This design comes from an exercise in tuning for small area on the open sky130 flow, not from production work. RTL that was checked went through simulation tests only; none was proved equivalent to the original. The series may have gaps, and a smaller design here may also do less where the tests do not look. No functional check of the RTL was part of runs 2, 4 and 5. In runs 5 to 7 the design's own scripts or RTL, not TritonCTS, make the clock network. The clock input has no modelled driver; a real chip could not lean on it and would need a root buffer or a full tree.

### Power grid, run 1

Pins as bars on the die edge. Tap cells in gray.
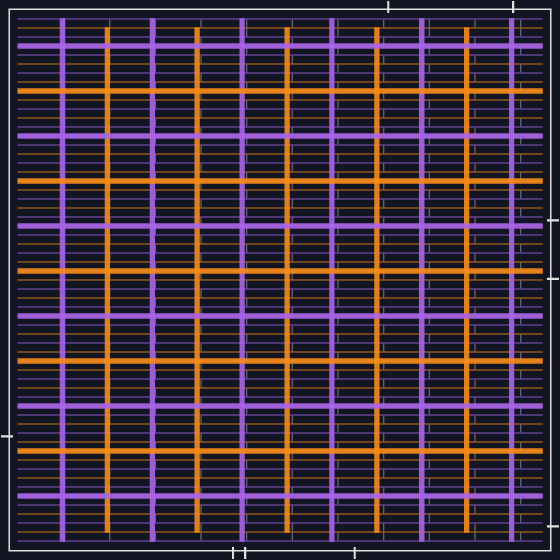
### Placed standard cells, run 1

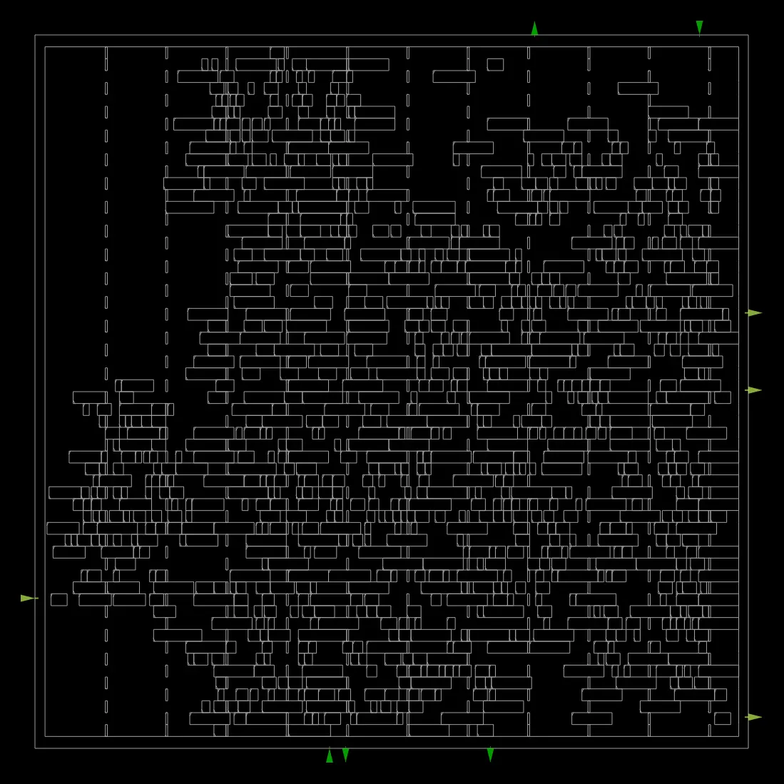
### Sequential cells grouped by signal name, run 1

Bar = 50 µm.
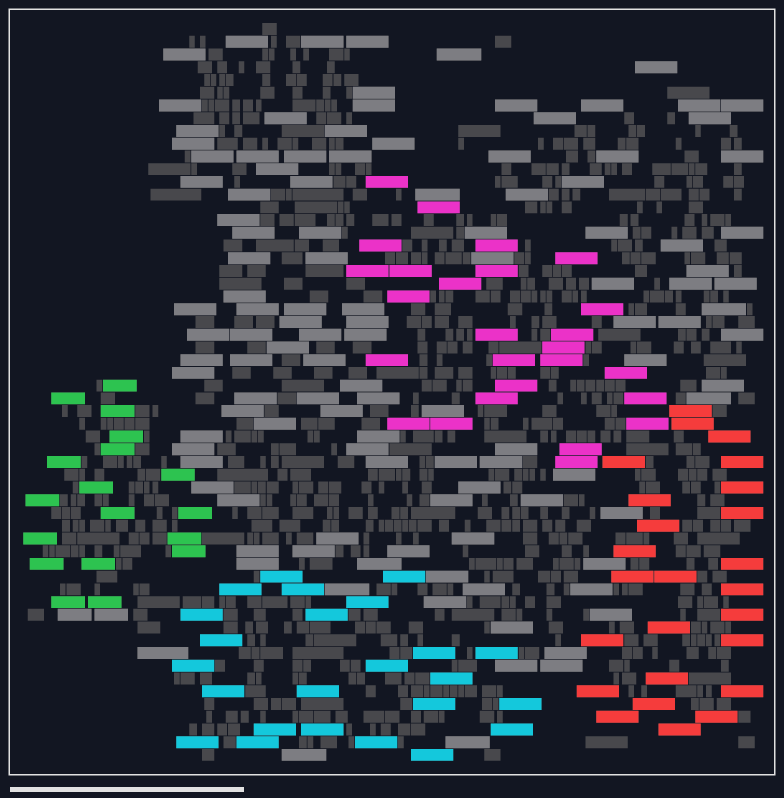
### Worst path highlighted, run 1

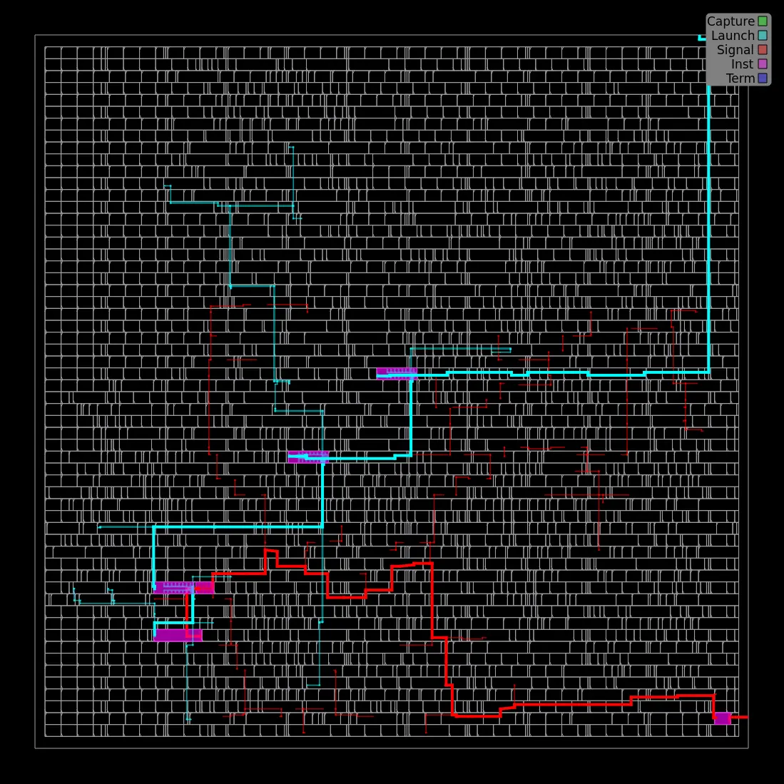
--- config.mk ---
export PLATFORM = sky130hd
export DESIGN_NAME = uart_top
export DESIGN_NICKNAME = uart_top
export VERILOG_FILES = /design/flow/design.v
export SDC_FILE = /design/flow/constraint.sdc
export NUM_CORES = 4
export LEC_CHECK = 0
export CAP_MARGIN = 20
export CORE_MARGIN = 2
export CORE_UTILIZATION = 40
export SLEW_MARGIN = 20
--- constraint.sdc ---
create_clock -name core_clock -period 10.0 [get_ports {clk}]
set_input_delay 2.0000 -clock core_clock [delete_from_list [all_inputs] [get_ports {clk}]]
set_output_delay 2.0000 -clock core_clock [all_outputs]
set_load 0.01 [all_outputs]
--- design.v ---
module uart_debounce
#(
	parameter integer CLK_FREQ = 27_000_000, 	 
	parameter integer HOLD_MS  = 5				 
)
(
	input 	wire 	clk,		 
	input 	wire 	btn_press,	 
	output 	reg 	btn_result	 
);
localparam integer hold_max = (CLK_FREQ / 1000) * HOLD_MS; 	 
reg [17:0] counter;
reg 	   sync1;
reg        sync2;						  
always @(posedge clk)
begin
	sync1 <= btn_press;
	sync2 <= sync1;
end
wire btn_debounced = sync2;
always @(posedge clk)
begin
	if (sync2 == btn_result)		 
		counter <= 0;
	else if (counter == hold_max) 	 
	begin
		btn_result <= btn_debounced;
		counter <= 0;
	end
	else
		counter <= counter + 18'd1;
end
endmodule
module uart_rx 
#(
	parameter integer clk_frequency = 27, 	  
	parameter integer baud_rate 	= 115200  
)
(
	input 				i_clk, 			 
	input 				i_rst_n,	 	 
	input 				i_byte_accept, 	 
	input 				i_data_bit, 	 
	output reg 			o_done, 		 
	output reg [7:0] 	o_data_byte, 	 
	output reg 			framing_error	 
);
localparam integer clk_cycle = (clk_frequency * 1000000) / baud_rate;  
localparam s_idle 				= 3'b000;  
localparam s_start				= 3'b001;  
localparam s_data_byte 			= 3'b010;  
localparam s_stop 				= 3'b011;  
localparam s_hold 				= 3'b100;  
reg [2:0] 	current_state, next_state; 	 
reg		  	rx_sync1, rx_sync2;	    	 
reg [15:0] 	clock_counter;		         
reg [7:0] 	temp_data;					 
reg [2:0] 	bit_index;				     
always @(posedge i_clk or negedge i_rst_n) 
begin
	if (i_rst_n == 1'b0)
	begin
		rx_sync1 <= 1'b1;
		rx_sync2 <= 1'b1;
	end
	else
	begin
		rx_sync1 <= i_data_bit;
		rx_sync2 <= rx_sync1;
	end
end
wire synced_data_bit = rx_sync2;
wire start_fall = rx_sync2 & ~rx_sync1;  
always @(*)
begin
	next_state = current_state;  
	case (current_state)
		s_idle: 
			if (start_fall) 
				next_state = s_start;
		s_start:
			if (clock_counter == (clk_cycle / 2 - 1) && synced_data_bit == 1'b1)  
				next_state = s_idle;
			else if (clock_counter == clk_cycle - 1)  
				next_state = s_data_byte; 
		s_data_byte:
			if (clock_counter == clk_cycle - 1 && bit_index == 3'd7) 
				next_state = s_stop;
		s_stop:
			if (clock_counter == clk_cycle / 2 - 1)  
				next_state = s_hold;
		s_hold:
			if (i_byte_accept) 			
				next_state = s_idle;
		default:
			next_state = s_idle;
	endcase
end
always @(posedge i_clk or negedge i_rst_n)
begin
	if (i_rst_n == 1'b0)
		current_state <= s_idle;
	else
		current_state <= next_state;
end
always @(posedge i_clk or negedge i_rst_n)
begin
	if (i_rst_n == 1'b0)
		clock_counter <= 16'd0;
	else if ((current_state == s_data_byte && clock_counter == clk_cycle - 1) || next_state != current_state)  
		clock_counter <= 16'd0;
	else
		clock_counter <= clock_counter + 16'd1;
end
always @(posedge i_clk or negedge i_rst_n)
begin
	if (i_rst_n == 1'b0)
		bit_index <= 3'd0;
	else if (current_state == s_data_byte && clock_counter == clk_cycle - 1)
		bit_index <= bit_index + 3'd1;
	else if (current_state != s_data_byte)
		bit_index <= 3'd0;
end
always @(posedge i_clk or negedge i_rst_n)
begin
	if (i_rst_n == 1'b0)
		temp_data <= 8'd0;
    else if (current_state == s_idle && next_state == s_start)
		temp_data <= 8'd0;
	else if (current_state == s_data_byte && clock_counter == clk_cycle / 2 - 1)
		temp_data[bit_index] <= synced_data_bit;
end
always @(posedge i_clk or negedge i_rst_n) 
begin
	if (i_rst_n == 1'b0)
		framing_error <= 1'b0;
	else if (current_state ==s_idle && next_state == s_start)
		framing_error <= 1'b0;
	else if (current_state == s_stop && clock_counter == clk_cycle / 2 - 1)
		framing_error <= (synced_data_bit != 1'b1);
end
always @(posedge i_clk or negedge i_rst_n)
begin
	if (i_rst_n == 1'b0)
		o_data_byte <= 8'd0;
	else if (current_state == s_stop && next_state != current_state)
		o_data_byte <= temp_data;
end
always @(posedge i_clk or negedge i_rst_n)
begin
	if (i_rst_n == 1'b0)
		o_done <= 1'b0;
	else if (current_state == s_stop && next_state != current_state)
		o_done <= 1'b1;
	else if (current_state == s_hold && i_byte_accept == 1'b1)
		o_done <= 1'b0;
end
endmodule
module uart_tx
#(
	parameter integer clk_frequency = 27, 	  
	parameter integer baud_rate 	= 115200  
)
(
	input		 	i_clk, 			 
	input 			i_rst_n, 		 
	input [7:0] 	data_send, 		 
	input 			tx_valid,		 
	output reg		ready_tx,		 
	output reg 		o_tx 			 
);
localparam integer clk_cycle = (clk_frequency * 1000000) / baud_rate;  
localparam s_idle 	= 3'b000;  
localparam s_start 	= 3'b001;  
localparam s_send 	= 3'b010;  
localparam s_stop 	= 3'b011;  
reg [2:0] current_state, next_state;  
reg [15:0] clock_counter; 			  
reg [2:0] bit_index; 				  
reg [7:0] temp_data;				  
always @(*)
begin
	next_state = current_state;  
	case (current_state)
		s_idle:
			if (tx_valid == 1'b1)
				next_state = s_start;
		s_start:
			if (clock_counter == clk_cycle - 1)
				next_state = s_send;
		s_send:
			if (clock_counter == clk_cycle - 1 && bit_index == 3'd7)
				next_state = s_stop;
		s_stop:
			if (clock_counter == clk_cycle - 1)
				next_state = s_idle;
		default:
			next_state = s_idle;
	endcase	
end
always @(posedge i_clk or negedge i_rst_n)
begin
	if (i_rst_n == 1'b0)
		current_state <= s_idle;
	else
		current_state <= next_state;
end
always @(posedge i_clk  or negedge i_rst_n)
begin
	if (i_rst_n == 1'b0)
		ready_tx <= 1'b1;
	else
		ready_tx <= (current_state == s_idle);
end
always @(posedge i_clk or negedge i_rst_n)
begin
	if (i_rst_n == 1'b0)
		clock_counter <= 16'd0;
	else if (current_state != next_state || clock_counter == clk_cycle - 1) 
		clock_counter <= 16'd0;
	else
		clock_counter <= clock_counter + 16'd1;
end
always @(posedge i_clk  or negedge i_rst_n)
begin
	if (i_rst_n == 1'b0)
		bit_index <= 3'd0;
	else if (current_state == s_idle)
		bit_index <= 3'd0;
	else if (current_state == s_send && clock_counter == clk_cycle - 1)
		bit_index <= bit_index + 3'd1;
end
always @(posedge i_clk  or negedge i_rst_n)
begin
	if (i_rst_n == 1'b0)
		temp_data  <= 8'd0;
	else if (current_state == s_idle && tx_valid == 1'b1)
		temp_data  <= data_send;
end
always @(posedge i_clk  or negedge i_rst_n)
begin
	if (i_rst_n == 1'b0)
		o_tx <= 1'b1;
	else
	begin
		case (current_state)
			s_idle, s_stop:
				o_tx <= 1'b1;
			s_start:
				o_tx <= 1'b0;
			s_send:
				o_tx <= temp_data[bit_index];		
			default: 
				o_tx <= 1'b1;
		endcase
	end
end
endmodule
module uart_top
(
	input 	wire clk, 				 
	input 	wire rst_btn, 			 
	input 	wire BL616_UART_RX, 	 
	output 	wire BL616_UART_TX, 	 
	output 	reg LED0, 				 
	output	reg LED1,				 
	output 	reg LED2,				 
	output 	reg LED3,				 
	output 	wire LED4				 
);
wire rst_active, rst_n; 
assign rst_n = ~rst_active;  
uart_debounce
#(
	.CLK_FREQ	(27_000_000),
	.HOLD_MS 	(5)
)
DEBOUNCE
(
	.clk 		(clk),
	.btn_press 	(rst_btn),
	.btn_result (rst_active)     
);
wire 		rx_done;			 
wire [7:0] 	rx_data;			 
wire 		rx_framing_err; 	 
reg 		rx_ack;				 
reg 		error_detect;		 
reg [7:0]   rx_data_latched;     
reg [25:0]  delay_counter;       
reg         delay_active;        
reg 	tx_valid;				 
wire 	tx_ready;				 
uart_rx 
#(
	.clk_frequency(27), 		 
	.baud_rate(115200)			 
)
RX
(
	.i_clk         (clk),
    .i_rst_n       (rst_n),
    .i_byte_accept (rx_ack),
    .i_data_bit    (BL616_UART_RX),
    .o_done        (rx_done),
    .o_data_byte   (rx_data),
    .framing_error (rx_framing_err)
);
uart_tx
#(
	.clk_frequency(27), 		 
	.baud_rate(115200)			 
)
TX
(
    .i_clk    	 (clk),
    .i_rst_n   	 (rst_n),
    .data_send 	 (rx_data_latched),
    .tx_valid  	 (tx_valid),
    .ready_tx  	 (tx_ready),
    .o_tx      	 (BL616_UART_TX)
);
always @(posedge clk or negedge rst_n)
begin
    if (!rst_n)
    begin
        rx_data_latched <= 8'd0;
        tx_valid <= 1'b0;
        delay_counter <= 26'd0;
        delay_active <= 1'b0;
        rx_ack <= 1'b0;
    end
    else
    begin
        if (rx_done && !rx_ack)
        begin
            rx_data_latched <= rx_data;  	 
            rx_ack <= 1'b1;             	 
            delay_active <= 1'b1;       	 
            delay_counter <= 26'd0;     	 
        end
        else if (rx_ack && !rx_done)
        begin
            rx_ack <= 1'b0;          		 
        end
        if (delay_active)
        begin
            if (delay_counter < 26'd2_000_000)  
            begin
                delay_counter <= delay_counter + 26'd1;
            end
            else
            begin
                delay_active <= 1'b0;
                tx_valid <= 1'b1;        
            end
        end
        if (tx_valid && tx_ready)
        begin
            tx_valid <= 1'b0;
        end
    end
end
reg [24:0] heart_counter;
always @(posedge clk or negedge rst_n)
begin
	if (!rst_n)
	begin
		heart_counter <= 0;
		LED0 		  <= 1'b1;
	end
	else if (heart_counter == 27_000_000 - 1)
	begin
		heart_counter <= 0;
		LED0 <= ~LED0;
	end
	else
		heart_counter <= heart_counter + 25'd1;
end
reg [23:0] led1_counter, led2_counter;
reg rx_done_d;								 
wire rx_done_rise = rx_done && ~rx_done_d;
wire tx_accept = tx_valid && tx_ready;
always @(posedge clk or negedge rst_n)
begin
    if (!rst_n)
    begin
        led1_counter    <= 0;
        led2_counter    <= 0;
        LED1            <= 1'b1;   
        LED2            <= 1'b1;   
		rx_done_d 		<= 1'b0;
    end
    else
    begin
		rx_done_d <= rx_done;
        if (rx_done_rise)
            led1_counter <= 24'd5_400_000;   
        else if (led1_counter > 0)
        begin
            led1_counter <= led1_counter - 1;
            LED1 <= 1'b0;   
        end
        else
            LED1 <= 1'b1;   
        if (tx_accept)   
            led2_counter <= 24'd5_400_000;   
        else if (led2_counter > 0)
        begin
            led2_counter <= led2_counter - 1;
            LED2 <= 1'b0;   
        end
        else
            LED2 <= 1'b1;   
    end
end
always @(posedge clk or negedge rst_n)
begin
    if (!rst_n)
        error_detect <= 1'b0;   
    else if (rx_framing_err)	
        error_detect <= 1'b1;   
end
always @(posedge clk or negedge rst_n)
begin
    if (!rst_n)
        LED3 <= 1'b1;   
    else
        LED3 <= error_detect ? 1'b0 : 1'b1;   
end
assign LED4 = rst_n;
endmodule
--- run.sh ---
#!/bin/bash
# synth_recipe.tcl (not shown) runs the flow's synth.tcl, then flattens the netlist and writes it again
# the make line also repeats each setting of config.mk as NAME=value (left out here)
make -C /OpenROAD-flow-scripts/flow DESIGN_CONFIG=/design/flow/config.mk WORK_HOME=/design/flow/orfs CLKGATE_MAP_FILE= SYNTH_SCRIPT=/design/flow/synth_recipe.tcl finish
==> summary.md, run 1 <==
| Metric | Value |
|---|---|
| Worst Max-Slew Pin Slew | 1.01 ns |
| Final hold violation count | 0 |
| Ys flop type | dfrtp_1 |
| Met3 usage | 0.0229 |
| Placed Area | around 0.011 mm² |
| Placed wire-length estimate | 12100 µm |
| Critical path type | reg -> out |
| Via count | 7157 |
| Startpoint types | flop |
| Clock-cell share | 0.0779 |
| CTS buffer count | 25 |
| Initial DRC count | between 400 and 500 |
| Synth Area in XOR/XNOR | 0.0769 |
| Post-synth EDFFs | 1 |
| Initial core utilization | 0.405 |
| Buffers, non-clock | 11 |
| First-pass GRT wire length | approximately 34000 µm |
| CP cell instances | inv_8 -> clkdlybuf4s50_1 |
| Critical Path RT | approximately 8.0 ns |
| Area fraction in compound gates after synthesis | 0.0874 |
| Post-Syn Nets | 1027 |
| Critical-path cell with the highest stage delay | clkdlybuf4s50_1 |
| Area leader, netlist | dfrtp_1 |
| DR top layer | met4 |
| Hold EP | DEBOUNCE.sync2$_DFF_P_ |
| Worst setup margin | roughly 6 ns |
| DR WL met2 | about 8700 µm |
| Asr flop ratio synth | 0.900 |
| CLK BUF | 37 |
| Slew headroom | 0.329 |
| CTS tree | done |
| Syn avg cell area | about 10 µm² |
| # DRC | 0 |
| Status | finished clean |
| Reg with most FFs | delay_counter |
| Vias in the first global route | 7118 |
| FF-to-FF Start | led1_counter[0]$_DFFE_PP0P_ |
| # Taps | between 300 and 400 |
| Multiplexer share of the synthesized area | 0.0462 |
| Top Usage Layer GRT | met2 |
| FF+latch count, synth | between 200 and 250 |
| # clock sinks | approximately 210 |
| Total track usage | 0.149 |
| CP endpoint | LED4 |
| Largest net degree at the start of global routing | between 80 and 90 |
Back to the opening pictures, 'Power grid':
purple -> VSS
orange -> VDD
met1 rails = 59
met4 straps = 11
die outline width: 163 µm
Core ar.: 0.0250 mm²

Back to the opening pictures, 'Placed standard cells':
Site Rows: 58
fraction of area in registers: 0.455

Back to the opening pictures, 'Sequential cells grouped by signal name':
green -> `DEBOUNCE.counter`  # sequential cells 18
magenta -> `delay_counter`  # sequential cells 26
cyan -> `led1_counter`  # sequential cells 24
red -> `heart_counter`  # sequential cells 25
not colored = 118
Reg area: 0.00519 mm²
utilization after layout: 0.456

Back to the opening pictures, 'Worst path highlighted':
Layout Cells excl Fill: 1353
Tmin final: 4.15 ns
Fin Setup TNS: 0 ns

### Logic cells by family, run 1

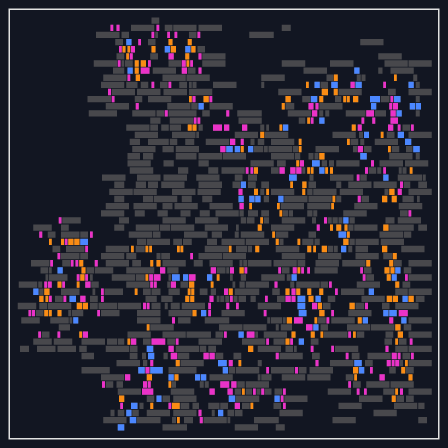

--- run 2 (changed files replaced; the others as in run 1) ---
removed: run.sh
==> design.v <==
module uart_debounce
(
	input 	wire 	clk,
	input 	wire 	btn_press,
	output 	reg 	btn_result,
	output 	wire 	rst
);
localparam [17:0] SEED = 18'hf2be;
reg [17:0] counter;
reg        sync1;
reg        sync2;
always @(posedge clk)
begin
	sync1 <= btn_press;
	sync2 <= sync1;
end
wire diff = sync2 ^ btn_result;
wire term = (counter[16:0] == 17'd0);
assign rst = btn_result | (diff & term);
always @(posedge clk)
begin
	btn_result <= btn_result ^ (diff & term);
	if (!diff || term)
		counter <= SEED;
	else
		counter <= {counter[16:0], counter[17] ^ counter[6]};
end
endmodule
module uart_rx
(
	input 				i_clk,
	input 				i_rst,			 
	input 				i_data_bit,
	output 				o_latch,		 
	output 				o_ferr,			 
	output reg [7:0] 	o_data_byte
);
localparam [3:0] P_STOP = 4'd0, P_H1 = 4'd1, P_H2 = 4'd2, P_IDLE = 4'd3,
                 P_E1 = 4'd4, P_E2 = 4'd5, P_START = 4'd7;
localparam [7:0] CSEED = 8'h70, T116 = 8'h91;
reg [3:0] phase;
reg [7:0] cnt;
reg       rx_sync1, rx_sync2;
wire start_fall = rx_sync2 & ~rx_sync1;
wire t116 = (cnt == T116);
wire t233 = (cnt[6:0] == 7'd0);
wire idle = (phase == P_IDLE);
assign o_latch = (phase == P_H1) | (phase == P_E1);
assign o_ferr  = (phase == P_E2);
always @(posedge i_clk)
begin
	if (i_rst) begin
		rx_sync1 <= 1'b1;
		rx_sync2 <= 1'b1;
	end else begin
		rx_sync1 <= i_data_bit;
		rx_sync2 <= rx_sync1;
	end
end
always @(posedge i_clk)
begin
	if (i_rst || idle || t233)
		cnt <= CSEED;
	else
		cnt <= {cnt[6:0], cnt[7] ^ cnt[5] ^ cnt[4] ^ cnt[3]};
end
always @(posedge i_clk)
begin
	if (i_rst)
		phase <= P_IDLE;
	else case (phase)
		P_IDLE:  if (start_fall) phase <= P_START;
		P_START: if (t116 && rx_sync2) phase <= P_IDLE;
		         else if (t233) phase <= 4'd8;
		P_STOP:  if (t116) phase <= rx_sync2 ? P_H1 : P_E1;
		P_H1:    phase <= P_H2;
		P_E1:    phase <= P_E2;
		P_H2, P_E2: phase <= P_IDLE;
		default: if (phase[3] && t233) phase <= phase + 4'd1;
	endcase
end
always @(posedge i_clk)
begin
	if (phase[3] && t116)
		o_data_byte <= {rx_sync2, o_data_byte[7:1]};
end
endmodule
module uart_tx
(
	input		 	i_clk,
	input 			i_rst,			 
	input [7:0] 	data_send,
	input 			tx_valid,
	output reg		ready_tx,
	output reg 		o_tx
);
localparam [3:0] P_STOP = 4'd0, P_IDLE = 4'd1, P_START = 4'd7;
localparam [7:0] CSEED = 8'h70;
reg [3:0] phase;
reg [7:0] cnt;
reg [7:0] temp_data;
wire idle = (phase == P_IDLE);
wire t233 = (cnt[6:0] == 7'd0);
always @(posedge i_clk)
begin
	if (i_rst || idle || t233)
		cnt <= CSEED;
	else
		cnt <= {cnt[6:0], cnt[7] ^ cnt[5] ^ cnt[4] ^ cnt[3]};
end
always @(posedge i_clk)
begin
	if (i_rst)
		phase <= P_IDLE;
	else if (idle) begin
		if (tx_valid) phase <= P_START;
	end else if (t233)
		phase <= phase + 4'd1;
end
always @(posedge i_clk)
begin
	if (i_rst)
		ready_tx <= 1'b1;
	else
		ready_tx <= idle;
end
always @(posedge i_clk)
begin
	if (idle && tx_valid)
		temp_data <= data_send;
end
always @(posedge i_clk)
begin
	if (i_rst)
		o_tx <= 1'b1;
	else if (phase[3])
		o_tx <= temp_data[phase[2:0]];
	else
		o_tx <= (phase != P_START);
end
endmodule
module uart_top
(
	input 	wire clk,
	input 	wire rst_btn,
	input 	wire BL616_UART_RX,
	output 	wire BL616_UART_TX,
	output 	reg LED0,
	output	reg LED1,
	output 	reg LED2,
	output 	reg LED3,
	output 	wire LED4
);
localparam [20:0] DLY_SEED = 21'h17de1f;	 
localparam [22:0] LED_SEED = 23'h17fac4;	 
localparam [24:0] HB_SEED  = 25'h6145f8;	 
wire rst_active, rst;
uart_debounce DEBOUNCE
(
	.clk 		(clk),
	.btn_press 	(rst_btn),
	.btn_result (rst_active),
	.rst        (rst)
);
assign LED4 = ~rst_active;
wire       rx_latch, rx_ferr;
wire [7:0] rx_data;
reg  [7:0] rx_data_latched;
reg        tx_valid;
wire       tx_ready;
uart_rx RX
(
	.i_clk       (clk),
	.i_rst       (rst),
	.i_data_bit  (BL616_UART_RX),
	.o_latch     (rx_latch),
	.o_ferr      (rx_ferr),
	.o_data_byte (rx_data)
);
uart_tx TX
(
	.i_clk     (clk),
	.i_rst     (rst),
	.data_send (rx_data_latched),
	.tx_valid  (tx_valid),
	.ready_tx  (tx_ready),
	.o_tx      (BL616_UART_TX)
);
wire tx_accept = tx_valid & tx_ready;
always @(posedge clk)
	if (rx_latch)
		rx_data_latched <= rx_data;
reg  [20:0] dly_q;
localparam [20:0] DP = 21'h0aaaaa;
wire [20:0] dly = dly_q ^ DP;
reg  [20:0] dly_n;
wire dly_low0  = (dly[19:0] == 20'd0);
wire dly_idle  = dly_low0 & ~dly[20];
wire dly_end   = dly_low0 &  dly[20];
always @(posedge clk)
begin
	if (rst)
		dly_n = 21'd0;
	else if (rx_latch && dly_idle)
		dly_n = DLY_SEED;
	else
		dly_n = {dly[19:0], (dly[20] ^ dly[1]) & ~dly_low0};
	dly_q <= dly_n ^ DP;
end
always @(posedge clk)
begin
	if (rst)
		tx_valid <= 1'b0;
	else if (tx_accept)
		tx_valid <= 1'b0;
	else if (dly_end)
		tx_valid <= 1'b1;
end
reg  [24:0] hb_q;
localparam [24:0] HP = 25'h0aaaaaa;
wire [24:0] hb = hb_q ^ HP;
reg  [24:0] hb_n;
wire hb_end = (hb[23:0] == 24'd0);
always @(posedge clk)
begin
	if (rst || hb_end)
		hb_n = HB_SEED;
	else
		hb_n = {hb[23:0], hb[24] ^ hb[2]};
	hb_q <= hb_n ^ HP;
end
always @(posedge clk)
begin
	if (rst)
		LED0 <= 1'b1;
	else if (hb_end)
		LED0 <= ~LED0;
end
reg  [22:0] l1_q, l2_q, l1_n, l2_n;
localparam [22:0] LP = 23'h2aaaaa;
wire [22:0] l1 = l1_q ^ LP;
wire [22:0] l2 = l2_q ^ LP;
wire l1_low0 = (l1[21:0] == 22'd0);
wire l2_low0 = (l2[21:0] == 22'd0);
wire l1_idle = l1_low0 & ~l1[22];
wire l2_idle = l2_low0 & ~l2[22];
always @(posedge clk)
begin
	if (rst)
		l1_n = 23'd0;
	else if (rx_latch)
		l1_n = LED_SEED;
	else
		l1_n = {l1[21:0], (l1[22] ^ l1[4]) & ~l1_low0};
	l1_q <= l1_n ^ LP;
end
always @(posedge clk)
begin
	if (rst)
		l2_n = 23'd0;
	else if (tx_accept)
		l2_n = LED_SEED;
	else
		l2_n = {l2[21:0], (l2[22] ^ l2[4]) & ~l2_low0};
	l2_q <= l2_n ^ LP;
end
always @(posedge clk)
begin
	if (rst) begin
		LED1 <= 1'b1;
		LED2 <= 1'b1;
	end else begin
		if (!rx_latch)
			LED1 <= l1_idle;
		if (!tx_accept)
			LED2 <= l2_idle;
	end
end
always @(posedge clk)
begin
	if (rst)
		LED3 <= 1'b1;
	else if (rx_ferr)
		LED3 <= 1'b0;
end
endmodule
==> flow/run.sh <==
#!/bin/bash
set -e
export CTS_ARGS="-sink_clustering_enable -repair_clock_nets -dont_use_dummy_load -sink_clustering_size 16 -sink_clustering_max_diameter 50 -buf_list {sky130_fd_sc_hd__clkbuf_4 sky130_fd_sc_hd__clkbuf_8}"
export BUFFER_PORTS_ARGS="-buffer_cell sky130_fd_sc_hd__buf_1"
bash standard.sh > standard.log 2>&1
==> standard.sh <==
#!/bin/bash
# synth_recipe.tcl (not shown) runs the flow's synth.tcl, then flattens the netlist and writes it again
# the make line also repeats each setting of config.mk as NAME=value (left out here)
make -C /OpenROAD-flow-scripts/flow DESIGN_CONFIG=/design/flow/config.mk WORK_HOME=/design/flow/orfs CLKGATE_MAP_FILE= SYNTH_SCRIPT=/design/flow/synth_recipe.tcl "${@:-finish}"
### Logic cells by family, run 2

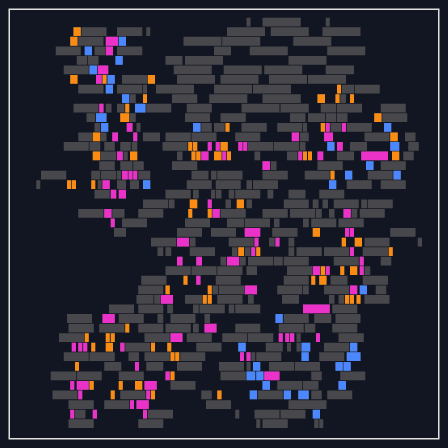
magenta -> NOR gates  # cells 81
blue -> AND and OR gates  # cells 37, where widely spread
orange -> NAND gates  # cells 74, where widely spread
commonest non-fill, non-tap cell in the layout: dfxtp_1
Layout Cells excl Fill: 678
fraction of standard cell area in multi-input logic: 0.296

### Worst path highlighted, run 2

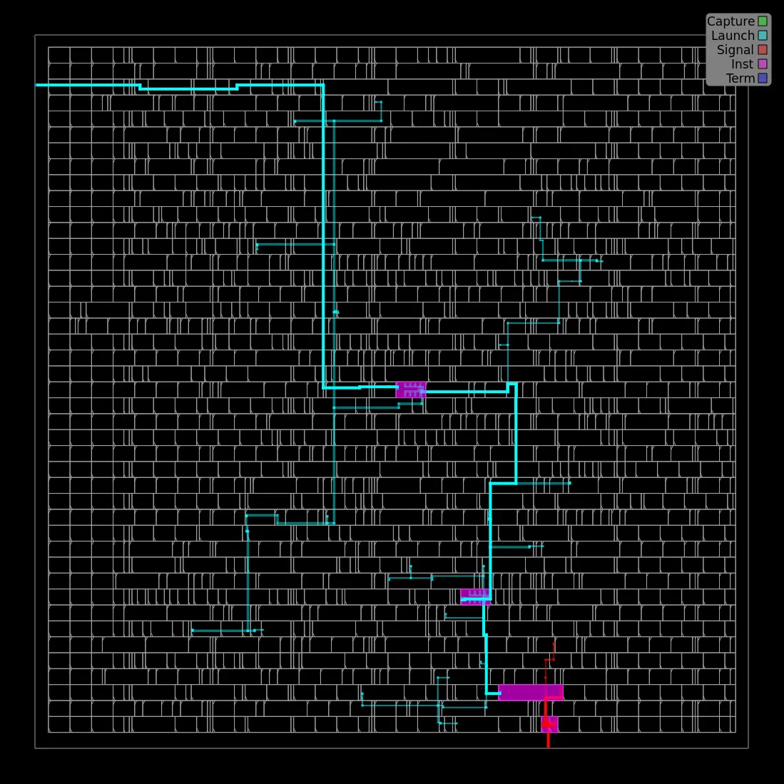
worst setup margin: 6.90 ns
Tmin final: 3.10 ns

==> run 2 against run 1 <==
Effect of this change: still clean; routed wire length fell by 53%; clock skew rose by 0.013 ns; core utilization fell by 2.1 points; largest cell class unchanged.
==> summary.md, run 2 <==
| Metric | Value |
|---|---|
| Status | finished clean |
| Most common cell in the netlist | dfxtp_1 |
| Die outline width | 122 µm (-25%) |
| Post-Syn Nets | 495 (-52%) |
| CTS buffer count | 17 (-32%) |
| CTS tree | done |
| Initial DRC count | 185 (-62%) |
| FF-to-FF Start | DEBOUNCE.counter[1]$_SDFF_PP1_ |
| Final hold violation count | 0 (unchanged) |
| DR top layer | met4 |
| CP cell instances | inv_1 -> buf_1 |
| Via count | 3344 (-53%) |
| CP endpoint | LED4 |
| HP Start | DEBOUNCE.sync1$_DFF_P_ |
| Reg with most FFs | hb_q |
| Asr flop ratio synth | 0 (-0.900) |
| Placed wire-length estimate | 5820 µm (-52%) |
| Area share of and/or/nand/nor cells after synthesis | 0.191 |
| Critical Path RT | 8.00 ns (about the same) |
| Tcrit/Tclk final | 0.310 |
| First-pass GRT wire length | 15300 µm (-55%) |
| Clock-cell share | 0.0392 (-0.0387) |
| Seq cells | 170 |
| Synth Area in XOR/XNOR | 0.0221 (-0.0548) |
| CLK BUF | 17 (-54%) |
| Slew headroom | 0.441 (+0.112) |
| Total track usage | 0.133 (-0.0161) |
| Reg area | 0.00365 mm² (-30%) |
| Met3 usage | 0.0393 (+0.0165) |
| Ys flop type | dfxtp_1 |
| # DRC | 0 (unchanged) |
| Syn avg cell area | 11.4 µm² (+13%) |
| Initial core utilization | 0.404 (-0.000520) |
| Site Rows | 43 (-26%) |
| Startpoint types | flop |
| DR WL met2 | 4040 µm (-54%) |
| GR Util met2 | 0.209 |
| Multiplexer share of the synthesized area | 0.0153 (-0.0308) |
| Largest net degree at the start of global routing | 40 (-53%) |
| Core ar. | 0.0137 mm² (-45%) |
| Post-synth EDFFs | 25 (+24) |
| Worst Hold Class | reg -> reg |
| Area fraction in compound gates after synthesis | 0.0774 (-0.0100) |
| Critical path type | reg -> out |
| Top Usage Layer GRT | met2 |
| Buffers, non-clock | 9 (-2) |
| Worst Max-Slew Pin Slew | 0.838 ns (-0.168 ns) |
| Area leader, netlist | dfxtp_1 |
| # clock sinks | 170 (-19%) |
| Placed Area | 0.00573 mm² (-45%) |
| Vias in the first global route | 3335 (-53%) |
| Clock skew | ~0.038 ns |
| Fin Setup TNS | 0 ns (unchanged) |
| # Taps | 180 (-45%) |
### Zoomed window, run 2

Window x 71 to 111, y 71 to 111 µm. Cells in gray, sequential cells in the stronger gray; small squares are vias.
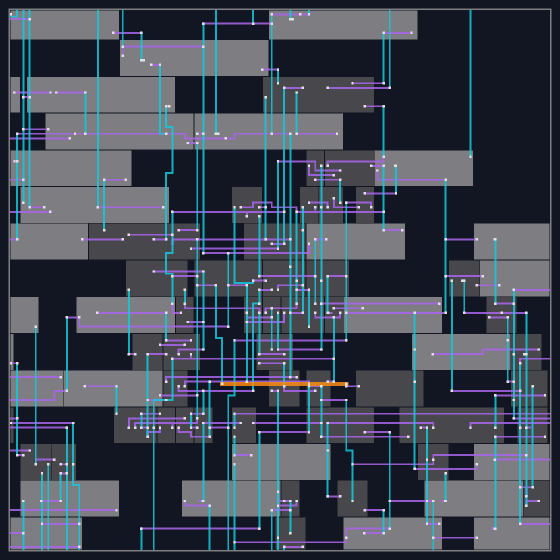
cyan -> met2
purple -> met1
orange -> met3
most frequent = dfxtp_1 (17), edfxtp_1 (9), nand2_1 (7)
cells with their middle in the window = 70
netlist names of flops here include = `TX.cnt` (8), `TX.temp_data` (7), `TX.phase` (4)
sequential cells in the window = 26

### Sequential cells grouped by signal name, run 2

Bar = 20 µm.
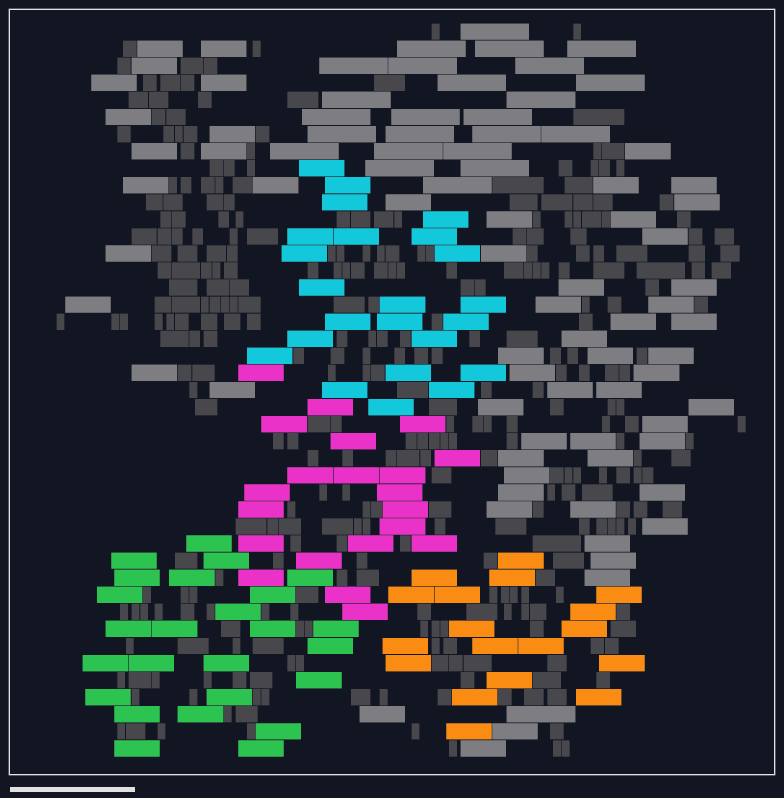
green -> `hb_q`  # sequential cells 25, where south-west
magenta -> `dly_q`  # sequential cells 21
cyan -> `l1_q`  # sequential cells 23, where center
orange -> `DEBOUNCE.counter`  # sequential cells 18
utilization after layout: 0.435
fraction of area in registers: 0.612

### Placed standard cells, run 2

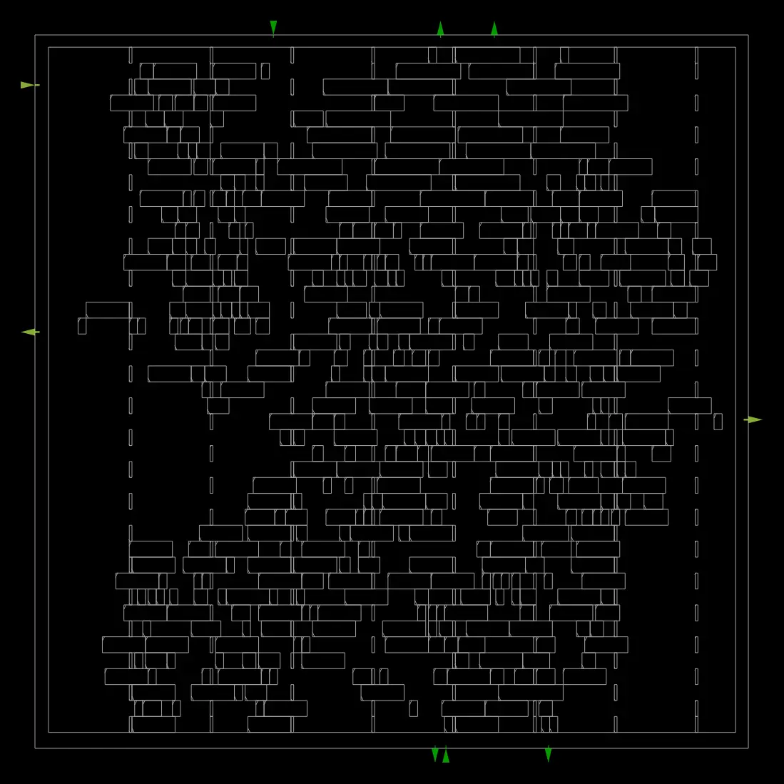

==> run 3, diff against run 2 <==
--- a/design.v
+++ b/design.v
@@ -191,8 +191,5 @@
 	if (rx_latch)
 		rx_data_latched <= rx_data;
-reg  [20:0] dly_q;
-localparam [20:0] DP = 21'h0aaaaa;
-wire [20:0] dly = dly_q ^ DP;
-reg  [20:0] dly_n;
+reg  [20:0] dly;
 wire dly_low0  = (dly[19:0] == 20'd0);
 wire dly_idle  = dly_low0 & ~dly[20];
@@ -201,10 +198,9 @@
 begin
 	if (rst)
-		dly_n = 21'd0;
+		dly <= 21'd0;
 	else if (rx_latch && dly_idle)
-		dly_n = DLY_SEED;
-	else
-		dly_n = {dly[19:0], (dly[20] ^ dly[1]) & ~dly_low0};
-	dly_q <= dly_n ^ DP;
+		dly <= DLY_SEED;
+	else
+		dly <= {dly[19:0], (dly[20] ^ dly[1]) & ~dly_low0};
 end
 always @(posedge clk)
@@ -217,16 +213,12 @@
 		tx_valid <= 1'b1;
 end
-reg  [24:0] hb_q;
-localparam [24:0] HP = 25'h0aaaaaa;
-wire [24:0] hb = hb_q ^ HP;
-reg  [24:0] hb_n;
+reg  [24:0] hb;
 wire hb_end = (hb[23:0] == 24'd0);
 always @(posedge clk)
 begin
 	if (rst || hb_end)
-		hb_n = HB_SEED;
-	else
-		hb_n = {hb[23:0], hb[24] ^ hb[2]};
-	hb_q <= hb_n ^ HP;
+		hb <= HB_SEED;
+	else
+		hb <= {hb[23:0], hb[24] ^ hb[2]};
 end
 always @(posedge clk)
@@ -237,8 +229,5 @@
 		LED0 <= ~LED0;
 end
-reg  [22:0] l1_q, l2_q, l1_n, l2_n;
-localparam [22:0] LP = 23'h2aaaaa;
-wire [22:0] l1 = l1_q ^ LP;
-wire [22:0] l2 = l2_q ^ LP;
+reg  [22:0] l1, l2;
 wire l1_low0 = (l1[21:0] == 22'd0);
 wire l2_low0 = (l2[21:0] == 22'd0);
@@ -248,20 +237,18 @@
 begin
 	if (rst)
-		l1_n = 23'd0;
+		l1 <= 23'd0;
 	else if (rx_latch)
-		l1_n = LED_SEED;
-	else
-		l1_n = {l1[21:0], (l1[22] ^ l1[4]) & ~l1_low0};
-	l1_q <= l1_n ^ LP;
-end
-always @(posedge clk)
-begin
-	if (rst)
-		l2_n = 23'd0;
+		l1 <= LED_SEED;
+	else
+		l1 <= {l1[21:0], (l1[22] ^ l1[4]) & ~l1_low0};
+end
+always @(posedge clk)
+begin
+	if (rst)
+		l2 <= 23'd0;
 	else if (tx_accept)
-		l2_n = LED_SEED;
-	else
-		l2_n = {l2[21:0], (l2[22] ^ l2[4]) & ~l2_low0};
-	l2_q <= l2_n ^ LP;
+		l2 <= LED_SEED;
+	else
+		l2 <= {l2[21:0], (l2[22] ^ l2[4]) & ~l2_low0};
 end
 always @(posedge clk)
==> run.sh (new file) <==
#!/bin/bash
# synth_recipe.tcl (not shown) runs the flow's synth.tcl, then flattens the netlist and writes it again
# the make line also repeats each setting of config.mk as NAME=value (left out here)
make -C /OpenROAD-flow-scripts/flow DESIGN_CONFIG=/design/flow/config.mk WORK_HOME=/design/flow/orfs CLKGATE_MAP_FILE= SYNTH_SCRIPT=/design/flow/synth_recipe.tcl finish
removed: flow/run.sh
removed: standard.sh
### Placed standard cells, run 3

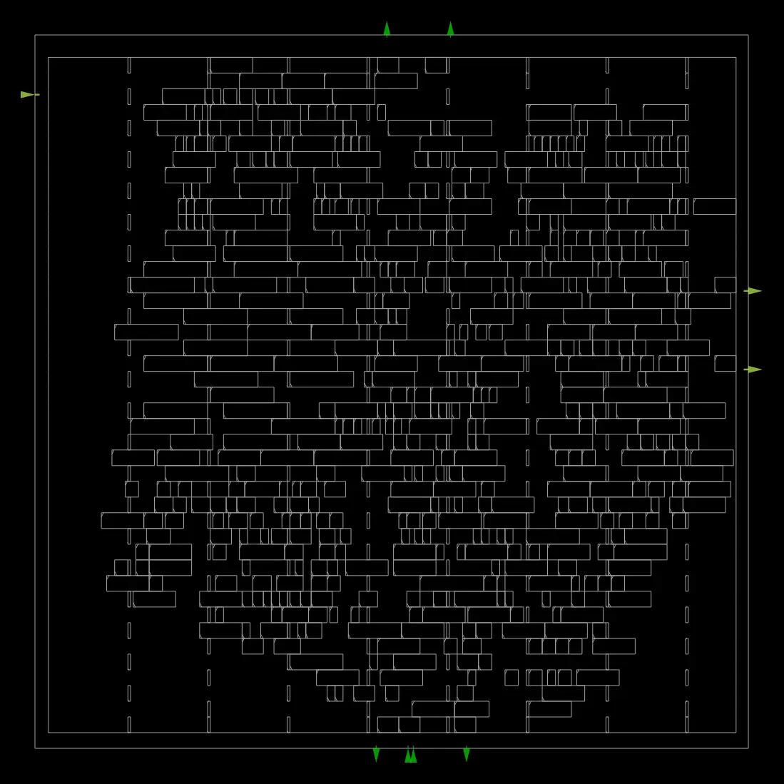
Site Rows: 43
Core ar.: 0.0139 mm²
fraction of area in registers: 0.555
Layout Cells excl Fill: 730

### Sequential cells grouped by signal name, run 3

Bar = 20 µm.
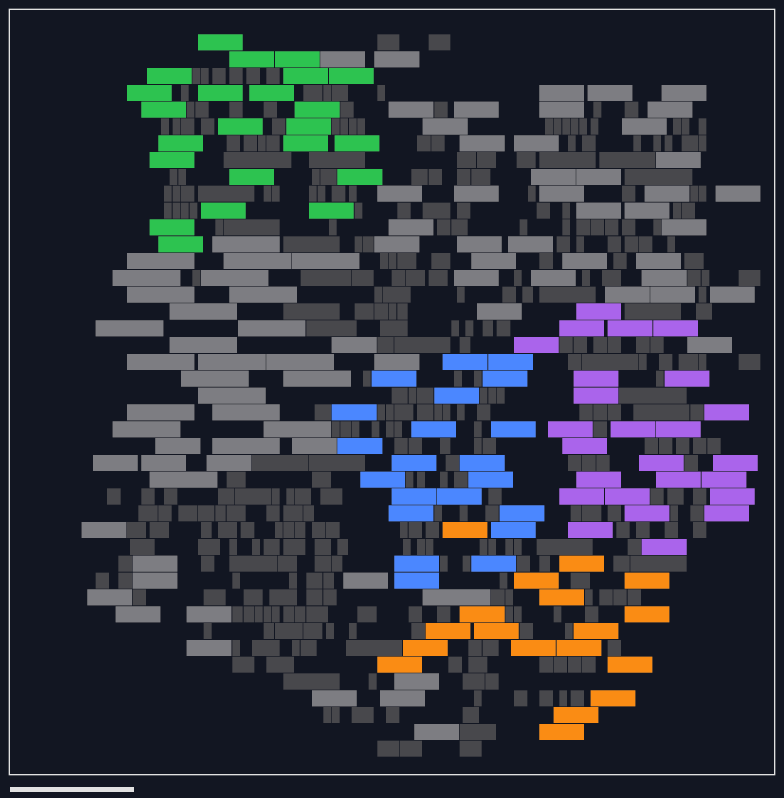
orange -> `DEBOUNCE.counter`  # sequential cells 18
green -> `l1`  # sequential cells 23
blue -> `dly`  # sequential cells 21, where center
purple -> `hb`  # sequential cells 25, where east
Reg area: 0.00365 mm²
utilization after layout: 0.473

### Power grid, run 3

Pins as bars on the die edge. Tap cells in gray.
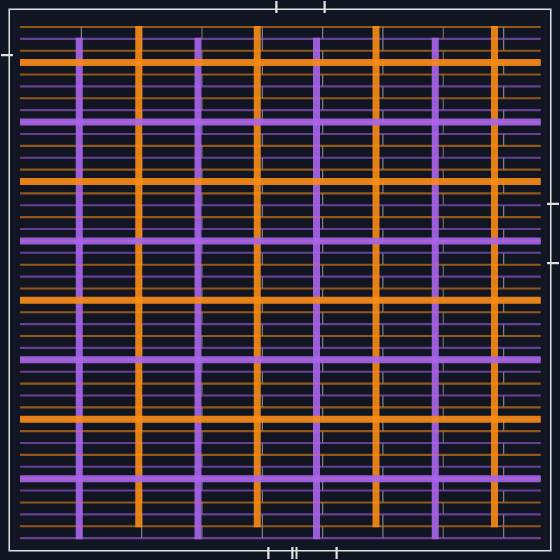
orange -> VDD
purple -> VSS
signal pins = 9
tap cells = 180
met5 straps = 8
die height: 124 µm
die outline width: 124 µm

### Zoomed window, run 3

Window x 73 to 113, y 73 to 113 µm. Cells in gray, sequential cells in the stronger gray; small squares are vias.
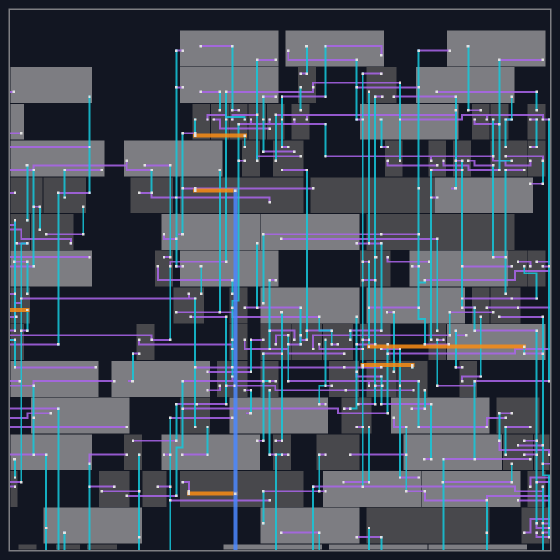
orange -> met3
blue -> met4
cyan -> met2
purple -> met1
netlist names of flops here include = `l2` (22), `TX.cnt` (4)
cells with their middle in the window = 92
sequential cells in the window = 30
most frequent = dfxtp_1 (30), nor2_1 (27), and3_1 (11)

==> run 3 against run 2 <==
Effect of this change: register-to-register slack gained 0.13 ns; first-iteration DRC count grew 36%; cell count grew 7.7%; cell area grew 10%; still clean on timing, DRC and antenna; critical path depth is the same; critical path type unchanged; flip-flop and latch count is the same; via count grew 6.6%; routed wire length grew 6.7%.
==> summary.md, run 3 <==
| Metric | Value |
|---|---|
| Buffers, non-clock | 11 (+2) |
| Ys flop type | dfxtp_1 |
| Fin Setup TNS | 0 ns (unchanged) |
| Initial DRC count | 252 (+36%) |
| Reg with most FFs | hb |
| Tcrit/Tclk final | 0.354 (+0.0435) |
| # Taps | 180 (unchanged) |
| # clock sinks | 170 (unchanged) |
| Commonest non-fill, non-tap cell in the layout | dfxtp_1 |
| Final hold violation count | 0 (unchanged) |
| CLK BUF | 19 (+2) |
| Top Usage Layer GRT | met2 |
| Placed wire-length estimate | 5820 µm (about the same) |
| Area leader, netlist | dfxtp_1 |
| Fraction of standard cell area in multi-input logic | 0.294 (-0.00217) |
| HP Start | DEBOUNCE.sync1$_DFF_P_ |
| Most common cell in the netlist | dfxtp_1 |
| Multiplexer share of the synthesized area | 0.0149 (-0.000456) |
| Critical path type | reg -> out |
| Post-synth EDFFs | 25 (unchanged) |
| Status | finished clean |
| CP endpoint | LED4 |
| GR Util met2 | 0.218 (+0.00857) |
| Largest net degree at the start of global routing | 70 (+75%) |
| Vias in the first global route | 3496 (+4.8%) |
| DR WL met2 | 4300 µm (+6.4%) |
| CTS tree | done |
| Initial core utilization | 0.410 (+0.00597) |
| Synth Area in XOR/XNOR | 0.0214 (-0.000658) |
| Placed Area | 0.00596 mm² (+3.9%) |
| First-pass GRT wire length | 16200 µm (+5.6%) |
| Area fraction in compound gates after synthesis | 0.0442 (-0.0332) |
| Total track usage | 0.136 (+0.00381) |
| FF-to-FF Start | TX.phase[0]$_SDFFE_PP1P_ |
| Worst Max-Slew Pin Slew | 0.922 ns (+0.0836 ns) |
| Clock-cell share | 0.0944 (+0.0552) |
| Via count | 3566 (+6.6%) |
| Post-Syn Nets | 535 (+8.1%) |
| Area share of and/or/nand/nor cells after synthesis | 0.243 (+0.0525) |
| CP cell instances | inv_1 -> clkdlybuf4s50_1 |
### Worst path highlighted, run 3

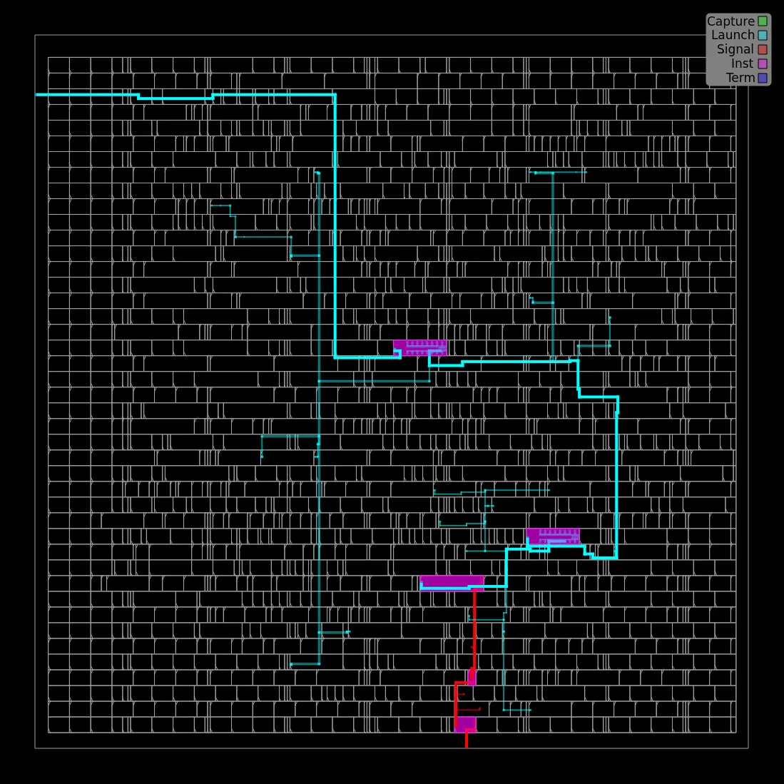

==> run 4: a larger rewrite; changed files in full <==
removed: run.sh
==> design.v <==
module uart_debounce
(
	input 	wire 	clk,
	input 	wire 	btn_press,
	output 	reg 	btn_result,
	output 	wire 	rst
);
localparam [17:0] SEED = 18'hf2be;
localparam [17:0] POL  = 18'h2aaaa;
reg  [17:0] cnt_q;
reg         sync1;
reg         sync2;
wire [17:0] s    = cnt_q ^ POL;
wire        diff = sync2 ^ btn_result;
wire        term = (s[16:0] == 17'd0);
assign rst = btn_result | (diff & term);
always @(posedge clk)
begin
	sync1 <= btn_press;
	sync2 <= sync1;
	btn_result <= btn_result ^ (diff & term);
	if (!diff || term)
		cnt_q <= SEED ^ POL;
	else
		cnt_q <= {s[16:0], s[17] ^ s[6]} ^ POL;
end
endmodule
module uart_rx
(
	input 				i_clk,
	input 				i_rst,			 
	input 				i_data_bit,
	output 				o_latch,		 
	output 				o_ferr,			 
	output reg [7:0] 	o_data_byte
);
localparam [3:0] P_STOP = 4'd0, P_H1 = 4'd1, P_H2 = 4'd2, P_IDLE = 4'd3,
                 P_E1 = 4'd4, P_E2 = 4'd5, P_START = 4'd7;
localparam [7:0] CSEED = 8'h70, T116 = 8'h91, CPOL = 8'haa;
reg  [3:0] phase;
reg  [7:0] cnt_q;
reg        rx_sync1, rx_sync2;
wire [7:0] cnt = cnt_q ^ CPOL;
wire start_fall = rx_sync2 & ~rx_sync1;
wire t116 = (cnt == T116);
wire t233 = (cnt[6:0] == 7'd0);
wire idle = (phase == P_IDLE);
assign o_latch = (phase == P_H1) | (phase == P_E1);
assign o_ferr  = (phase == P_E2);
always @(posedge i_clk)
begin
	if (i_rst) begin
		rx_sync1 <= 1'b1;
		rx_sync2 <= 1'b1;
	end else begin
		rx_sync1 <= i_data_bit;
		rx_sync2 <= rx_sync1;
	end
end
always @(posedge i_clk)
begin
	if (i_rst || idle || t233)
		cnt_q <= CSEED ^ CPOL;
	else
		cnt_q <= {cnt[6:0], cnt[7] ^ cnt[5] ^ cnt[4] ^ cnt[3]} ^ CPOL;
end
always @(posedge i_clk)
begin
	if (i_rst)
		phase <= P_IDLE;
	else case (phase)
		P_IDLE:  if (start_fall) phase <= P_START;
		P_START: if (t116 && rx_sync2) phase <= P_IDLE;
		         else if (t233) phase <= 4'd8;
		P_STOP:  if (t116) phase <= rx_sync2 ? P_H1 : P_E1;
		P_H1:    phase <= P_H2;
		P_E1:    phase <= P_E2;
		P_H2, P_E2: phase <= P_IDLE;
		default: if (phase[3] && t233) phase <= phase + 4'd1;
	endcase
end
always @(posedge i_clk)
begin
	if (phase[3] && t116)
		o_data_byte <= {rx_sync2, o_data_byte[7:1]};
end
endmodule
module uart_tx
(
	input		 	i_clk,
	input 			i_rst,			 
	input [7:0] 	data_send,
	input 			tx_valid,
	output reg 		o_tx
);
localparam [3:0] P_STOP = 4'd0, P_IDLE = 4'd1, P_START = 4'd7;
localparam [7:0] CSEED = 8'h70, CPOL = 8'haa;
reg  [3:0] phase;
reg  [7:0] cnt_q;
reg  [7:0] temp_data;
wire [7:0] cnt = cnt_q ^ CPOL;
wire idle = (phase == P_IDLE);
wire t233 = (cnt[6:0] == 7'd0);
always @(posedge i_clk)
begin
	if (i_rst || idle || t233)
		cnt_q <= CSEED ^ CPOL;
	else
		cnt_q <= {cnt[6:0], cnt[7] ^ cnt[5] ^ cnt[4] ^ cnt[3]} ^ CPOL;
end
always @(posedge i_clk)
begin
	if (i_rst)
		phase <= P_IDLE;
	else if (tx_valid)
		phase <= P_START;
	else if (!idle && t233)
		phase <= phase + 4'd1;
end
always @(posedge i_clk)
begin
	if (tx_valid)
		temp_data <= data_send;
end
always @(posedge i_clk)
begin
	if (i_rst)
		o_tx <= 1'b1;
	else if (phase[3])
		o_tx <= temp_data[phase[2:0]];
	else
		o_tx <= (phase != P_START);
end
endmodule
module uart_top
(
	input 	wire clk,
	input 	wire rst_btn,
	input 	wire BL616_UART_RX,
	output 	wire BL616_UART_TX,
	output 	reg LED0,
	output	reg LED1,
	output 	reg LED2,
	output 	reg LED3,
	output 	wire LED4
);
localparam [20:0] DLY_SEED = 21'h17de1f;	 
localparam [22:0] LED_SEED = 23'h17fac4;	 
localparam [24:0] HB_SEED  = 25'h6145f8;	 
localparam [20:0] DLY_POL  = 21'h0aaaaa;
localparam [22:0] LED_POL  = 23'h2aaaaa;
localparam [24:0] HB_POL   = 25'h0aaaaaa;
wire rst_active, rst;
uart_debounce DEBOUNCE
(
	.clk 		(clk),
	.btn_press 	(rst_btn),
	.btn_result (rst_active),
	.rst        (rst)
);
assign LED4 = ~rst_active;
wire       rx_latch, rx_ferr;
wire [7:0] rx_data;
reg  [7:0] rx_data_latched;
reg        tx_valid;
uart_rx RX
(
	.i_clk       (clk),
	.i_rst       (rst),
	.i_data_bit  (BL616_UART_RX),
	.o_latch     (rx_latch),
	.o_ferr      (rx_ferr),
	.o_data_byte (rx_data)
);
uart_tx TX
(
	.i_clk     (clk),
	.i_rst     (rst),
	.data_send (rx_data_latched),
	.tx_valid  (tx_valid),
	.o_tx      (BL616_UART_TX)
);
always @(posedge clk)
	if (rx_latch)
		rx_data_latched <= rx_data;
reg  [20:0] dly_q;
reg  [20:0] dly_n;
wire [20:0] dly      = dly_q ^ DLY_POL;
wire        dly_low0 = (dly[19:0] == 20'd0);
wire        dly_idle = dly_low0 & ~dly[20];
wire        dly_end  = dly_low0 &  dly[20];
always @(*)
begin
	if (rst)
		dly_n = 21'd0;
	else if (rx_latch && dly_idle)
		dly_n = DLY_SEED;
	else
		dly_n = {dly[19:0], (dly[20] ^ dly[1]) & ~dly_low0};
end
always @(posedge clk)
begin
	dly_q    <= dly_n ^ DLY_POL;
	tx_valid <= ~rst & dly_end;
end
reg  [24:0] hb_q;
reg  [24:0] hb_n;
wire [24:0] hb     = hb_q ^ HB_POL;
wire        hb_end = (hb[23:0] == 24'd0);
always @(*)
begin
	if (rst || hb_end)
		hb_n = HB_SEED;
	else
		hb_n = {hb[23:0], hb[24] ^ hb[2]};
end
always @(posedge clk)
begin
	hb_q <= hb_n ^ HB_POL;
	if (rst)
		LED0 <= 1'b1;
	else if (hb_end)
		LED0 <= ~LED0;
end
reg  [22:0] l1_q, l2_q, l1_n, l2_n;
wire [22:0] l1 = l1_q ^ LED_POL;
wire [22:0] l2 = l2_q ^ LED_POL;
wire l1_low0 = (l1[21:0] == 22'd0);
wire l2_low0 = (l2[21:0] == 22'd0);
wire l1_idle = l1_low0 & ~l1[22];
wire l2_idle = l2_low0 & ~l2[22];
always @(*)
begin
	if (rst)
		l1_n = 23'd0;
	else if (rx_latch)
		l1_n = LED_SEED;
	else
		l1_n = {l1[21:0], (l1[22] ^ l1[4]) & ~l1_low0};
	if (rst)
		l2_n = 23'd0;
	else if (tx_valid)
		l2_n = LED_SEED;
	else
		l2_n = {l2[21:0], (l2[22] ^ l2[4]) & ~l2_low0};
end
always @(posedge clk)
begin
	l1_q <= l1_n ^ LED_POL;
	l2_q <= l2_n ^ LED_POL;
	if (rst) begin
		LED1 <= 1'b1;
		LED2 <= 1'b1;
	end else begin
		if (!rx_latch)
			LED1 <= l1_idle;
		if (!tx_valid)
			LED2 <= l2_idle;
	end
end
always @(posedge clk)
begin
	if (rst)
		LED3 <= 1'b1;
	else if (rx_ferr)
		LED3 <= 1'b0;
end
endmodule
==> flow/run.sh <==
#!/bin/bash
# The standard layout (standard.sh), with these changes:
#  - synthesis is the standard flow's own script (synth_recipe.tcl) with ABC run on an
#    area-oriented script (flow/area.abc) instead of ORFS's speed script;
#  - CTS adds no dummy loads and uses clkbuf_4 leaves and a clkbuf_8 root;
#    after it, leaf buffers whose flip-flops see a slow clock edge are
#    sized up (flow/post_cts.tcl);
#  - port buffers are buf_1;
# Each tool's output goes to the ORFS logs under orfs/logs; make's own output
# goes to flow_make.log.
set -euo pipefail
W=$PWD
{
  echo "proc abc {args} {"
  echo "  set i [lsearch -exact \$args -script]"
  echo "  if {\$i >= 0} { lset args [expr {\$i + 1}] $W/flow/area.abc }"
  echo "  yosys abc {*}\$args"
  echo "}"
  cat synth_recipe.tcl
} > flow_synth.tcl
sed "s#SYNTH_SCRIPT=[^ ]*#SYNTH_SCRIPT=$W/flow_synth.tcl#" standard.sh > flow_standard.sh
export CTS_ARGS="-sink_clustering_enable -repair_clock_nets -dont_use_dummy_load -root_buf sky130_fd_sc_hd__clkbuf_8 -buf_list sky130_fd_sc_hd__clkbuf_4"
export POST_CTS_TCL=$W/flow/post_cts.tcl
export BUFFER_PORTS_ARGS="-buffer_cell sky130_fd_sc_hd__buf_1"
bash flow_standard.sh > flow_make.log 2>&1
==> flow/area.abc <==
strash
dch -f
amap
mfs2 -a
strash
dch -f
amap
topo
==> flow/post_cts.tcl <==
estimate_parasitics -placement
for {set pass 0} {$pass < 3} {incr pass} {
  set slow {}
  foreach pin [get_pins -hierarchical */CLK] {
    if {[get_property $pin slew_max] > 0.100} {
      set net [get_nets -of_objects $pin]
      foreach drv [get_pins -of_objects $net -filter "direction==output"] {
        set inst [get_cells -of_objects $drv]
        set name [get_full_name $inst]
        if {[lsearch -exact $slow $name] < 0} { lappend slow $name }
      }
    }
  }
  if {[llength $slow] == 0} { break }
  foreach name $slow {
    set inst [get_cells $name]
    set master [get_property $inst ref_name]
    switch $master {
      sky130_fd_sc_hd__clkbuf_1 { set up sky130_fd_sc_hd__clkbuf_2 }
      sky130_fd_sc_hd__clkbuf_2 { set up sky130_fd_sc_hd__clkbuf_4 }
      sky130_fd_sc_hd__clkbuf_4 { set up sky130_fd_sc_hd__clkbuf_8 }
      sky130_fd_sc_hd__clkbuf_8 { set up sky130_fd_sc_hd__clkbuf_16 }
      default { set up "" }
    }
    if {$up ne ""} {
      puts "post_cts: $name $master -> $up"
      replace_cell $inst $up
    }
  }
  estimate_parasitics -placement
}
detailed_placement
check_placement -verbose
estimate_parasitics -placement
==> standard.sh <==
#!/bin/bash
# synth_recipe.tcl (not shown) runs the flow's synth.tcl, then flattens the netlist and writes it again
# the make line also repeats each setting of config.mk as NAME=value (left out here)
make -C /OpenROAD-flow-scripts/flow DESIGN_CONFIG=/design/flow/config.mk WORK_HOME=/design/flow/orfs CLKGATE_MAP_FILE= SYNTH_SCRIPT=/design/flow/synth_recipe.tcl "${@:-finish}"
==> config.mk <==
export PLATFORM = sky130hd
export DESIGN_NAME = uart_top
export DESIGN_NICKNAME = uart_top
export VERILOG_FILES = /design/flow/design.v
export SDC_FILE = /design/flow/constraint.sdc
export NUM_CORES = 4
export LEC_CHECK = 0
export CAP_MARGIN = 50
export CORE_MARGIN = 2
export CORE_UTILIZATION = 70
export SLEW_MARGIN = 50
### Worst path highlighted, run 4

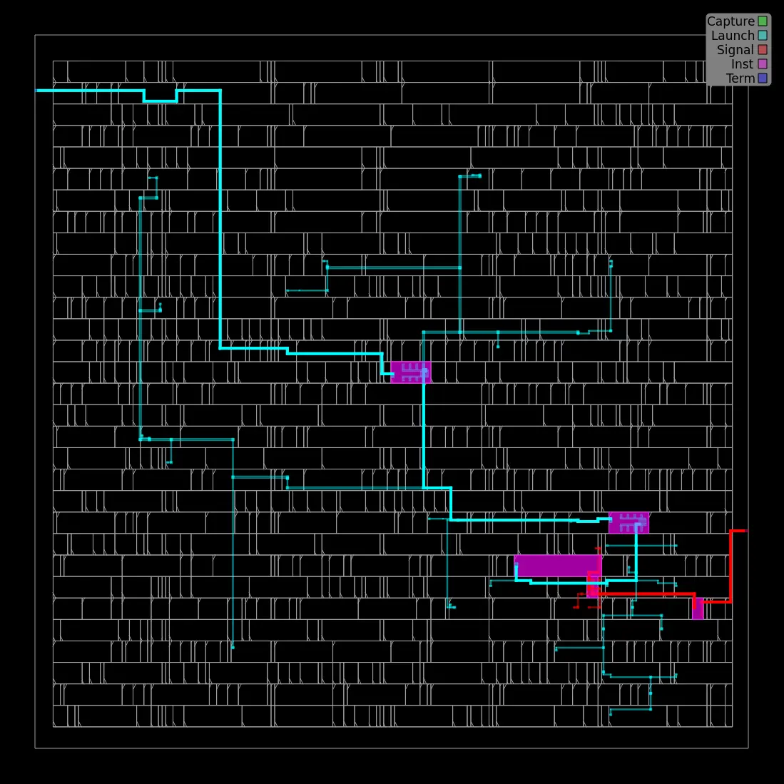
worst setup margin: 6.89 ns
Tmin final: 3.11 ns
utilization after layout: 0.774
Layout Cells excl Fill: 613

### Flops by top-level scope, run 4

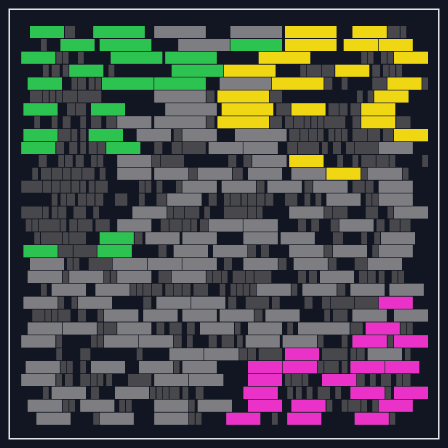
magenta -> `DEBOUNCE`  # sequential cells 20, where south-east
yellow -> `TX`  # sequential cells 21
green -> `RX`  # sequential cells 22
not colored = 106
die area: 0.00816 mm²

### Placed standard cells, run 4

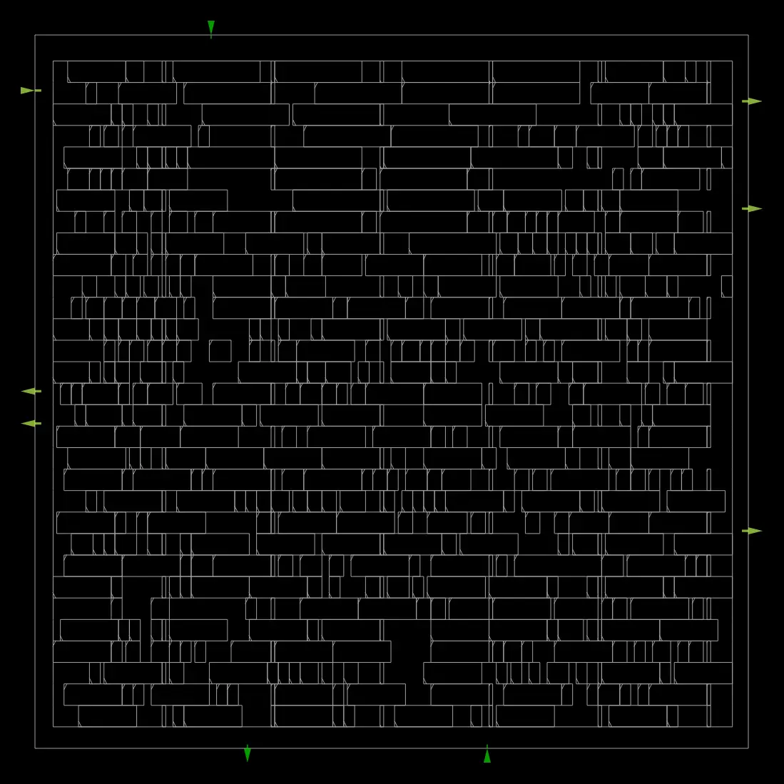
fraction of area in registers: 0.648
Site Rows: 31
# Taps: 99
Seq cells: 169
Core ar.: 0.00725 mm²

### Logic cells by family, run 4

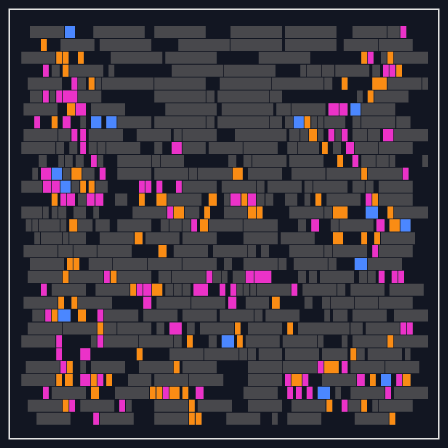
fraction of standard cell area in multi-input logic: 0.263

==> run 4 against run 3 <==
Effect of this change: still clean; routed wire length decreased by 11%; core utilization increased by 30 points; setup slack improved by 0.43 ns; flip-flop and latch count decreased by 1; critical path type unchanged.
==> summary.md, run 4 <==
| Metric | Value |
|---|---|
| Via count | 3397 (-4.7%) |
| Top Usage Layer GRT | met2 |
| Area fraction in compound gates after synthesis | 0.0990 (+0.0548) |
| CP endpoint | LED4 |
| GR Util met2 | 0.357 (+0.139) |
| Post-synth EDFFs | 25 (unchanged) |
| Final hold violation count | 0 (unchanged) |
| Worst Hold Class | reg -> reg |
| Post-Syn Nets | 496 (-7.3%) |
| CTS tree | done |
| Initial DRC count | 141 (-44%) |
| Commonest non-fill, non-tap cell in the layout | dfxtp_1 |
| Multiplexer share of the synthesized area | 0 (-0.0149) |
| DR WL met2 | 3900 µm (-9.4%) |
| Vias in the first global route | 3255 (-6.9%) |
| FF-to-FF Start | DEBOUNCE.cnt_q[8]$_SDFF_PP0_ |
| Status | finished clean |
| Area share of and/or/nand/nor cells after synthesis | 0.164 (-0.0791) |
| Worst Max-Slew Pin Slew | 0.668 ns (-0.254 ns) |
| Synth Area in XOR/XNOR | 0.00168 (-0.0198) |
| Crit. End Element | primary output |
| Clock-cell share | 0.0361 (-0.0583) |
| Most common cell in the netlist | dfxtp_1 |
| Area leader, netlist | dfxtp_1 |
| First-pass GRT wire length | 14600 µm (-9.9%) |
| Initial core utilization | 0.719 (+0.309) |
| Critical path type | reg -> out |
| Buffers, non-clock | 10 (-1) |
| Placed wire-length estimate | 5490 µm (-5.7%) |
| Placed Area | 0.00541 mm² (-9.3%) |
| CLK BUF | 17 (-2) |
| Die height | 90.3 µm (-27%) |
| Reg area | 0.00363 mm² (-0.55%) |
| CP cell instances | clkinv_1 -> buf_1 |
| Asr flop ratio synth | 0 |
| Reg with most FFs | hb_q |
| Fin Setup TNS | 0 ns (unchanged) |
| Largest net degree at the start of global routing | 39 (-44%) |
| # clock sinks | 169 (-0.59%) |
| Total track usage | 0.223 (+0.0862) |
| Die outline width | 90.3 µm (-27%) |
### Sequential cells grouped by signal name, run 4

Bar = 20 µm.
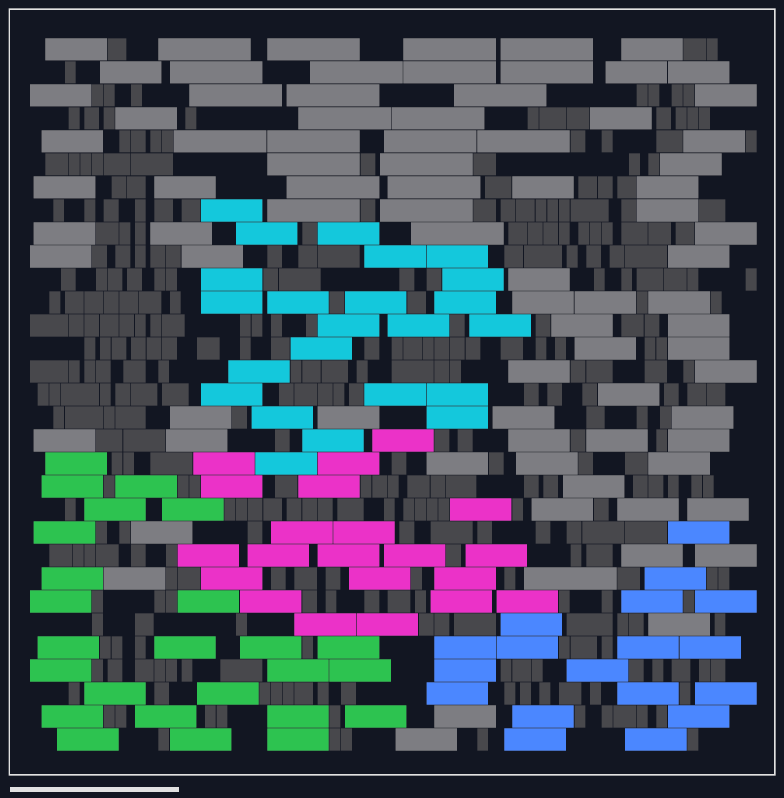

--- run 5 (changed files replaced; the others as in run 4) ---
removed: flow/post_cts.tcl
==> design.v <==
module uart_debounce
(
	input 	wire 	clk,
	input 	wire 	btn_press,
	output 	reg 	btn_result,
	output 	wire 	rst
);
localparam [17:0] SEED = 18'hf2be;
localparam [17:0] POL  = 18'h2aaaa;
reg  [17:0] cnt_q;
reg         sync1;
reg         sync2;
wire [17:0] s    = cnt_q ^ POL;
wire        diff = sync2 ^ btn_result;
wire        term = (s[16:0] == 17'd0);
assign rst = btn_result | (diff & term);
always @(posedge clk)
begin
	sync1 <= btn_press;
	sync2 <= sync1;
	btn_result <= btn_result ^ (diff & term);
	if (!diff || term)
		cnt_q <= SEED ^ POL;
	else
		cnt_q <= {s[16:0], s[17] ^ s[6]} ^ POL;
end
endmodule
module uart_rx
(
	input 				i_clk,
	input 				i_rst,			 
	input 				i_data_bit,
	output 				o_latch,		 
	output 				o_ferr,			 
	output reg [7:0] 	o_data_byte
);
localparam [3:0] P_STOP = 4'd0, P_H1 = 4'd1, P_H2 = 4'd2, P_IDLE = 4'd3,
                 P_E1 = 4'd4, P_E2 = 4'd5, P_START = 4'd7;
localparam [7:0] CSEED = 8'he5, T116 = 8'ha7, CPOL = 8'haa;
reg  [3:0] phase;
reg  [7:0] cnt_q;
reg        rx_sync1, rx_sync2;
wire [7:0] cnt = cnt_q ^ CPOL;
wire start_fall = rx_sync2 & ~rx_sync1;
wire t116 = (cnt == T116);
wire t233 = (cnt[6:0] == 7'd0);
wire idle = (phase == P_IDLE);
assign o_latch = (phase == P_H1) | (phase == P_E1);
assign o_ferr  = (phase == P_E2);
always @(posedge i_clk)
begin
	if (i_rst) begin
		rx_sync1 <= 1'b1;
		rx_sync2 <= 1'b1;
	end else begin
		rx_sync1 <= i_data_bit;
		rx_sync2 <= rx_sync1;
	end
end
always @(posedge i_clk)
begin
	if (i_rst || idle || t233)
		cnt_q <= CSEED ^ CPOL;
	else
		cnt_q <= {cnt[6:0], cnt[7] ^ (cnt[3] | cnt[4])} ^ CPOL;
end
always @(posedge i_clk)
begin
	if (i_rst)
		phase <= P_IDLE;
	else case (phase)
		P_IDLE:  if (start_fall) phase <= P_START;
		P_START: if (t116 && rx_sync2) phase <= P_IDLE;
		         else if (t233) phase <= 4'd8;
		P_STOP:  if (t116) phase <= rx_sync2 ? P_H1 : P_E1;
		P_H1:    phase <= P_H2;
		P_E1:    phase <= P_E2;
		P_H2, P_E2: phase <= P_IDLE;
		default: if (phase[3] && t233) phase <= phase + 4'd1;
	endcase
end
always @(posedge i_clk)
begin
	if (phase[3] && t116)
		o_data_byte <= {rx_sync2, o_data_byte[7:1]};
end
endmodule
module uart_tx
(
	input		 	i_clk,
	input 			i_rst,			 
	input [7:0] 	data_send,
	input 			tx_valid,
	output 			o_tx
);
localparam [7:0] CSEED = 8'he5, CPOL = 8'haa;
reg  [7:0] cnt_q;
reg  [9:0] frame;
wire [7:0] cnt = cnt_q ^ CPOL;
wire t233  = (cnt[6:0] == 7'd0);
assign o_tx = frame[0];
always @(posedge i_clk)
begin
	if (i_rst)
		cnt_q <= CSEED ^ CPOL;
	else if (tx_valid)
		cnt_q <= 8'h80 ^ CPOL;
	else if (t233)
		cnt_q <= CSEED ^ CPOL;
	else
		cnt_q <= {cnt[6:0], cnt[7] ^ (cnt[3] | cnt[4])} ^ CPOL;
end
always @(posedge i_clk)
begin
	if (i_rst)
		frame <= 10'h3ff;
	else if (tx_valid)
		frame <= {data_send, 2'b01};
	else if (t233)
		frame <= {1'b1, frame[9:1]};
end
endmodule
module uart_top
(
	input 	wire clk,
	input 	wire rst_btn,
	input 	wire BL616_UART_RX,
	output 	wire BL616_UART_TX,
	output 	reg LED0,
	output	reg LED1,
	output 	reg LED2,
	output 	reg LED3,
	output 	wire LED4
);
localparam [20:0] DLY_SEED = 21'h17de1f;	 
localparam [22:0] LED_SEED = 23'h17fac4;	 
localparam [24:0] HB_SEED  = 25'h6145f8;	 
localparam [20:0] DLY_POL  = 21'h0aaaaa;
localparam [22:0] LED_POL  = 23'h2aaaaa;
localparam [24:0] HB_POL   = 25'h0aaaaaa;
wire rst_active, rst;
uart_debounce DEBOUNCE
(
	.clk 		(clk),
	.btn_press 	(rst_btn),
	.btn_result (rst_active),
	.rst        (rst)
);
assign LED4 = ~rst_active;
wire       rx_latch, rx_ferr;
wire [7:0] rx_data;
reg  [7:0] rx_data_latched;
reg        tx_valid;
uart_rx RX
(
	.i_clk       (clk),
	.i_rst       (rst),
	.i_data_bit  (BL616_UART_RX),
	.o_latch     (rx_latch),
	.o_ferr      (rx_ferr),
	.o_data_byte (rx_data)
);
uart_tx TX
(
	.i_clk     (clk),
	.i_rst     (rst),
	.data_send (rx_data_latched),
	.tx_valid  (tx_valid),
	.o_tx      (BL616_UART_TX)
);
always @(posedge clk)
	if (rx_latch)
		rx_data_latched <= rx_data;
reg  [20:0] dly_q;
reg  [20:0] dly_n;
wire [20:0] dly      = dly_q ^ DLY_POL;
wire        dly_low0 = (dly[19:0] == 20'd0);
wire        dly_idle = dly_low0 & ~dly[20];
wire        dly_end  = dly_low0 &  dly[20];
always @(*)
begin
	if (rst)
		dly_n = 21'd0;
	else if (rx_latch && dly_idle)
		dly_n = DLY_SEED;
	else
		dly_n = {dly[19:0], (dly[20] ^ dly[1]) & ~dly_low0};
end
always @(posedge clk)
begin
	dly_q    <= dly_n ^ DLY_POL;
	tx_valid <= ~rst & dly_end;
end
reg  [24:0] hb_q;
reg  [24:0] hb_n;
wire [24:0] hb     = hb_q ^ HB_POL;
wire        hb_end = (hb[23:0] == 24'd0);
always @(*)
begin
	if (rst || hb_end)
		hb_n = HB_SEED;
	else
		hb_n = {hb[23:0], hb[24] ^ hb[2]};
end
always @(posedge clk)
begin
	hb_q <= hb_n ^ HB_POL;
	if (rst)
		LED0 <= 1'b1;
	else if (hb_end)
		LED0 <= ~LED0;
end
reg  [22:0] l1_q, l2_q, l1_n, l2_n;
wire [22:0] l1 = l1_q ^ LED_POL;
wire [22:0] l2 = l2_q ^ LED_POL;
wire l1_low0 = (l1[21:0] == 22'd0);
wire l2_low0 = (l2[21:0] == 22'd0);
wire l1_idle = l1_low0 & ~l1[22];
wire l2_idle = l2_low0 & ~l2[22];
always @(*)
begin
	if (rst)
		l1_n = 23'd0;
	else if (rx_latch)
		l1_n = LED_SEED;
	else
		l1_n = {l1[21:0], (l1[22] ^ l1[4]) & ~l1_low0};
	if (rst)
		l2_n = 23'd0;
	else if (tx_valid)
		l2_n = LED_SEED;
	else
		l2_n = {l2[21:0], (l2[22] ^ l2[4]) & ~l2_low0};
end
always @(posedge clk)
begin
	l1_q <= l1_n ^ LED_POL;
	l2_q <= l2_n ^ LED_POL;
	if (rst) begin
		LED1 <= 1'b1;
		LED2 <= 1'b1;
	end else begin
		if (!rx_latch)
			LED1 <= l1_idle;
		if (!tx_valid)
			LED2 <= l2_idle;
	end
end
always @(posedge clk)
begin
	if (rst)
		LED3 <= 1'b1;
	else if (rx_ferr)
		LED3 <= 1'b0;
end
endmodule
==> flow/run.sh <==
#!/bin/bash
# The standard layout (standard.sh), with these changes:
#  - synthesis is the standard flow's own script (synth_recipe.tcl) with ABC run on an
#    area-oriented script (flow/area.abc) instead of ORFS's speed script;
#  - the clock tree is a clkbuf_8 root driving five clkbuf_16 leaves, built
#    by flow/pre_cts.tcl in place of TritonCTS;
#  - port buffers are buf_1.
# Each tool's output goes to the ORFS logs under orfs/logs; make's own output
# goes to flow_make.log.
set -euo pipefail
W=$PWD
{
  echo "proc abc {args} {"
  echo "  set i [lsearch -exact \$args -script]"
  echo "  if {\$i >= 0} { lset args [expr {\$i + 1}] $W/flow/area.abc }"
  echo "  yosys abc {*}\$args"
  echo "}"
  cat synth_recipe.tcl
} > flow_synth.tcl
sed "s#SYNTH_SCRIPT=[^ ]*#SYNTH_SCRIPT=$W/flow_synth.tcl#" standard.sh > flow_standard.sh
export PRE_CTS_TCL=$W/flow/pre_cts.tcl
export BUFFER_PORTS_ARGS="-buffer_cell sky130_fd_sc_hd__buf_1"
bash flow_standard.sh > flow_make.log 2>&1
==> flow/pre_cts.tcl <==
# Replaces TritonCTS with a two-level clock tree: the clock port drives one
# root buffer, placed at the centre of the leaves, which drives NLEAF leaf
# buffers, each placed at the centre of a cluster of flip-flops (k-means with
# equal-size clusters on their placed positions) and driving their clock pins. The rest of ORFS's
# CTS step (legalisation, timing repair) runs unchanged after it.
proc manual_clock_tree {nleaf master rootmaster} {
  set block [ord::get_db_block]
  set clknet [$block findNet clk]
  set sinks {}
  foreach it [$clknet getITerms] {
    set inst [$it getInst]
    lassign [$inst getLocation] x y
    set m [$inst getMaster]
    set x [expr {$x + [$m getWidth] / 2}]
    set y [expr {$y + [$m getHeight] / 2}]
    lappend sinks [list $it $x $y]
  }
  set n [llength $sinks]
  puts "manual_cts: $n clock sinks, $nleaf leaf buffers of $master"
  set sorted [lsort -integer -index 1 $sinks]
  set cx {}
  set cy {}
  for {set k 0} {$k < $nleaf} {incr k} {
    set s [lindex $sorted [expr {int(($k + 0.5) * $n / $nleaf)}]]
    lappend cx [lindex $s 1]
    lappend cy [lindex $s 2]
  }
  # k-means with a capacity of ceil(n / nleaf) sinks per cluster: each pass
  # assigns sinks to the nearest centre with room, closest pairs first.
  set cap [expr {($n + $nleaf - 1) / $nleaf}]
  for {set iter 0} {$iter < 30} {incr iter} {
    set pairs {}
    set i 0
    foreach s $sinks {
      for {set k 0} {$k < $nleaf} {incr k} {
        set d [expr {abs([lindex $s 1] - [lindex $cx $k]) + abs([lindex $s 2] - [lindex $cy $k])}]
        lappend pairs [list $d $i $k]
      }
      incr i
    }
    set pairs [lsort -integer -index 0 $pairs]
    set asg [lrepeat $n -1]
    set cnt [lrepeat $nleaf 0]
    foreach p $pairs {
      lassign $p d i k
      if {[lindex $asg $i] >= 0 || [lindex $cnt $k] >= $cap} { continue }
      lset asg $i $k
      lset cnt $k [expr {[lindex $cnt $k] + 1}]
    }
    set sx [lrepeat $nleaf 0]
    set sy [lrepeat $nleaf 0]
    foreach s $sinks a $asg {
      lset sx $a [expr {[lindex $sx $a] + [lindex $s 1]}]
      lset sy $a [expr {[lindex $sy $a] + [lindex $s 2]}]
    }
    for {set k 0} {$k < $nleaf} {incr k} {
      if {[lindex $cnt $k] > 0} {
        lset cx $k [expr {[lindex $sx $k] / [lindex $cnt $k]}]
        lset cy $k [expr {[lindex $sy $k] / [lindex $cnt $k]}]
      }
    }
  }
  puts "manual_cts: cluster sizes $cnt"
  set mbuf [[ord::get_db] findMaster $master]
  set rx 0
  set ry 0
  for {set k 0} {$k < $nleaf} {incr k} {
    set rx [expr {$rx + [lindex $cx $k]}]
    set ry [expr {$ry + [lindex $cy $k]}]
  }
  set root [odb::dbInst_create $block [[ord::get_db] findMaster $rootmaster] "clkbuf_root"]
  $root setLocation [expr {$rx / $nleaf}] [expr {$ry / $nleaf}]
  $root setPlacementStatus PLACED
  set rootnet [odb::dbNet_create $block "clknet_root"]
  $rootnet setSigType CLOCK
  [$root findITerm A] connect $clknet
  [$root findITerm X] connect $rootnet
  set leafnets {}
  for {set k 0} {$k < $nleaf} {incr k} {
    set b [odb::dbInst_create $block $mbuf "clkbuf_leaf_$k"]
    $b setLocation [lindex $cx $k] [lindex $cy $k]
    $b setPlacementStatus PLACED
    set net [odb::dbNet_create $block "clknet_leaf_$k"]
    $net setSigType CLOCK
    [$b findITerm A] connect $rootnet
    [$b findITerm X] connect $net
    lappend leafnets $net
  }
  foreach s $sinks a $asg {
    set it [lindex $s 0]
    $it disconnect
    $it connect [lindex $leafnets $a]
  }
  set_propagated_clock [all_clocks]
}

proc remove_manual_clock_tree {nleaf} {
  set block [ord::get_db_block]
  set clknet [$block findNet clk]
  for {set k 0} {$k < $nleaf} {incr k} {
    set net [$block findNet "clknet_leaf_$k"]
    foreach it [$net getITerms] {
      if {[[$it getInst] getName] ne "clkbuf_leaf_$k"} {
        $it disconnect
        $it connect $clknet
      }
    }
    odb::dbInst_destroy [$block findInst "clkbuf_leaf_$k"]
    odb::dbNet_destroy $net
  }
  odb::dbInst_destroy [$block findInst "clkbuf_root"]
  odb::dbNet_destroy [$block findNet "clknet_root"]
}

proc max_clock_pin_slew {} {
  set mx 0
  foreach pin [get_pins -hierarchical */CLK] {
    set s [get_property $pin slew_max]
    if {$s > $mx} { set mx $s }
  }
  return $mx
}

rename clock_tree_synthesis orfs_clock_tree_synthesis
proc clock_tree_synthesis {args} {
  for {set nleaf 5} {$nleaf <= 10} {incr nleaf} {
    manual_clock_tree $nleaf sky130_fd_sc_hd__clkbuf_16 sky130_fd_sc_hd__clkbuf_8
    estimate_parasitics -placement
    set mx [max_clock_pin_slew]
    puts "manual_cts: $nleaf leaves, max clock-pin slew $mx"
    if {$mx < 0.126 || $nleaf == 10} { break }
    remove_manual_clock_tree $nleaf
  }
}
==> config.mk <==
export PLATFORM = sky130hd
export DESIGN_NAME = uart_top
export DESIGN_NICKNAME = uart_top
export VERILOG_FILES = /design/flow/design.v
export SDC_FILE = /design/flow/constraint.sdc
export NUM_CORES = 4
export LEC_CHECK = 0
export CAP_MARGIN = 20
export CORE_MARGIN = 2
export CORE_UTILIZATION = 60
export SLEW_MARGIN = 20
### Sequential cells grouped by signal name, run 5

Bar = 20 µm.
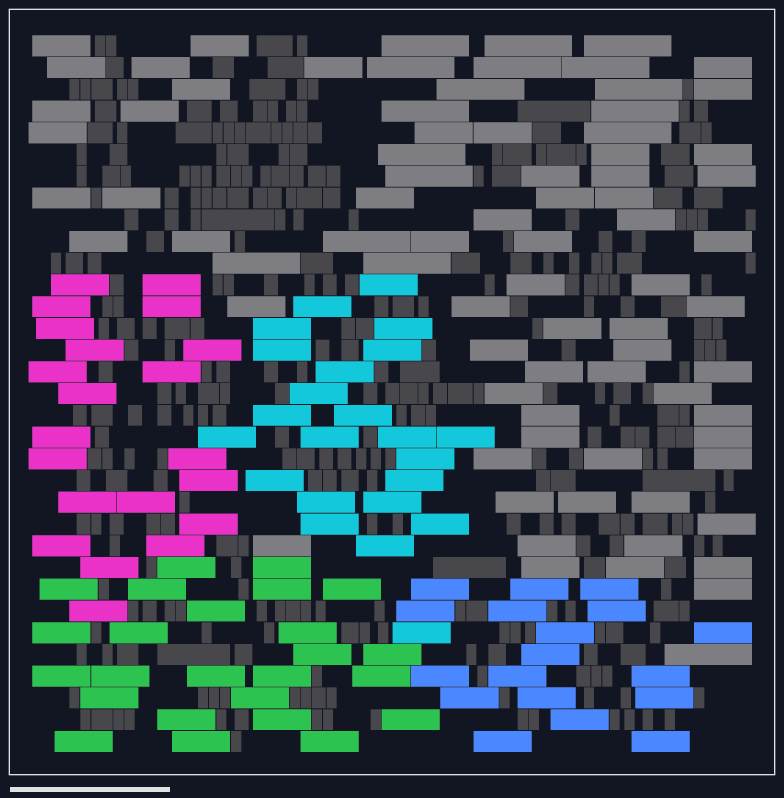
magenta -> `dly_q`  # sequential cells 21, where west
cyan -> `l1_q`  # sequential cells 23, where center
green -> `hb_q`  # sequential cells 25
blue -> `DEBOUNCE.cnt_q`  # sequential cells 18
Reg area: 0.00349 mm²
utilization after layout: 0.655

### Logic cells by family, run 5

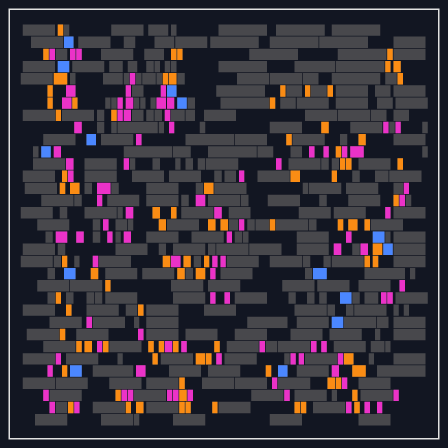
magenta -> NOR gates  # cells 89, where widely spread
orange -> NAND gates  # cells 87, where widely spread
blue -> AND and OR gates  # cells 14, where widely spread
Layout Cells excl Fill: 596
fraction of standard cell area in multi-input logic: 0.265

### Placed standard cells, run 5

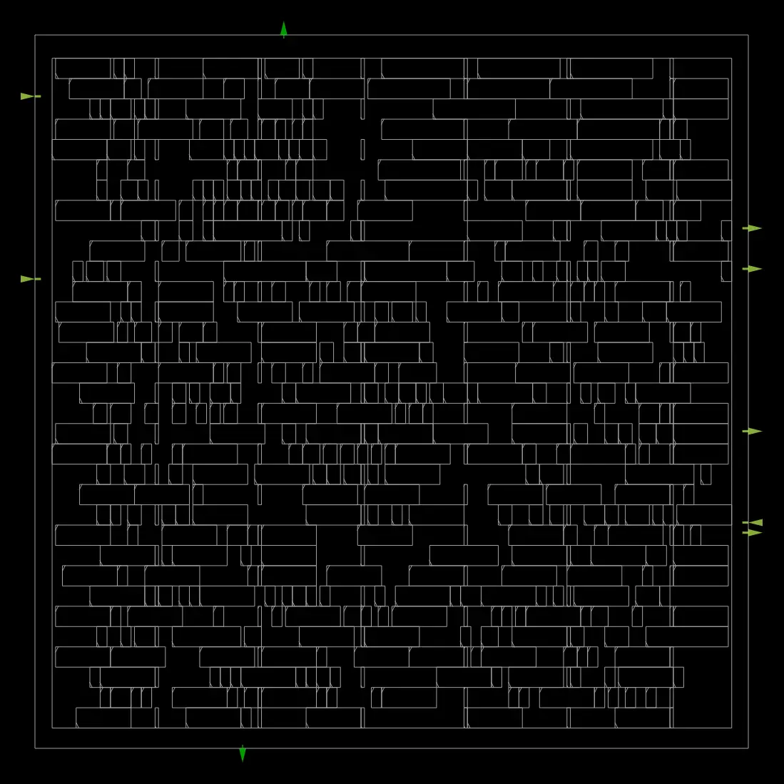
Site Rows: 33
fillers: 675
# Taps: 105
Core ar.: 0.00818 mm²

### Power grid, run 5

Pins as bars on the die edge. Tap cells in gray.
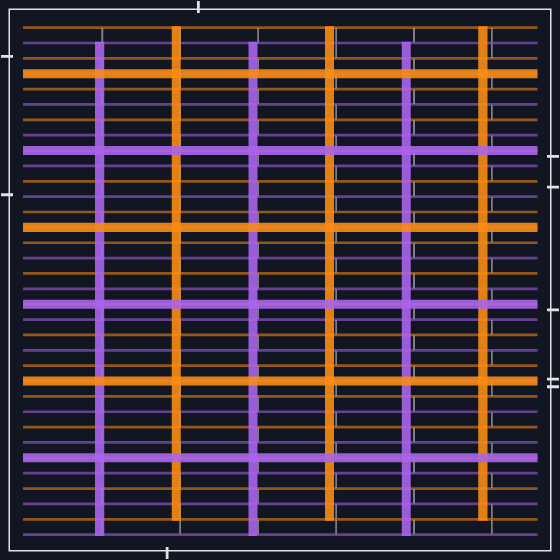
orange -> VDD
purple -> VSS
tap cells = 105
rows = 33
met1 rails = 34
met5 straps = 6
met4 straps = 6
die outline width: 95.6 µm
die height: 95.6 µm

==> run 5 against run 4 <==
Effect of this change: sequential share of layout area increased by 0.49 points; clock skew shrank 0.0098 ns; critical endpoint is now l1_q[0]$_SDFF_PP0_; still clean on timing, DRC and antenna; hold slack improved by 0.016 ns; cell area fell by 4.6%; die area grew 12%; cell count decreased by 2.8%; via count shrank 3.8%; setup slack improved by 0.056 ns; largest cell class unchanged.
==> summary.md, run 5 <==
| Metric | Value |
|---|---|
| Multiplexer share of the synthesized area | 0 (unchanged) |
| Seq cells | 166 (-1.8%) |
| IO Port Bufs | 8 |
| Via count | 3269 (-3.8%) |
| Worst Max-Slew Pin Slew | 0.996 ns (+0.328 ns) |
| Crit. End Element | flop |
| Most common cell in the netlist | dfxtp_1 |
| DR top layer | met4 |
| Tmin final | 3.05 ns (-0.0564 ns) |
| Commonest non-fill, non-tap cell in the layout | dfxtp_1 |
| CP cell instances | or4_1 -> nor3_1 -> nand4b_1 -> o21ai_2 -> buf_4 -> clkinv_1 -> buf_4 -> nand2_1 -> nor2_1 |
| Placer's final routability congestion estimate | just over 0.9 |
| Fin Setup TNS | 0 ns (unchanged) |
| Placed Area | 0.00522 mm² (-3.5%) |
| Reg with most FFs | hb_q |
| Final setup vio count | 0 |
| Vias in the first global route | 3069 (-5.7%) |
| FF-to-FF Start | DEBOUNCE.cnt_q[8]$_SDFF_PP0_ |
| Asr flop ratio synth | 0 (unchanged) |
| First-pass GRT wire length | 13500 µm (-7.3%) |
| Post-synth EDFFs | 17 (-32%) |
| Initial core utilization | 0.616 (-0.103) |
| Die area | 0.00914 mm² (+12%) |
| Top Usage Layer GRT | met2 |
| Largest net degree at the start of global routing | 39 (unchanged) |
| Synth Area in XOR/XNOR | 0 (-0.00168) |
| Status | finished clean |
| Met3 usage | 0.0182 |
| Area leader, netlist | dfxtp_1 |
| GR Util met2 | 0.319 (-0.0378) |
| Fraction of area in registers | 0.652 (+0.00485) |
| Post-Syn Nets | 482 (-2.8%) |
| DR WL met2 | 3930 µm (+0.98%) |
| Area share of and/or/nand/nor cells after synthesis | 0.170 (+0.00570) |
| Clock skew | 0.0157 ns |
| Unrepaired setup endpoints after global routing | false |
| Final hold violation count | 0 (unchanged) |
| Total track usage | 0.179 (-0.0441) |
| Critical Path Fanout Max | 38 |
| Worst setup margin | 6.95 ns (+0.0564 ns) |
| Initial DRC count | 152 (+7.8%) |
| Worst Hold Class | reg -> reg |
| Critical path type | reg -> reg |
| Synth warnings | 4 |
| Finished Cell Area | ~0.0054 mm² |
| Placed wire-length estimate | 5590 µm (+1.8%) |
### Worst path highlighted, run 5

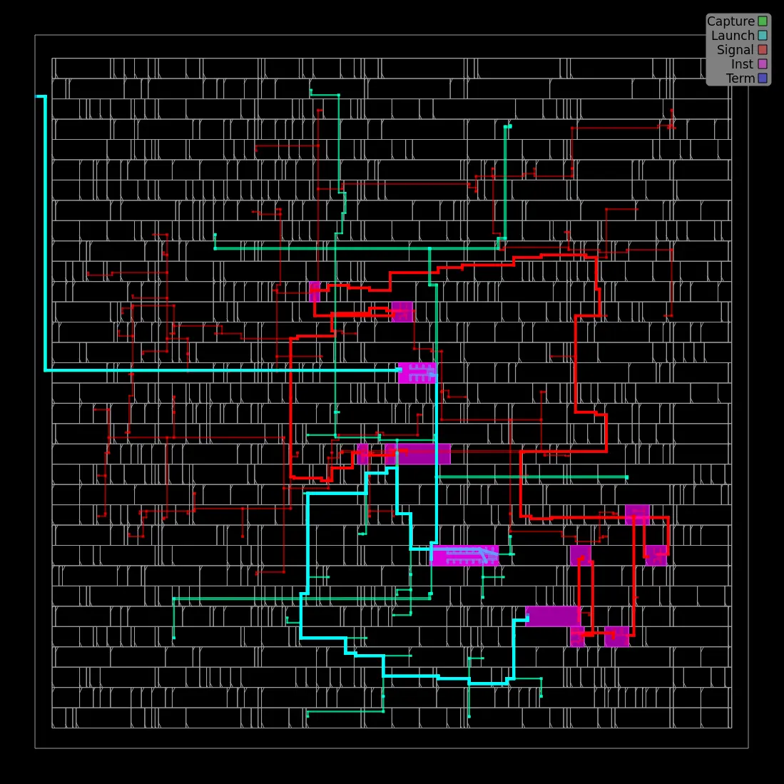

==> run 6, diff against run 5 <==
--- a/design.v
+++ b/design.v
@@ -19,5 +19,6 @@
 	sync1 <= btn_press;
 	sync2 <= sync1;
-	btn_result <= btn_result ^ (diff & term);
+	if (diff && term)
+		btn_result <= sync2;
 	if (!diff || term)
 		cnt_q <= SEED ^ POL;
@@ -35,6 +36,5 @@
 	output reg [7:0] 	o_data_byte
 );
-localparam [3:0] P_STOP = 4'd0, P_H1 = 4'd1, P_H2 = 4'd2, P_IDLE = 4'd3,
-                 P_E1 = 4'd4, P_E2 = 4'd5, P_START = 4'd7;
+localparam [3:0] P_STOP = 4'd7, P_H1 = 4'd4, P_H2 = 4'd2, P_IDLE = 4'd5, P_E1 = 4'd1, P_E2 = 4'd0, P_START = 4'd6;
 localparam [7:0] CSEED = 8'he5, T116 = 8'ha7, CPOL = 8'haa;
 reg  [3:0] phase;
@@ -46,4 +46,16 @@
 wire t233 = (cnt[6:0] == 7'd0);
 wire idle = (phase == P_IDLE);
+reg [3:0] phase_inc;
+always @(*)
+	case (phase[2:0])
+		3'b000: phase_inc = 4'b1001;
+		3'b001: phase_inc = 4'b1011;
+		3'b011: phase_inc = 4'b1010;
+		3'b010: phase_inc = 4'b1110;
+		3'b110: phase_inc = 4'b1111;
+		3'b111: phase_inc = 4'b1101;
+		3'b101: phase_inc = 4'b1100;
+		default: phase_inc = P_STOP;
+	endcase
 assign o_latch = (phase == P_H1) | (phase == P_E1);
 assign o_ferr  = (phase == P_E2);
@@ -77,5 +89,5 @@
 		P_E1:    phase <= P_E2;
 		P_H2, P_E2: phase <= P_IDLE;
-		default: if (phase[3] && t233) phase <= phase + 4'd1;
+		default: if (phase[3] && t233) phase <= phase_inc;
 	endcase
 end
### Worst path highlighted, run 6

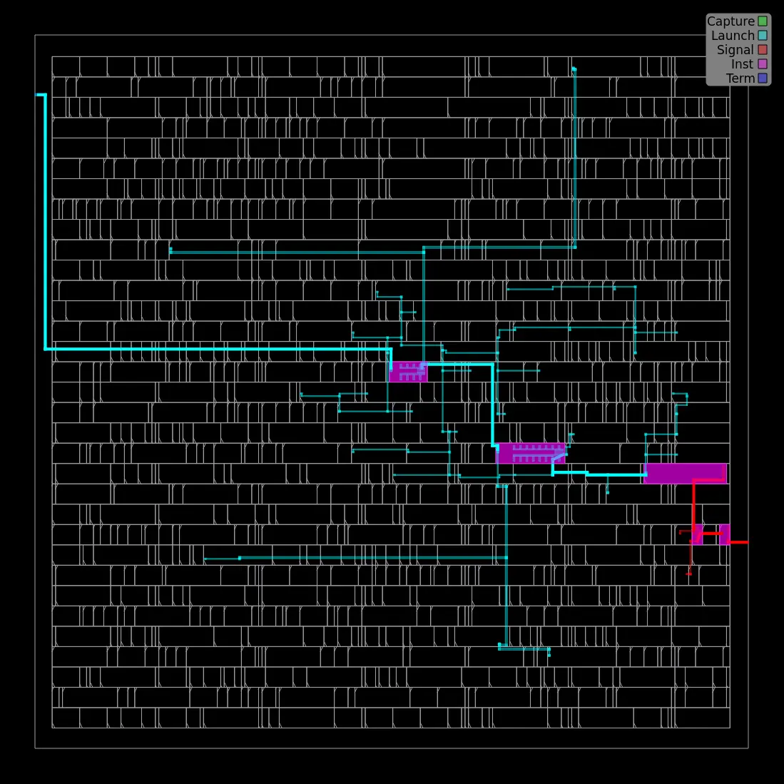
Layout Cells excl Fill: 607
worst setup margin: 6.95 ns
utilization after layout: 0.656

### Logic cells by family, run 6

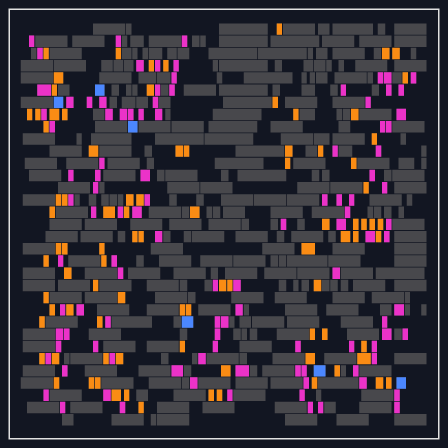
blue -> AND and OR gates  # cells 6, where widely spread
magenta -> NOR gates  # cells 104, where widely spread
orange -> NAND gates  # cells 88, where widely spread
fraction of standard cell area in multi-input logic: 0.261

### Power grid, run 6

Pins as bars on the die edge. Tap cells in gray.
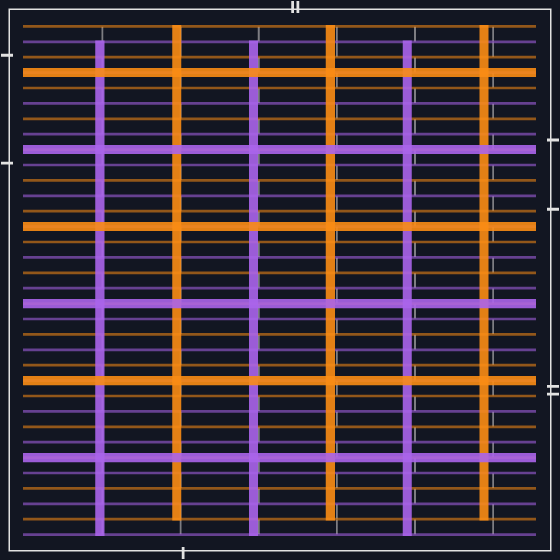
purple -> VSS
orange -> VDD
met4 straps = 6
met1 rails = 34
signal pins = 9
met5 straps = 6
rows = 33
die outline width: 95.4 µm
die height: 95.4 µm

### Placed standard cells, run 6

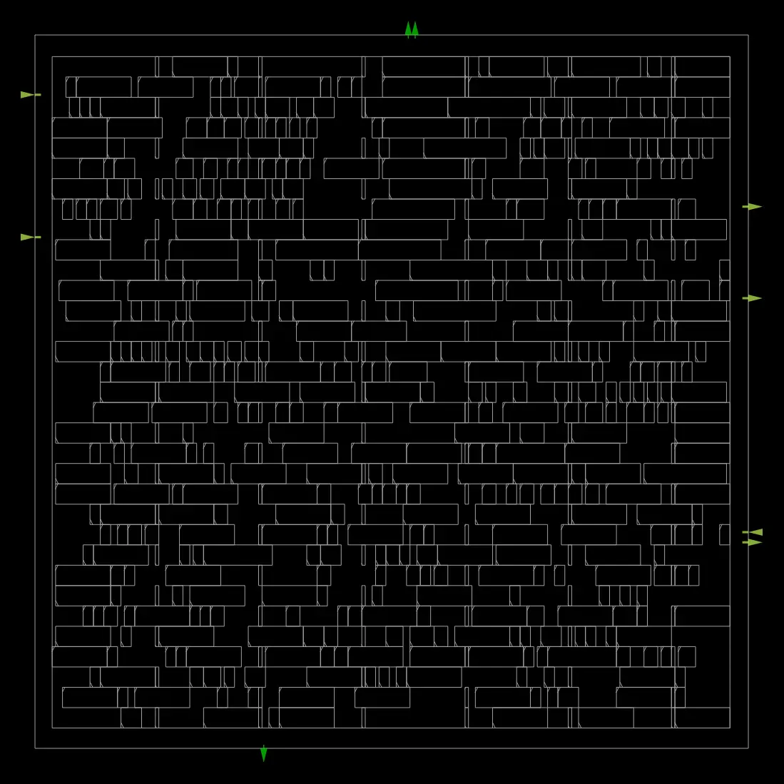
fillers: 689
Core ar.: 0.00813 mm²
Seq cells: 166
fraction of area in registers: 0.655

==> run 6 against run 5 <==
Effect of this change: hold slack gained 0.0073 ns; area after synthesis shrank 0.50%; flip-flop and latch count is the same; sequential share of layout area grew 0.23 points; setup slack lost 0.0013 ns; fmax is essentially flat; critical endpoint is now LED4; highest routed layer unchanged.
==> summary.md, run 6 <==
| Metric | Value |
|---|---|
| Total track usage | 0.175 (-0.00368) |
| Gate Count Post-Synth | between 400 and 500 |
| Unrepaired setup endpoints after global routing | false |
| DR WL met2 | 3680 µm (-6.6%) |
| Area share of and/or/nand/nor cells after synthesis | 0.173 (+0.00335) |
| Setup bufs post-CTS | 0 |
| Post-route ant nets | 0 |
| Critical path type | reg -> out |
| Area grow syn2layout | 6.49% |
| Largest net degree at the start of global routing | 44 (+13%) |
| First-pass GRT wire length | 13300 µm (-1.3%) |
| # Taps | 105 (unchanged) |
| # nets final | 507 |
| Hold_buf cts | 0 |
| Final setup vio count | 0 (unchanged) |
| Ys flop type | dfxtp_1 |
| Post-synth top area share | 0.595 |
| Non-clk invs | 34 |
| Critical Path Fanout Max | 3 (-92%) |
| Register area share after synthesis | 0.697 |
| Post-synth top cells | dfxtp_1, nor2_1, nand2_1 |
| Fmax | around 330 MHz |
| Tcrit/Tclk final | 0.305 |
| Via count | 3274 (+0.15%) |
| Max-cap violation count | 0 |
| Antenna cells | 0 |
| Synth Area in XOR/XNOR | 0 (unchanged) |
| Post-Syn Nets | 488 (+1.2%) |
| Status | finished clean |
| Die area | 0.00910 mm² (-0.48%) |
| DR top layer | met4 |
| Worst Hold Class | reg -> reg |
| Crit. End Element | primary output |
| Met3 usage | 0.0182 (unchanged) |
| Initial DRC count | 188 (+24%) |
| Vias in the first global route | 3053 (-0.52%) |
| Placed Area | 0.00520 mm² (-0.36%) |
| Placed wire-length estimate | 5380 µm (-3.8%) |
| Clock slew at reported path FFs | about 0.11 ns |
| Critical-path cell with the highest stage delay | edfxtp_1 |
| CP endpoint | LED4 |
| Site Rows | 33 (unchanged) |
| Hold_ws | about 0.35 ns |
| Vias per cell | ~5.4 |
| Reg-to-reg endpoint | dly_q[12]$_SDFF_PP0_ |
| Worst Max-Slew Pin Slew | 1.09 ns (+0.0927 ns) |
| IO Port Bufs | 8 (unchanged) |
| Reg area | 0.00349 mm² (unchanged) |
| Placer's final routability congestion estimate | 0.844 (-7.2%) |
| Tmin final | 3.05 ns (+0.00128 ns) |
| FF-to-FF Start | RX.phase[0]$_SDFFE_PP1P_ |
| Area leader, netlist | dfxtp_1 |
| Finished Cell Area | 0.00534 mm² (-0.35%) |
| Multi-In Gates | 285 |
| Post-CTS Resized | 0 |
| CP cell instances | clkinv_1 -> buf_1 |
| Worst Setup SP | DEBOUNCE.btn_result$_DFFE_PP_ |
| Biggest regs | hb_q: 25 flops, l1_q: 23 flops, l2_q: 23 flops |
| Setup WS pre-CTS | around 7 ns |
| Clock skew | 0.0103 ns (-0.00546 ns) |
| Commonest non-fill, non-tap cell in the layout | dfxtp_1 |
| Initial core utilization | 0.616 (about the same) |
| Post-synth EDFFs | 17 (unchanged) |
| Multiplexer share of the synthesized area | 0 (unchanged) |
| Synth Area in Adders | 0 |
| Asr flop ratio synth | 0 (unchanged) |
| GR Util met2 | 0.306 (-0.0124) |
| Share of layout cells above drive strength 1 | 0.0199 |
| Final hold violation count | 0 (unchanged) |
| CP top delay family | flip-flops |
| Area fraction in compound gates after synthesis | 0.104 |
| Synth warnings | 4 (unchanged) |
| Most common cell in the netlist | dfxtp_1 |
| Initial antenna violation count | 0 |
| Reg with most FFs | hb_q |
| Fin Setup TNS | 0 ns (unchanged) |
| Top Usage Layer GRT | met2 |
### Sequential cells grouped by signal name, run 6

Bar = 20 µm.
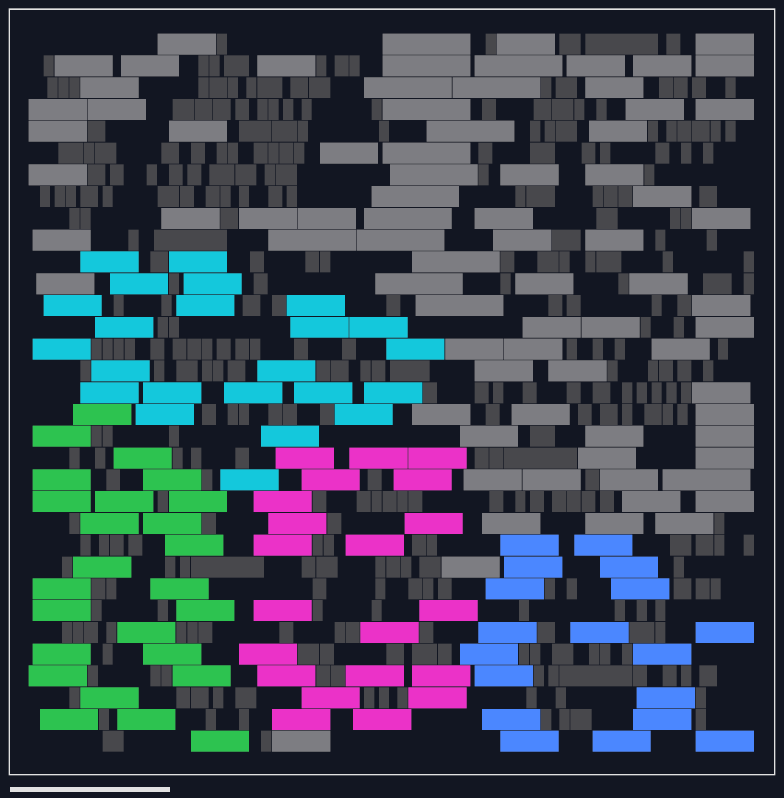

==> run 7, diff against run 6 <==
--- a/design.v
+++ b/design.v
@@ -160,8 +160,7 @@
 );
 assign LED4 = ~rst_active;
-wire       rx_latch, rx_ferr;
+wire       rx_latch, rx_ferr, tx_valid;
 wire [7:0] rx_data;
 reg  [7:0] rx_data_latched;
-reg        tx_valid;
 uart_rx RX
 (
@@ -187,7 +186,7 @@
 reg  [20:0] dly_n;
 wire [20:0] dly      = dly_q ^ DLY_POL;
-wire        dly_low0 = (dly[19:0] == 20'd0);
-wire        dly_idle = dly_low0 & ~dly[20];
-wire        dly_end  = dly_low0 &  dly[20];
+wire        dly_hi0  = (dly[20:1] == 20'd0);
+wire        dly_idle = dly_hi0;
+assign      tx_valid = dly_hi0 & dly[0];
 always @(*)
 begin
@@ -196,12 +195,11 @@
 	else if (rx_latch && dly_idle)
 		dly_n = DLY_SEED;
-	else
-		dly_n = {dly[19:0], (dly[20] ^ dly[1]) & ~dly_low0};
-end
-always @(posedge clk)
-begin
-	dly_q    <= dly_n ^ DLY_POL;
-	tx_valid <= ~rst & dly_end;
-end
+	else if (tx_valid)
+		dly_n = 21'd0;
+	else
+		dly_n = {dly[19:0], dly[20] ^ dly[1]};
+end
+always @(posedge clk)
+	dly_q <= dly_n ^ DLY_POL;
 reg  [24:0] hb_q;
 reg  [24:0] hb_n;
==> flow/run.sh (replaced) <==
#!/bin/bash
# The standard layout (standard.sh), with these changes:
#  - synthesis is the standard flow's own script (synth_recipe.tcl), but ABC runs once
#    for each area-oriented script flow/abc_*.script instead of ORFS's speed
#    script, and the smallest result is kept (flow/abc_bestof.tcl);
#  - the clock tree is a clkbuf_8 root driving clkbuf_16 leaves (the fewest,
#    from five, whose estimated clock-pin slew stays under 126 ps), built by
#    flow/pre_cts.tcl in place of TritonCTS;
#  - port buffers are buf_1.
# Each tool's output goes to the ORFS logs under orfs/logs; make's own output
# goes to flow_make.log.
set -euo pipefail
W=$PWD
{
  echo "set ::ABC_SCRIPTS [list $(ls $W/flow/abc_*.script | tr '\n' ' ')]"
  cat flow/abc_bestof.tcl
  cat synth_recipe.tcl
} > flow_synth.tcl
sed "s#SYNTH_SCRIPT=[^ ]*#SYNTH_SCRIPT=$W/flow_synth.tcl#" standard.sh > flow_standard.sh
export PRE_CTS_TCL=$W/flow/pre_cts.tcl
export BUFFER_PORTS_ARGS="-buffer_cell sky130_fd_sc_hd__buf_1"
bash flow_standard.sh > flow_make.log 2>&1
==> flow/abc_a1.script (new file) <==
strash
dch
map -a
mfs2
strash
dch
map -a
topo
dnsize -c
==> flow/abc_bestof.tcl (new file) <==
# Runs ABC once per script in ABC_SCRIPTS and keeps the smallest result.
proc abc {args} {
  set i [lsearch -exact $args -script]
  set l [lsearch -exact $args -liberty]
  if {$i < 0 || $l < 0} {
    yosys abc {*}$args
    return
  }
  set lib [lindex $args [expr {$l + 1}]]
  set report $::env(OBJECTS_DIR)/abc_area.txt
  yosys design -save pre_abc
  set best_area 1e18
  set best_script ""
  foreach script $::ABC_SCRIPTS {
    yosys design -load pre_abc
    lset args [expr {$i + 1}] $script
    yosys abc {*}$args
    yosys tee -q -o $report stat -liberty $lib
    set fh [open $report r]
    set text [read $fh]
    close $fh
    regexp {Chip area for module [^:]*:\s*([0-9.]+)} $text -> area
    puts "abc_bestof: $script area $area"
    if {$area < $best_area} {
      set best_area $area
      set best_script $script
      yosys design -save best_abc
    }
  }
  yosys design -load best_abc
  puts "abc_bestof: kept $best_script area $best_area"
}
==> flow/abc_c1.script (new file) <==
strash
dch
map -a
mfs2
strash
dch
map -a
mfs2
strash
dch
map -a
topo
dnsize -c
==> flow/abc_c6.script (new file) <==
strash
dch
map -a
mfs2 -a
strash
dch
map -a
topo
dnsize -c
==> flow/abc_d3.script (new file) <==
strash
dch -f
amap
mfs2 -a
strash
dch -f
amap
topo
==> flow/abc_ds1.script (new file) <==
strash
&get -n
&deepsyn -T 20 -S 1
&put
dch -f
amap
mfs2 -a
strash
dch -f
amap
topo
==> flow/abc_ds2.script (new file) <==
strash
&get -n
&deepsyn -T 20 -S 2
&put
dch -f
amap
mfs2 -a
strash
dch -f
amap
topo
==> flow/abc_ds3.script (new file) <==
strash
&get -n
&deepsyn -T 20 -S 3
&put
dch -f
amap
mfs2 -a
strash
dch -f
amap
topo
==> flow/abc_e1.script (new file) <==
strash
&get -n
&deepsyn -T 20
&put
dch -f
amap
mfs2 -a
strash
dch -f
amap
topo
--- a/config.mk
+++ b/config.mk
@@ -9,3 +9,4 @@
 export CORE_MARGIN = 2
 export CORE_UTILIZATION = 60
+export GPL_TIMING_DRIVEN = 0
 export SLEW_MARGIN = 20
removed: flow/area.abc
### Sequential cells grouped by signal name, run 7

Bar = 20 µm.
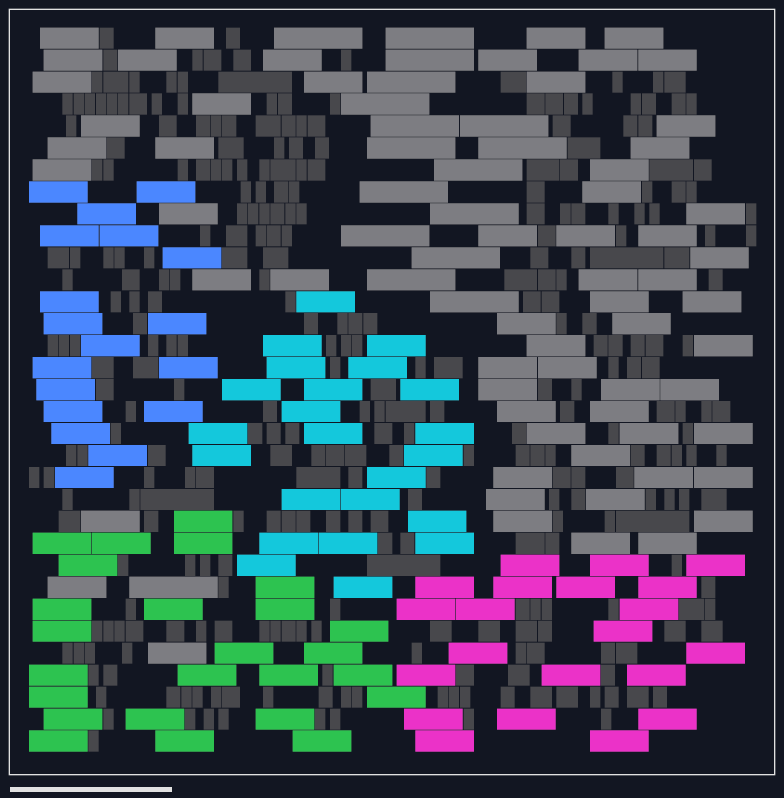
blue -> `DEBOUNCE.cnt_q`  # sequential cells 18, where west
green -> `hb_q`  # sequential cells 25
magenta -> `dly_q`  # sequential cells 21
cyan -> `l1_q`  # sequential cells 23, where center
utilization after layout: 0.650
fraction of area in registers: 0.660

### Logic cells by family, run 7

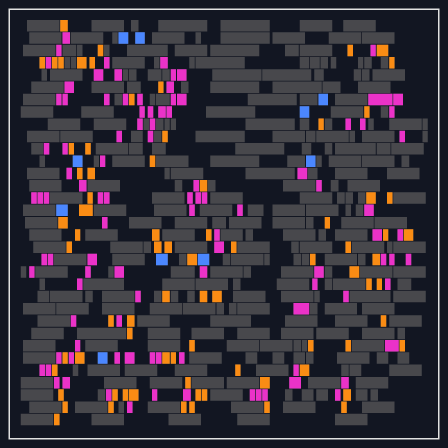
blue -> AND and OR gates  # cells 10
magenta -> NOR gates  # cells 100, where widely spread
orange -> NAND gates  # cells 77, where widely spread
fraction of standard cell area in multi-input logic: 0.261
Layout Cells excl Fill: 582

### Worst path highlighted, run 7

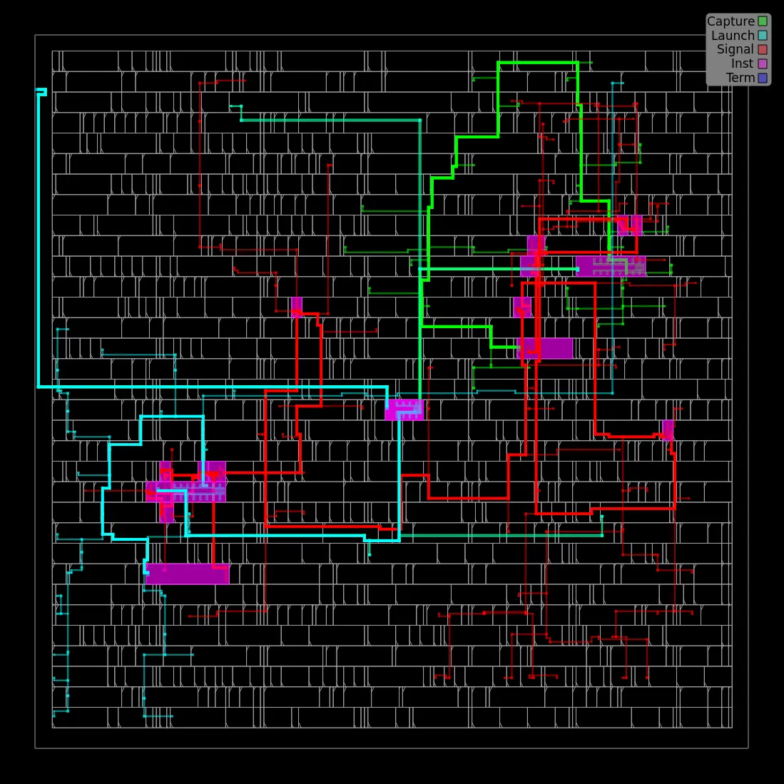
worst setup margin: 5.17 ns
Tmin final: 4.83 ns

### Placed standard cells, run 7

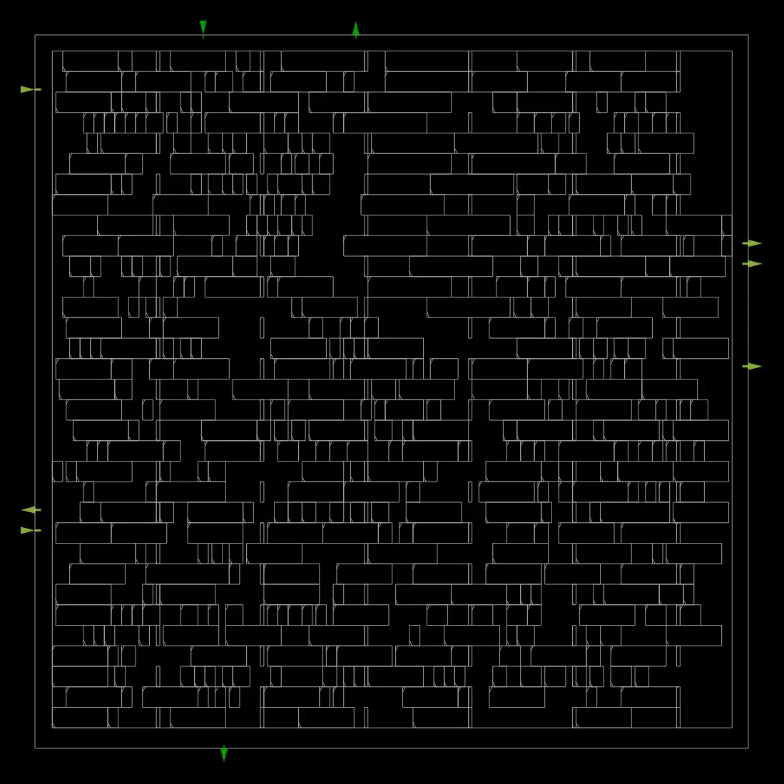
Seq cells: 165
Core ar.: 0.00809 mm²
fillers: 672

==> run 7 against run 6 <==
Effect of this change: cell count down 4.1%; fmax shrank 37%; routed wire length shrank 2.7%; still clean on timing, DRC and antenna; setup slack worse by 1.8 ns; first-iteration DRC count decreased by 33%; highest routed layer unchanged; sequential share of layout area up 0.55 points; core utilization is 0.59 points lower.
==> summary.md, run 7 <==
| Metric | Value |
|---|---|
| Status | finished clean |
| Critical path type | reg -> reg |
| Biggest regs | hb_q: 25 flops, l1_q: 23 flops, l2_q: 23 flops |
| Met3 usage | 0.0168 (-0.00142) |
| Placed wire-length estimate | 5280 µm (-1.9%) |
| CP cell instances | clkinv_1 -> nor2_1 -> a21oi_1 -> nor2_1 -> nor2_2 -> clkinv_1 -> nor2_2 -> clkinv_1 -> nor2_1 -> clkinv_1 -> o22ai_1 -> a31oi_1 |
| Most common cell in the netlist | dfxtp_1 |
| Post-Syn Nets | 465 (-4.7%) |
| Vias in the first global route | 3032 (-0.69%) |
| Reg with most FFs | hb_q |
| Tcrit/Tclk final | 0.483 (+0.178) |
| GR Util met2 | 0.325 (+0.0187) |
| Fin Setup TNS | 0 ns (unchanged) |
| Post-route ant nets | 0 (unchanged) |
| Post-synth top area share | 0.601 (+0.00607) |
| Initial core utilization | 0.609 (-0.00722) |
| CP top delay family | simple AND/OR/NAND/NOR gates |
| Clock skew | 0.0175 ns (+0.00727 ns) |
| Clock slew at reported path FFs | 0.12 ns (about the same) |
| Unrepaired setup endpoints after global routing | false |
| Synth Area in Adders | 0 (unchanged) |
| Synth Area in XOR/XNOR | 0 (unchanged) |
| Reg area | 0.00347 mm² (-0.57%) |
| Vias per cell | 5.44 (+0.79%) |
| Max-cap violation count | 0 (unchanged) |
| # nets final | 482 (-4.9%) |
| Top Usage Layer GRT | met2 |
| Critical-path cell with the highest stage delay | nor2_2 |
| Critical Path Fanout Max | 24 (+21) |
| Worst Hold Class | reg -> reg |
| Multi-In Gates | 271 (-4.9%) |
| # Taps | 105 (unchanged) |
| Crit. End Element | flop |
| Total track usage | 0.178 (+0.00316) |
| Placed Area | 0.00512 mm² (-1.4%) |
| Share of layout cells above drive strength 1 | 0.0252 (+0.00524) |
| Non-clk invs | 26 (-24%) |
| Area leader, netlist | dfxtp_1 |
| Worst Setup SP | DEBOUNCE.btn_result$_DFFE_PP_ |
| IO Port Bufs | 8 (unchanged) |
| Die outline width | 94.6 µm (-0.80%) |
| Final hold violation count | 0 (unchanged) |
| Commonest non-fill, non-tap cell in the layout | dfxtp_1 |
| Gate Count Post-Synth | 462 (-4.7%) |
| Post-synth top cells | dfxtp_1, nor2_1, nand2_1 |
| Post-CTS Resized | 0 (unchanged) |
| Setup bufs post-CTS | 0 (unchanged) |
| Die area | 0.00895 mm² (-1.6%) |
| Hold_ws | 0.349 ns (-0.00351 ns) |
| Finished Cell Area | 0.00526 mm² (-1.4%) |
| Ys flop type | dfxtp_1 |
| Final setup vio count | 0 (unchanged) |
| Register area share after synthesis | 0.705 (+0.00780) |
| Fmax | 207 MHz (-37%) |
| Hold_buf cts | 0 (unchanged) |

==> layout pictures side by side <==
Flops by top-level scope.
picture 1
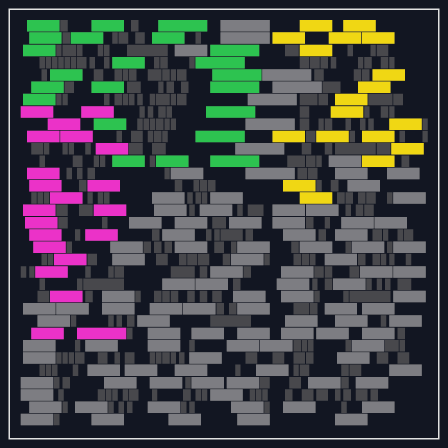
picture 2
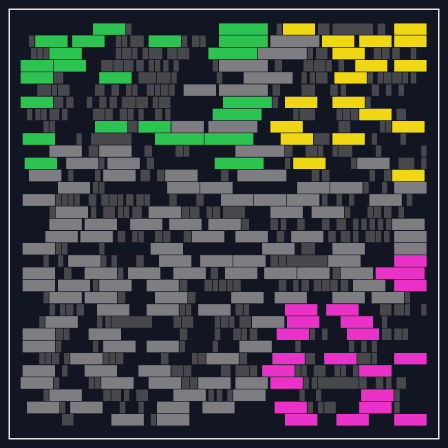
picture 3
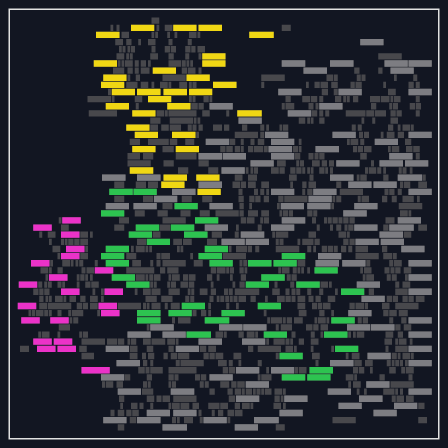
picture 4
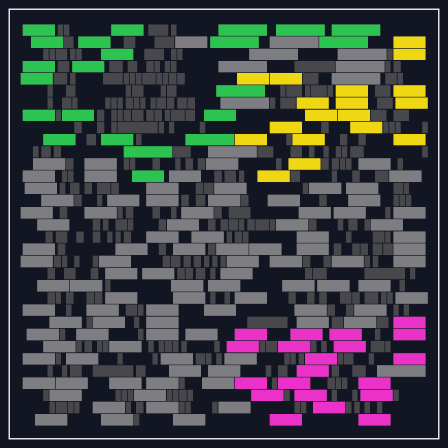
| from | picture |
|---|---|
| run 1 | picture 3 |
| run 7 | picture 1 |
| run 5 | picture 4 |
| run 6 | picture 2 |

Key to picture 1:
magenta -> `DEBOUNCE`  # sequential cells 21, where west
yellow -> `TX`  # sequential cells 18, where north-east
green -> `RX`  # sequential cells 22
not colored = 104

-- separate check: timing with driven ports --
The flow's constraints put no driver on any port. The routed layouts listed below were extracted and timed again, unchanged, in two steps.
Step 1 sets driving cells, clkbuf_16 on the clock port and buf_2 on the other inputs (assumed; they add their load-dependent delay and slew).
Step 2 times the ports against the registers' clock, not the clock port: input delays grow and output delays shrink by t, the midpoint of the rising clock arrivals with the driver on.
a / b / c = no drivers / after step 1 / after step 2; a / b = the first two.
| run | t, ns | slack for setup (ns) | slew at the worst register clock pin (ns) |
|---|---|---|---|
| run 1 | 0.566 | 5.855 / 5.805 / 6.370 | 0.06 / 0.06 |
| run 2 | 0.460 | 6.899 / 6.863 / 7.323 | 0.09 / 0.09 |
| run 3 | 0.456 | 6.464 / 6.424 / 6.879 | 0.07 / 0.07 |
| run 4 | 0.440 | 6.892 / 6.860 / 7.195 | 0.09 / 0.09 |
| run 5 | 0.417 | 6.948 / 6.918 / 6.948 | 0.12 / 0.12 |
| run 6 | 0.422 | 6.947 / 6.915 / 6.975 | 0.11 / 0.11 |
| run 7 | 0.418 | 5.165 / 5.165 / 5.165 | 0.12 / 0.12 |
After both steps setup and hold are still met in every run listed.
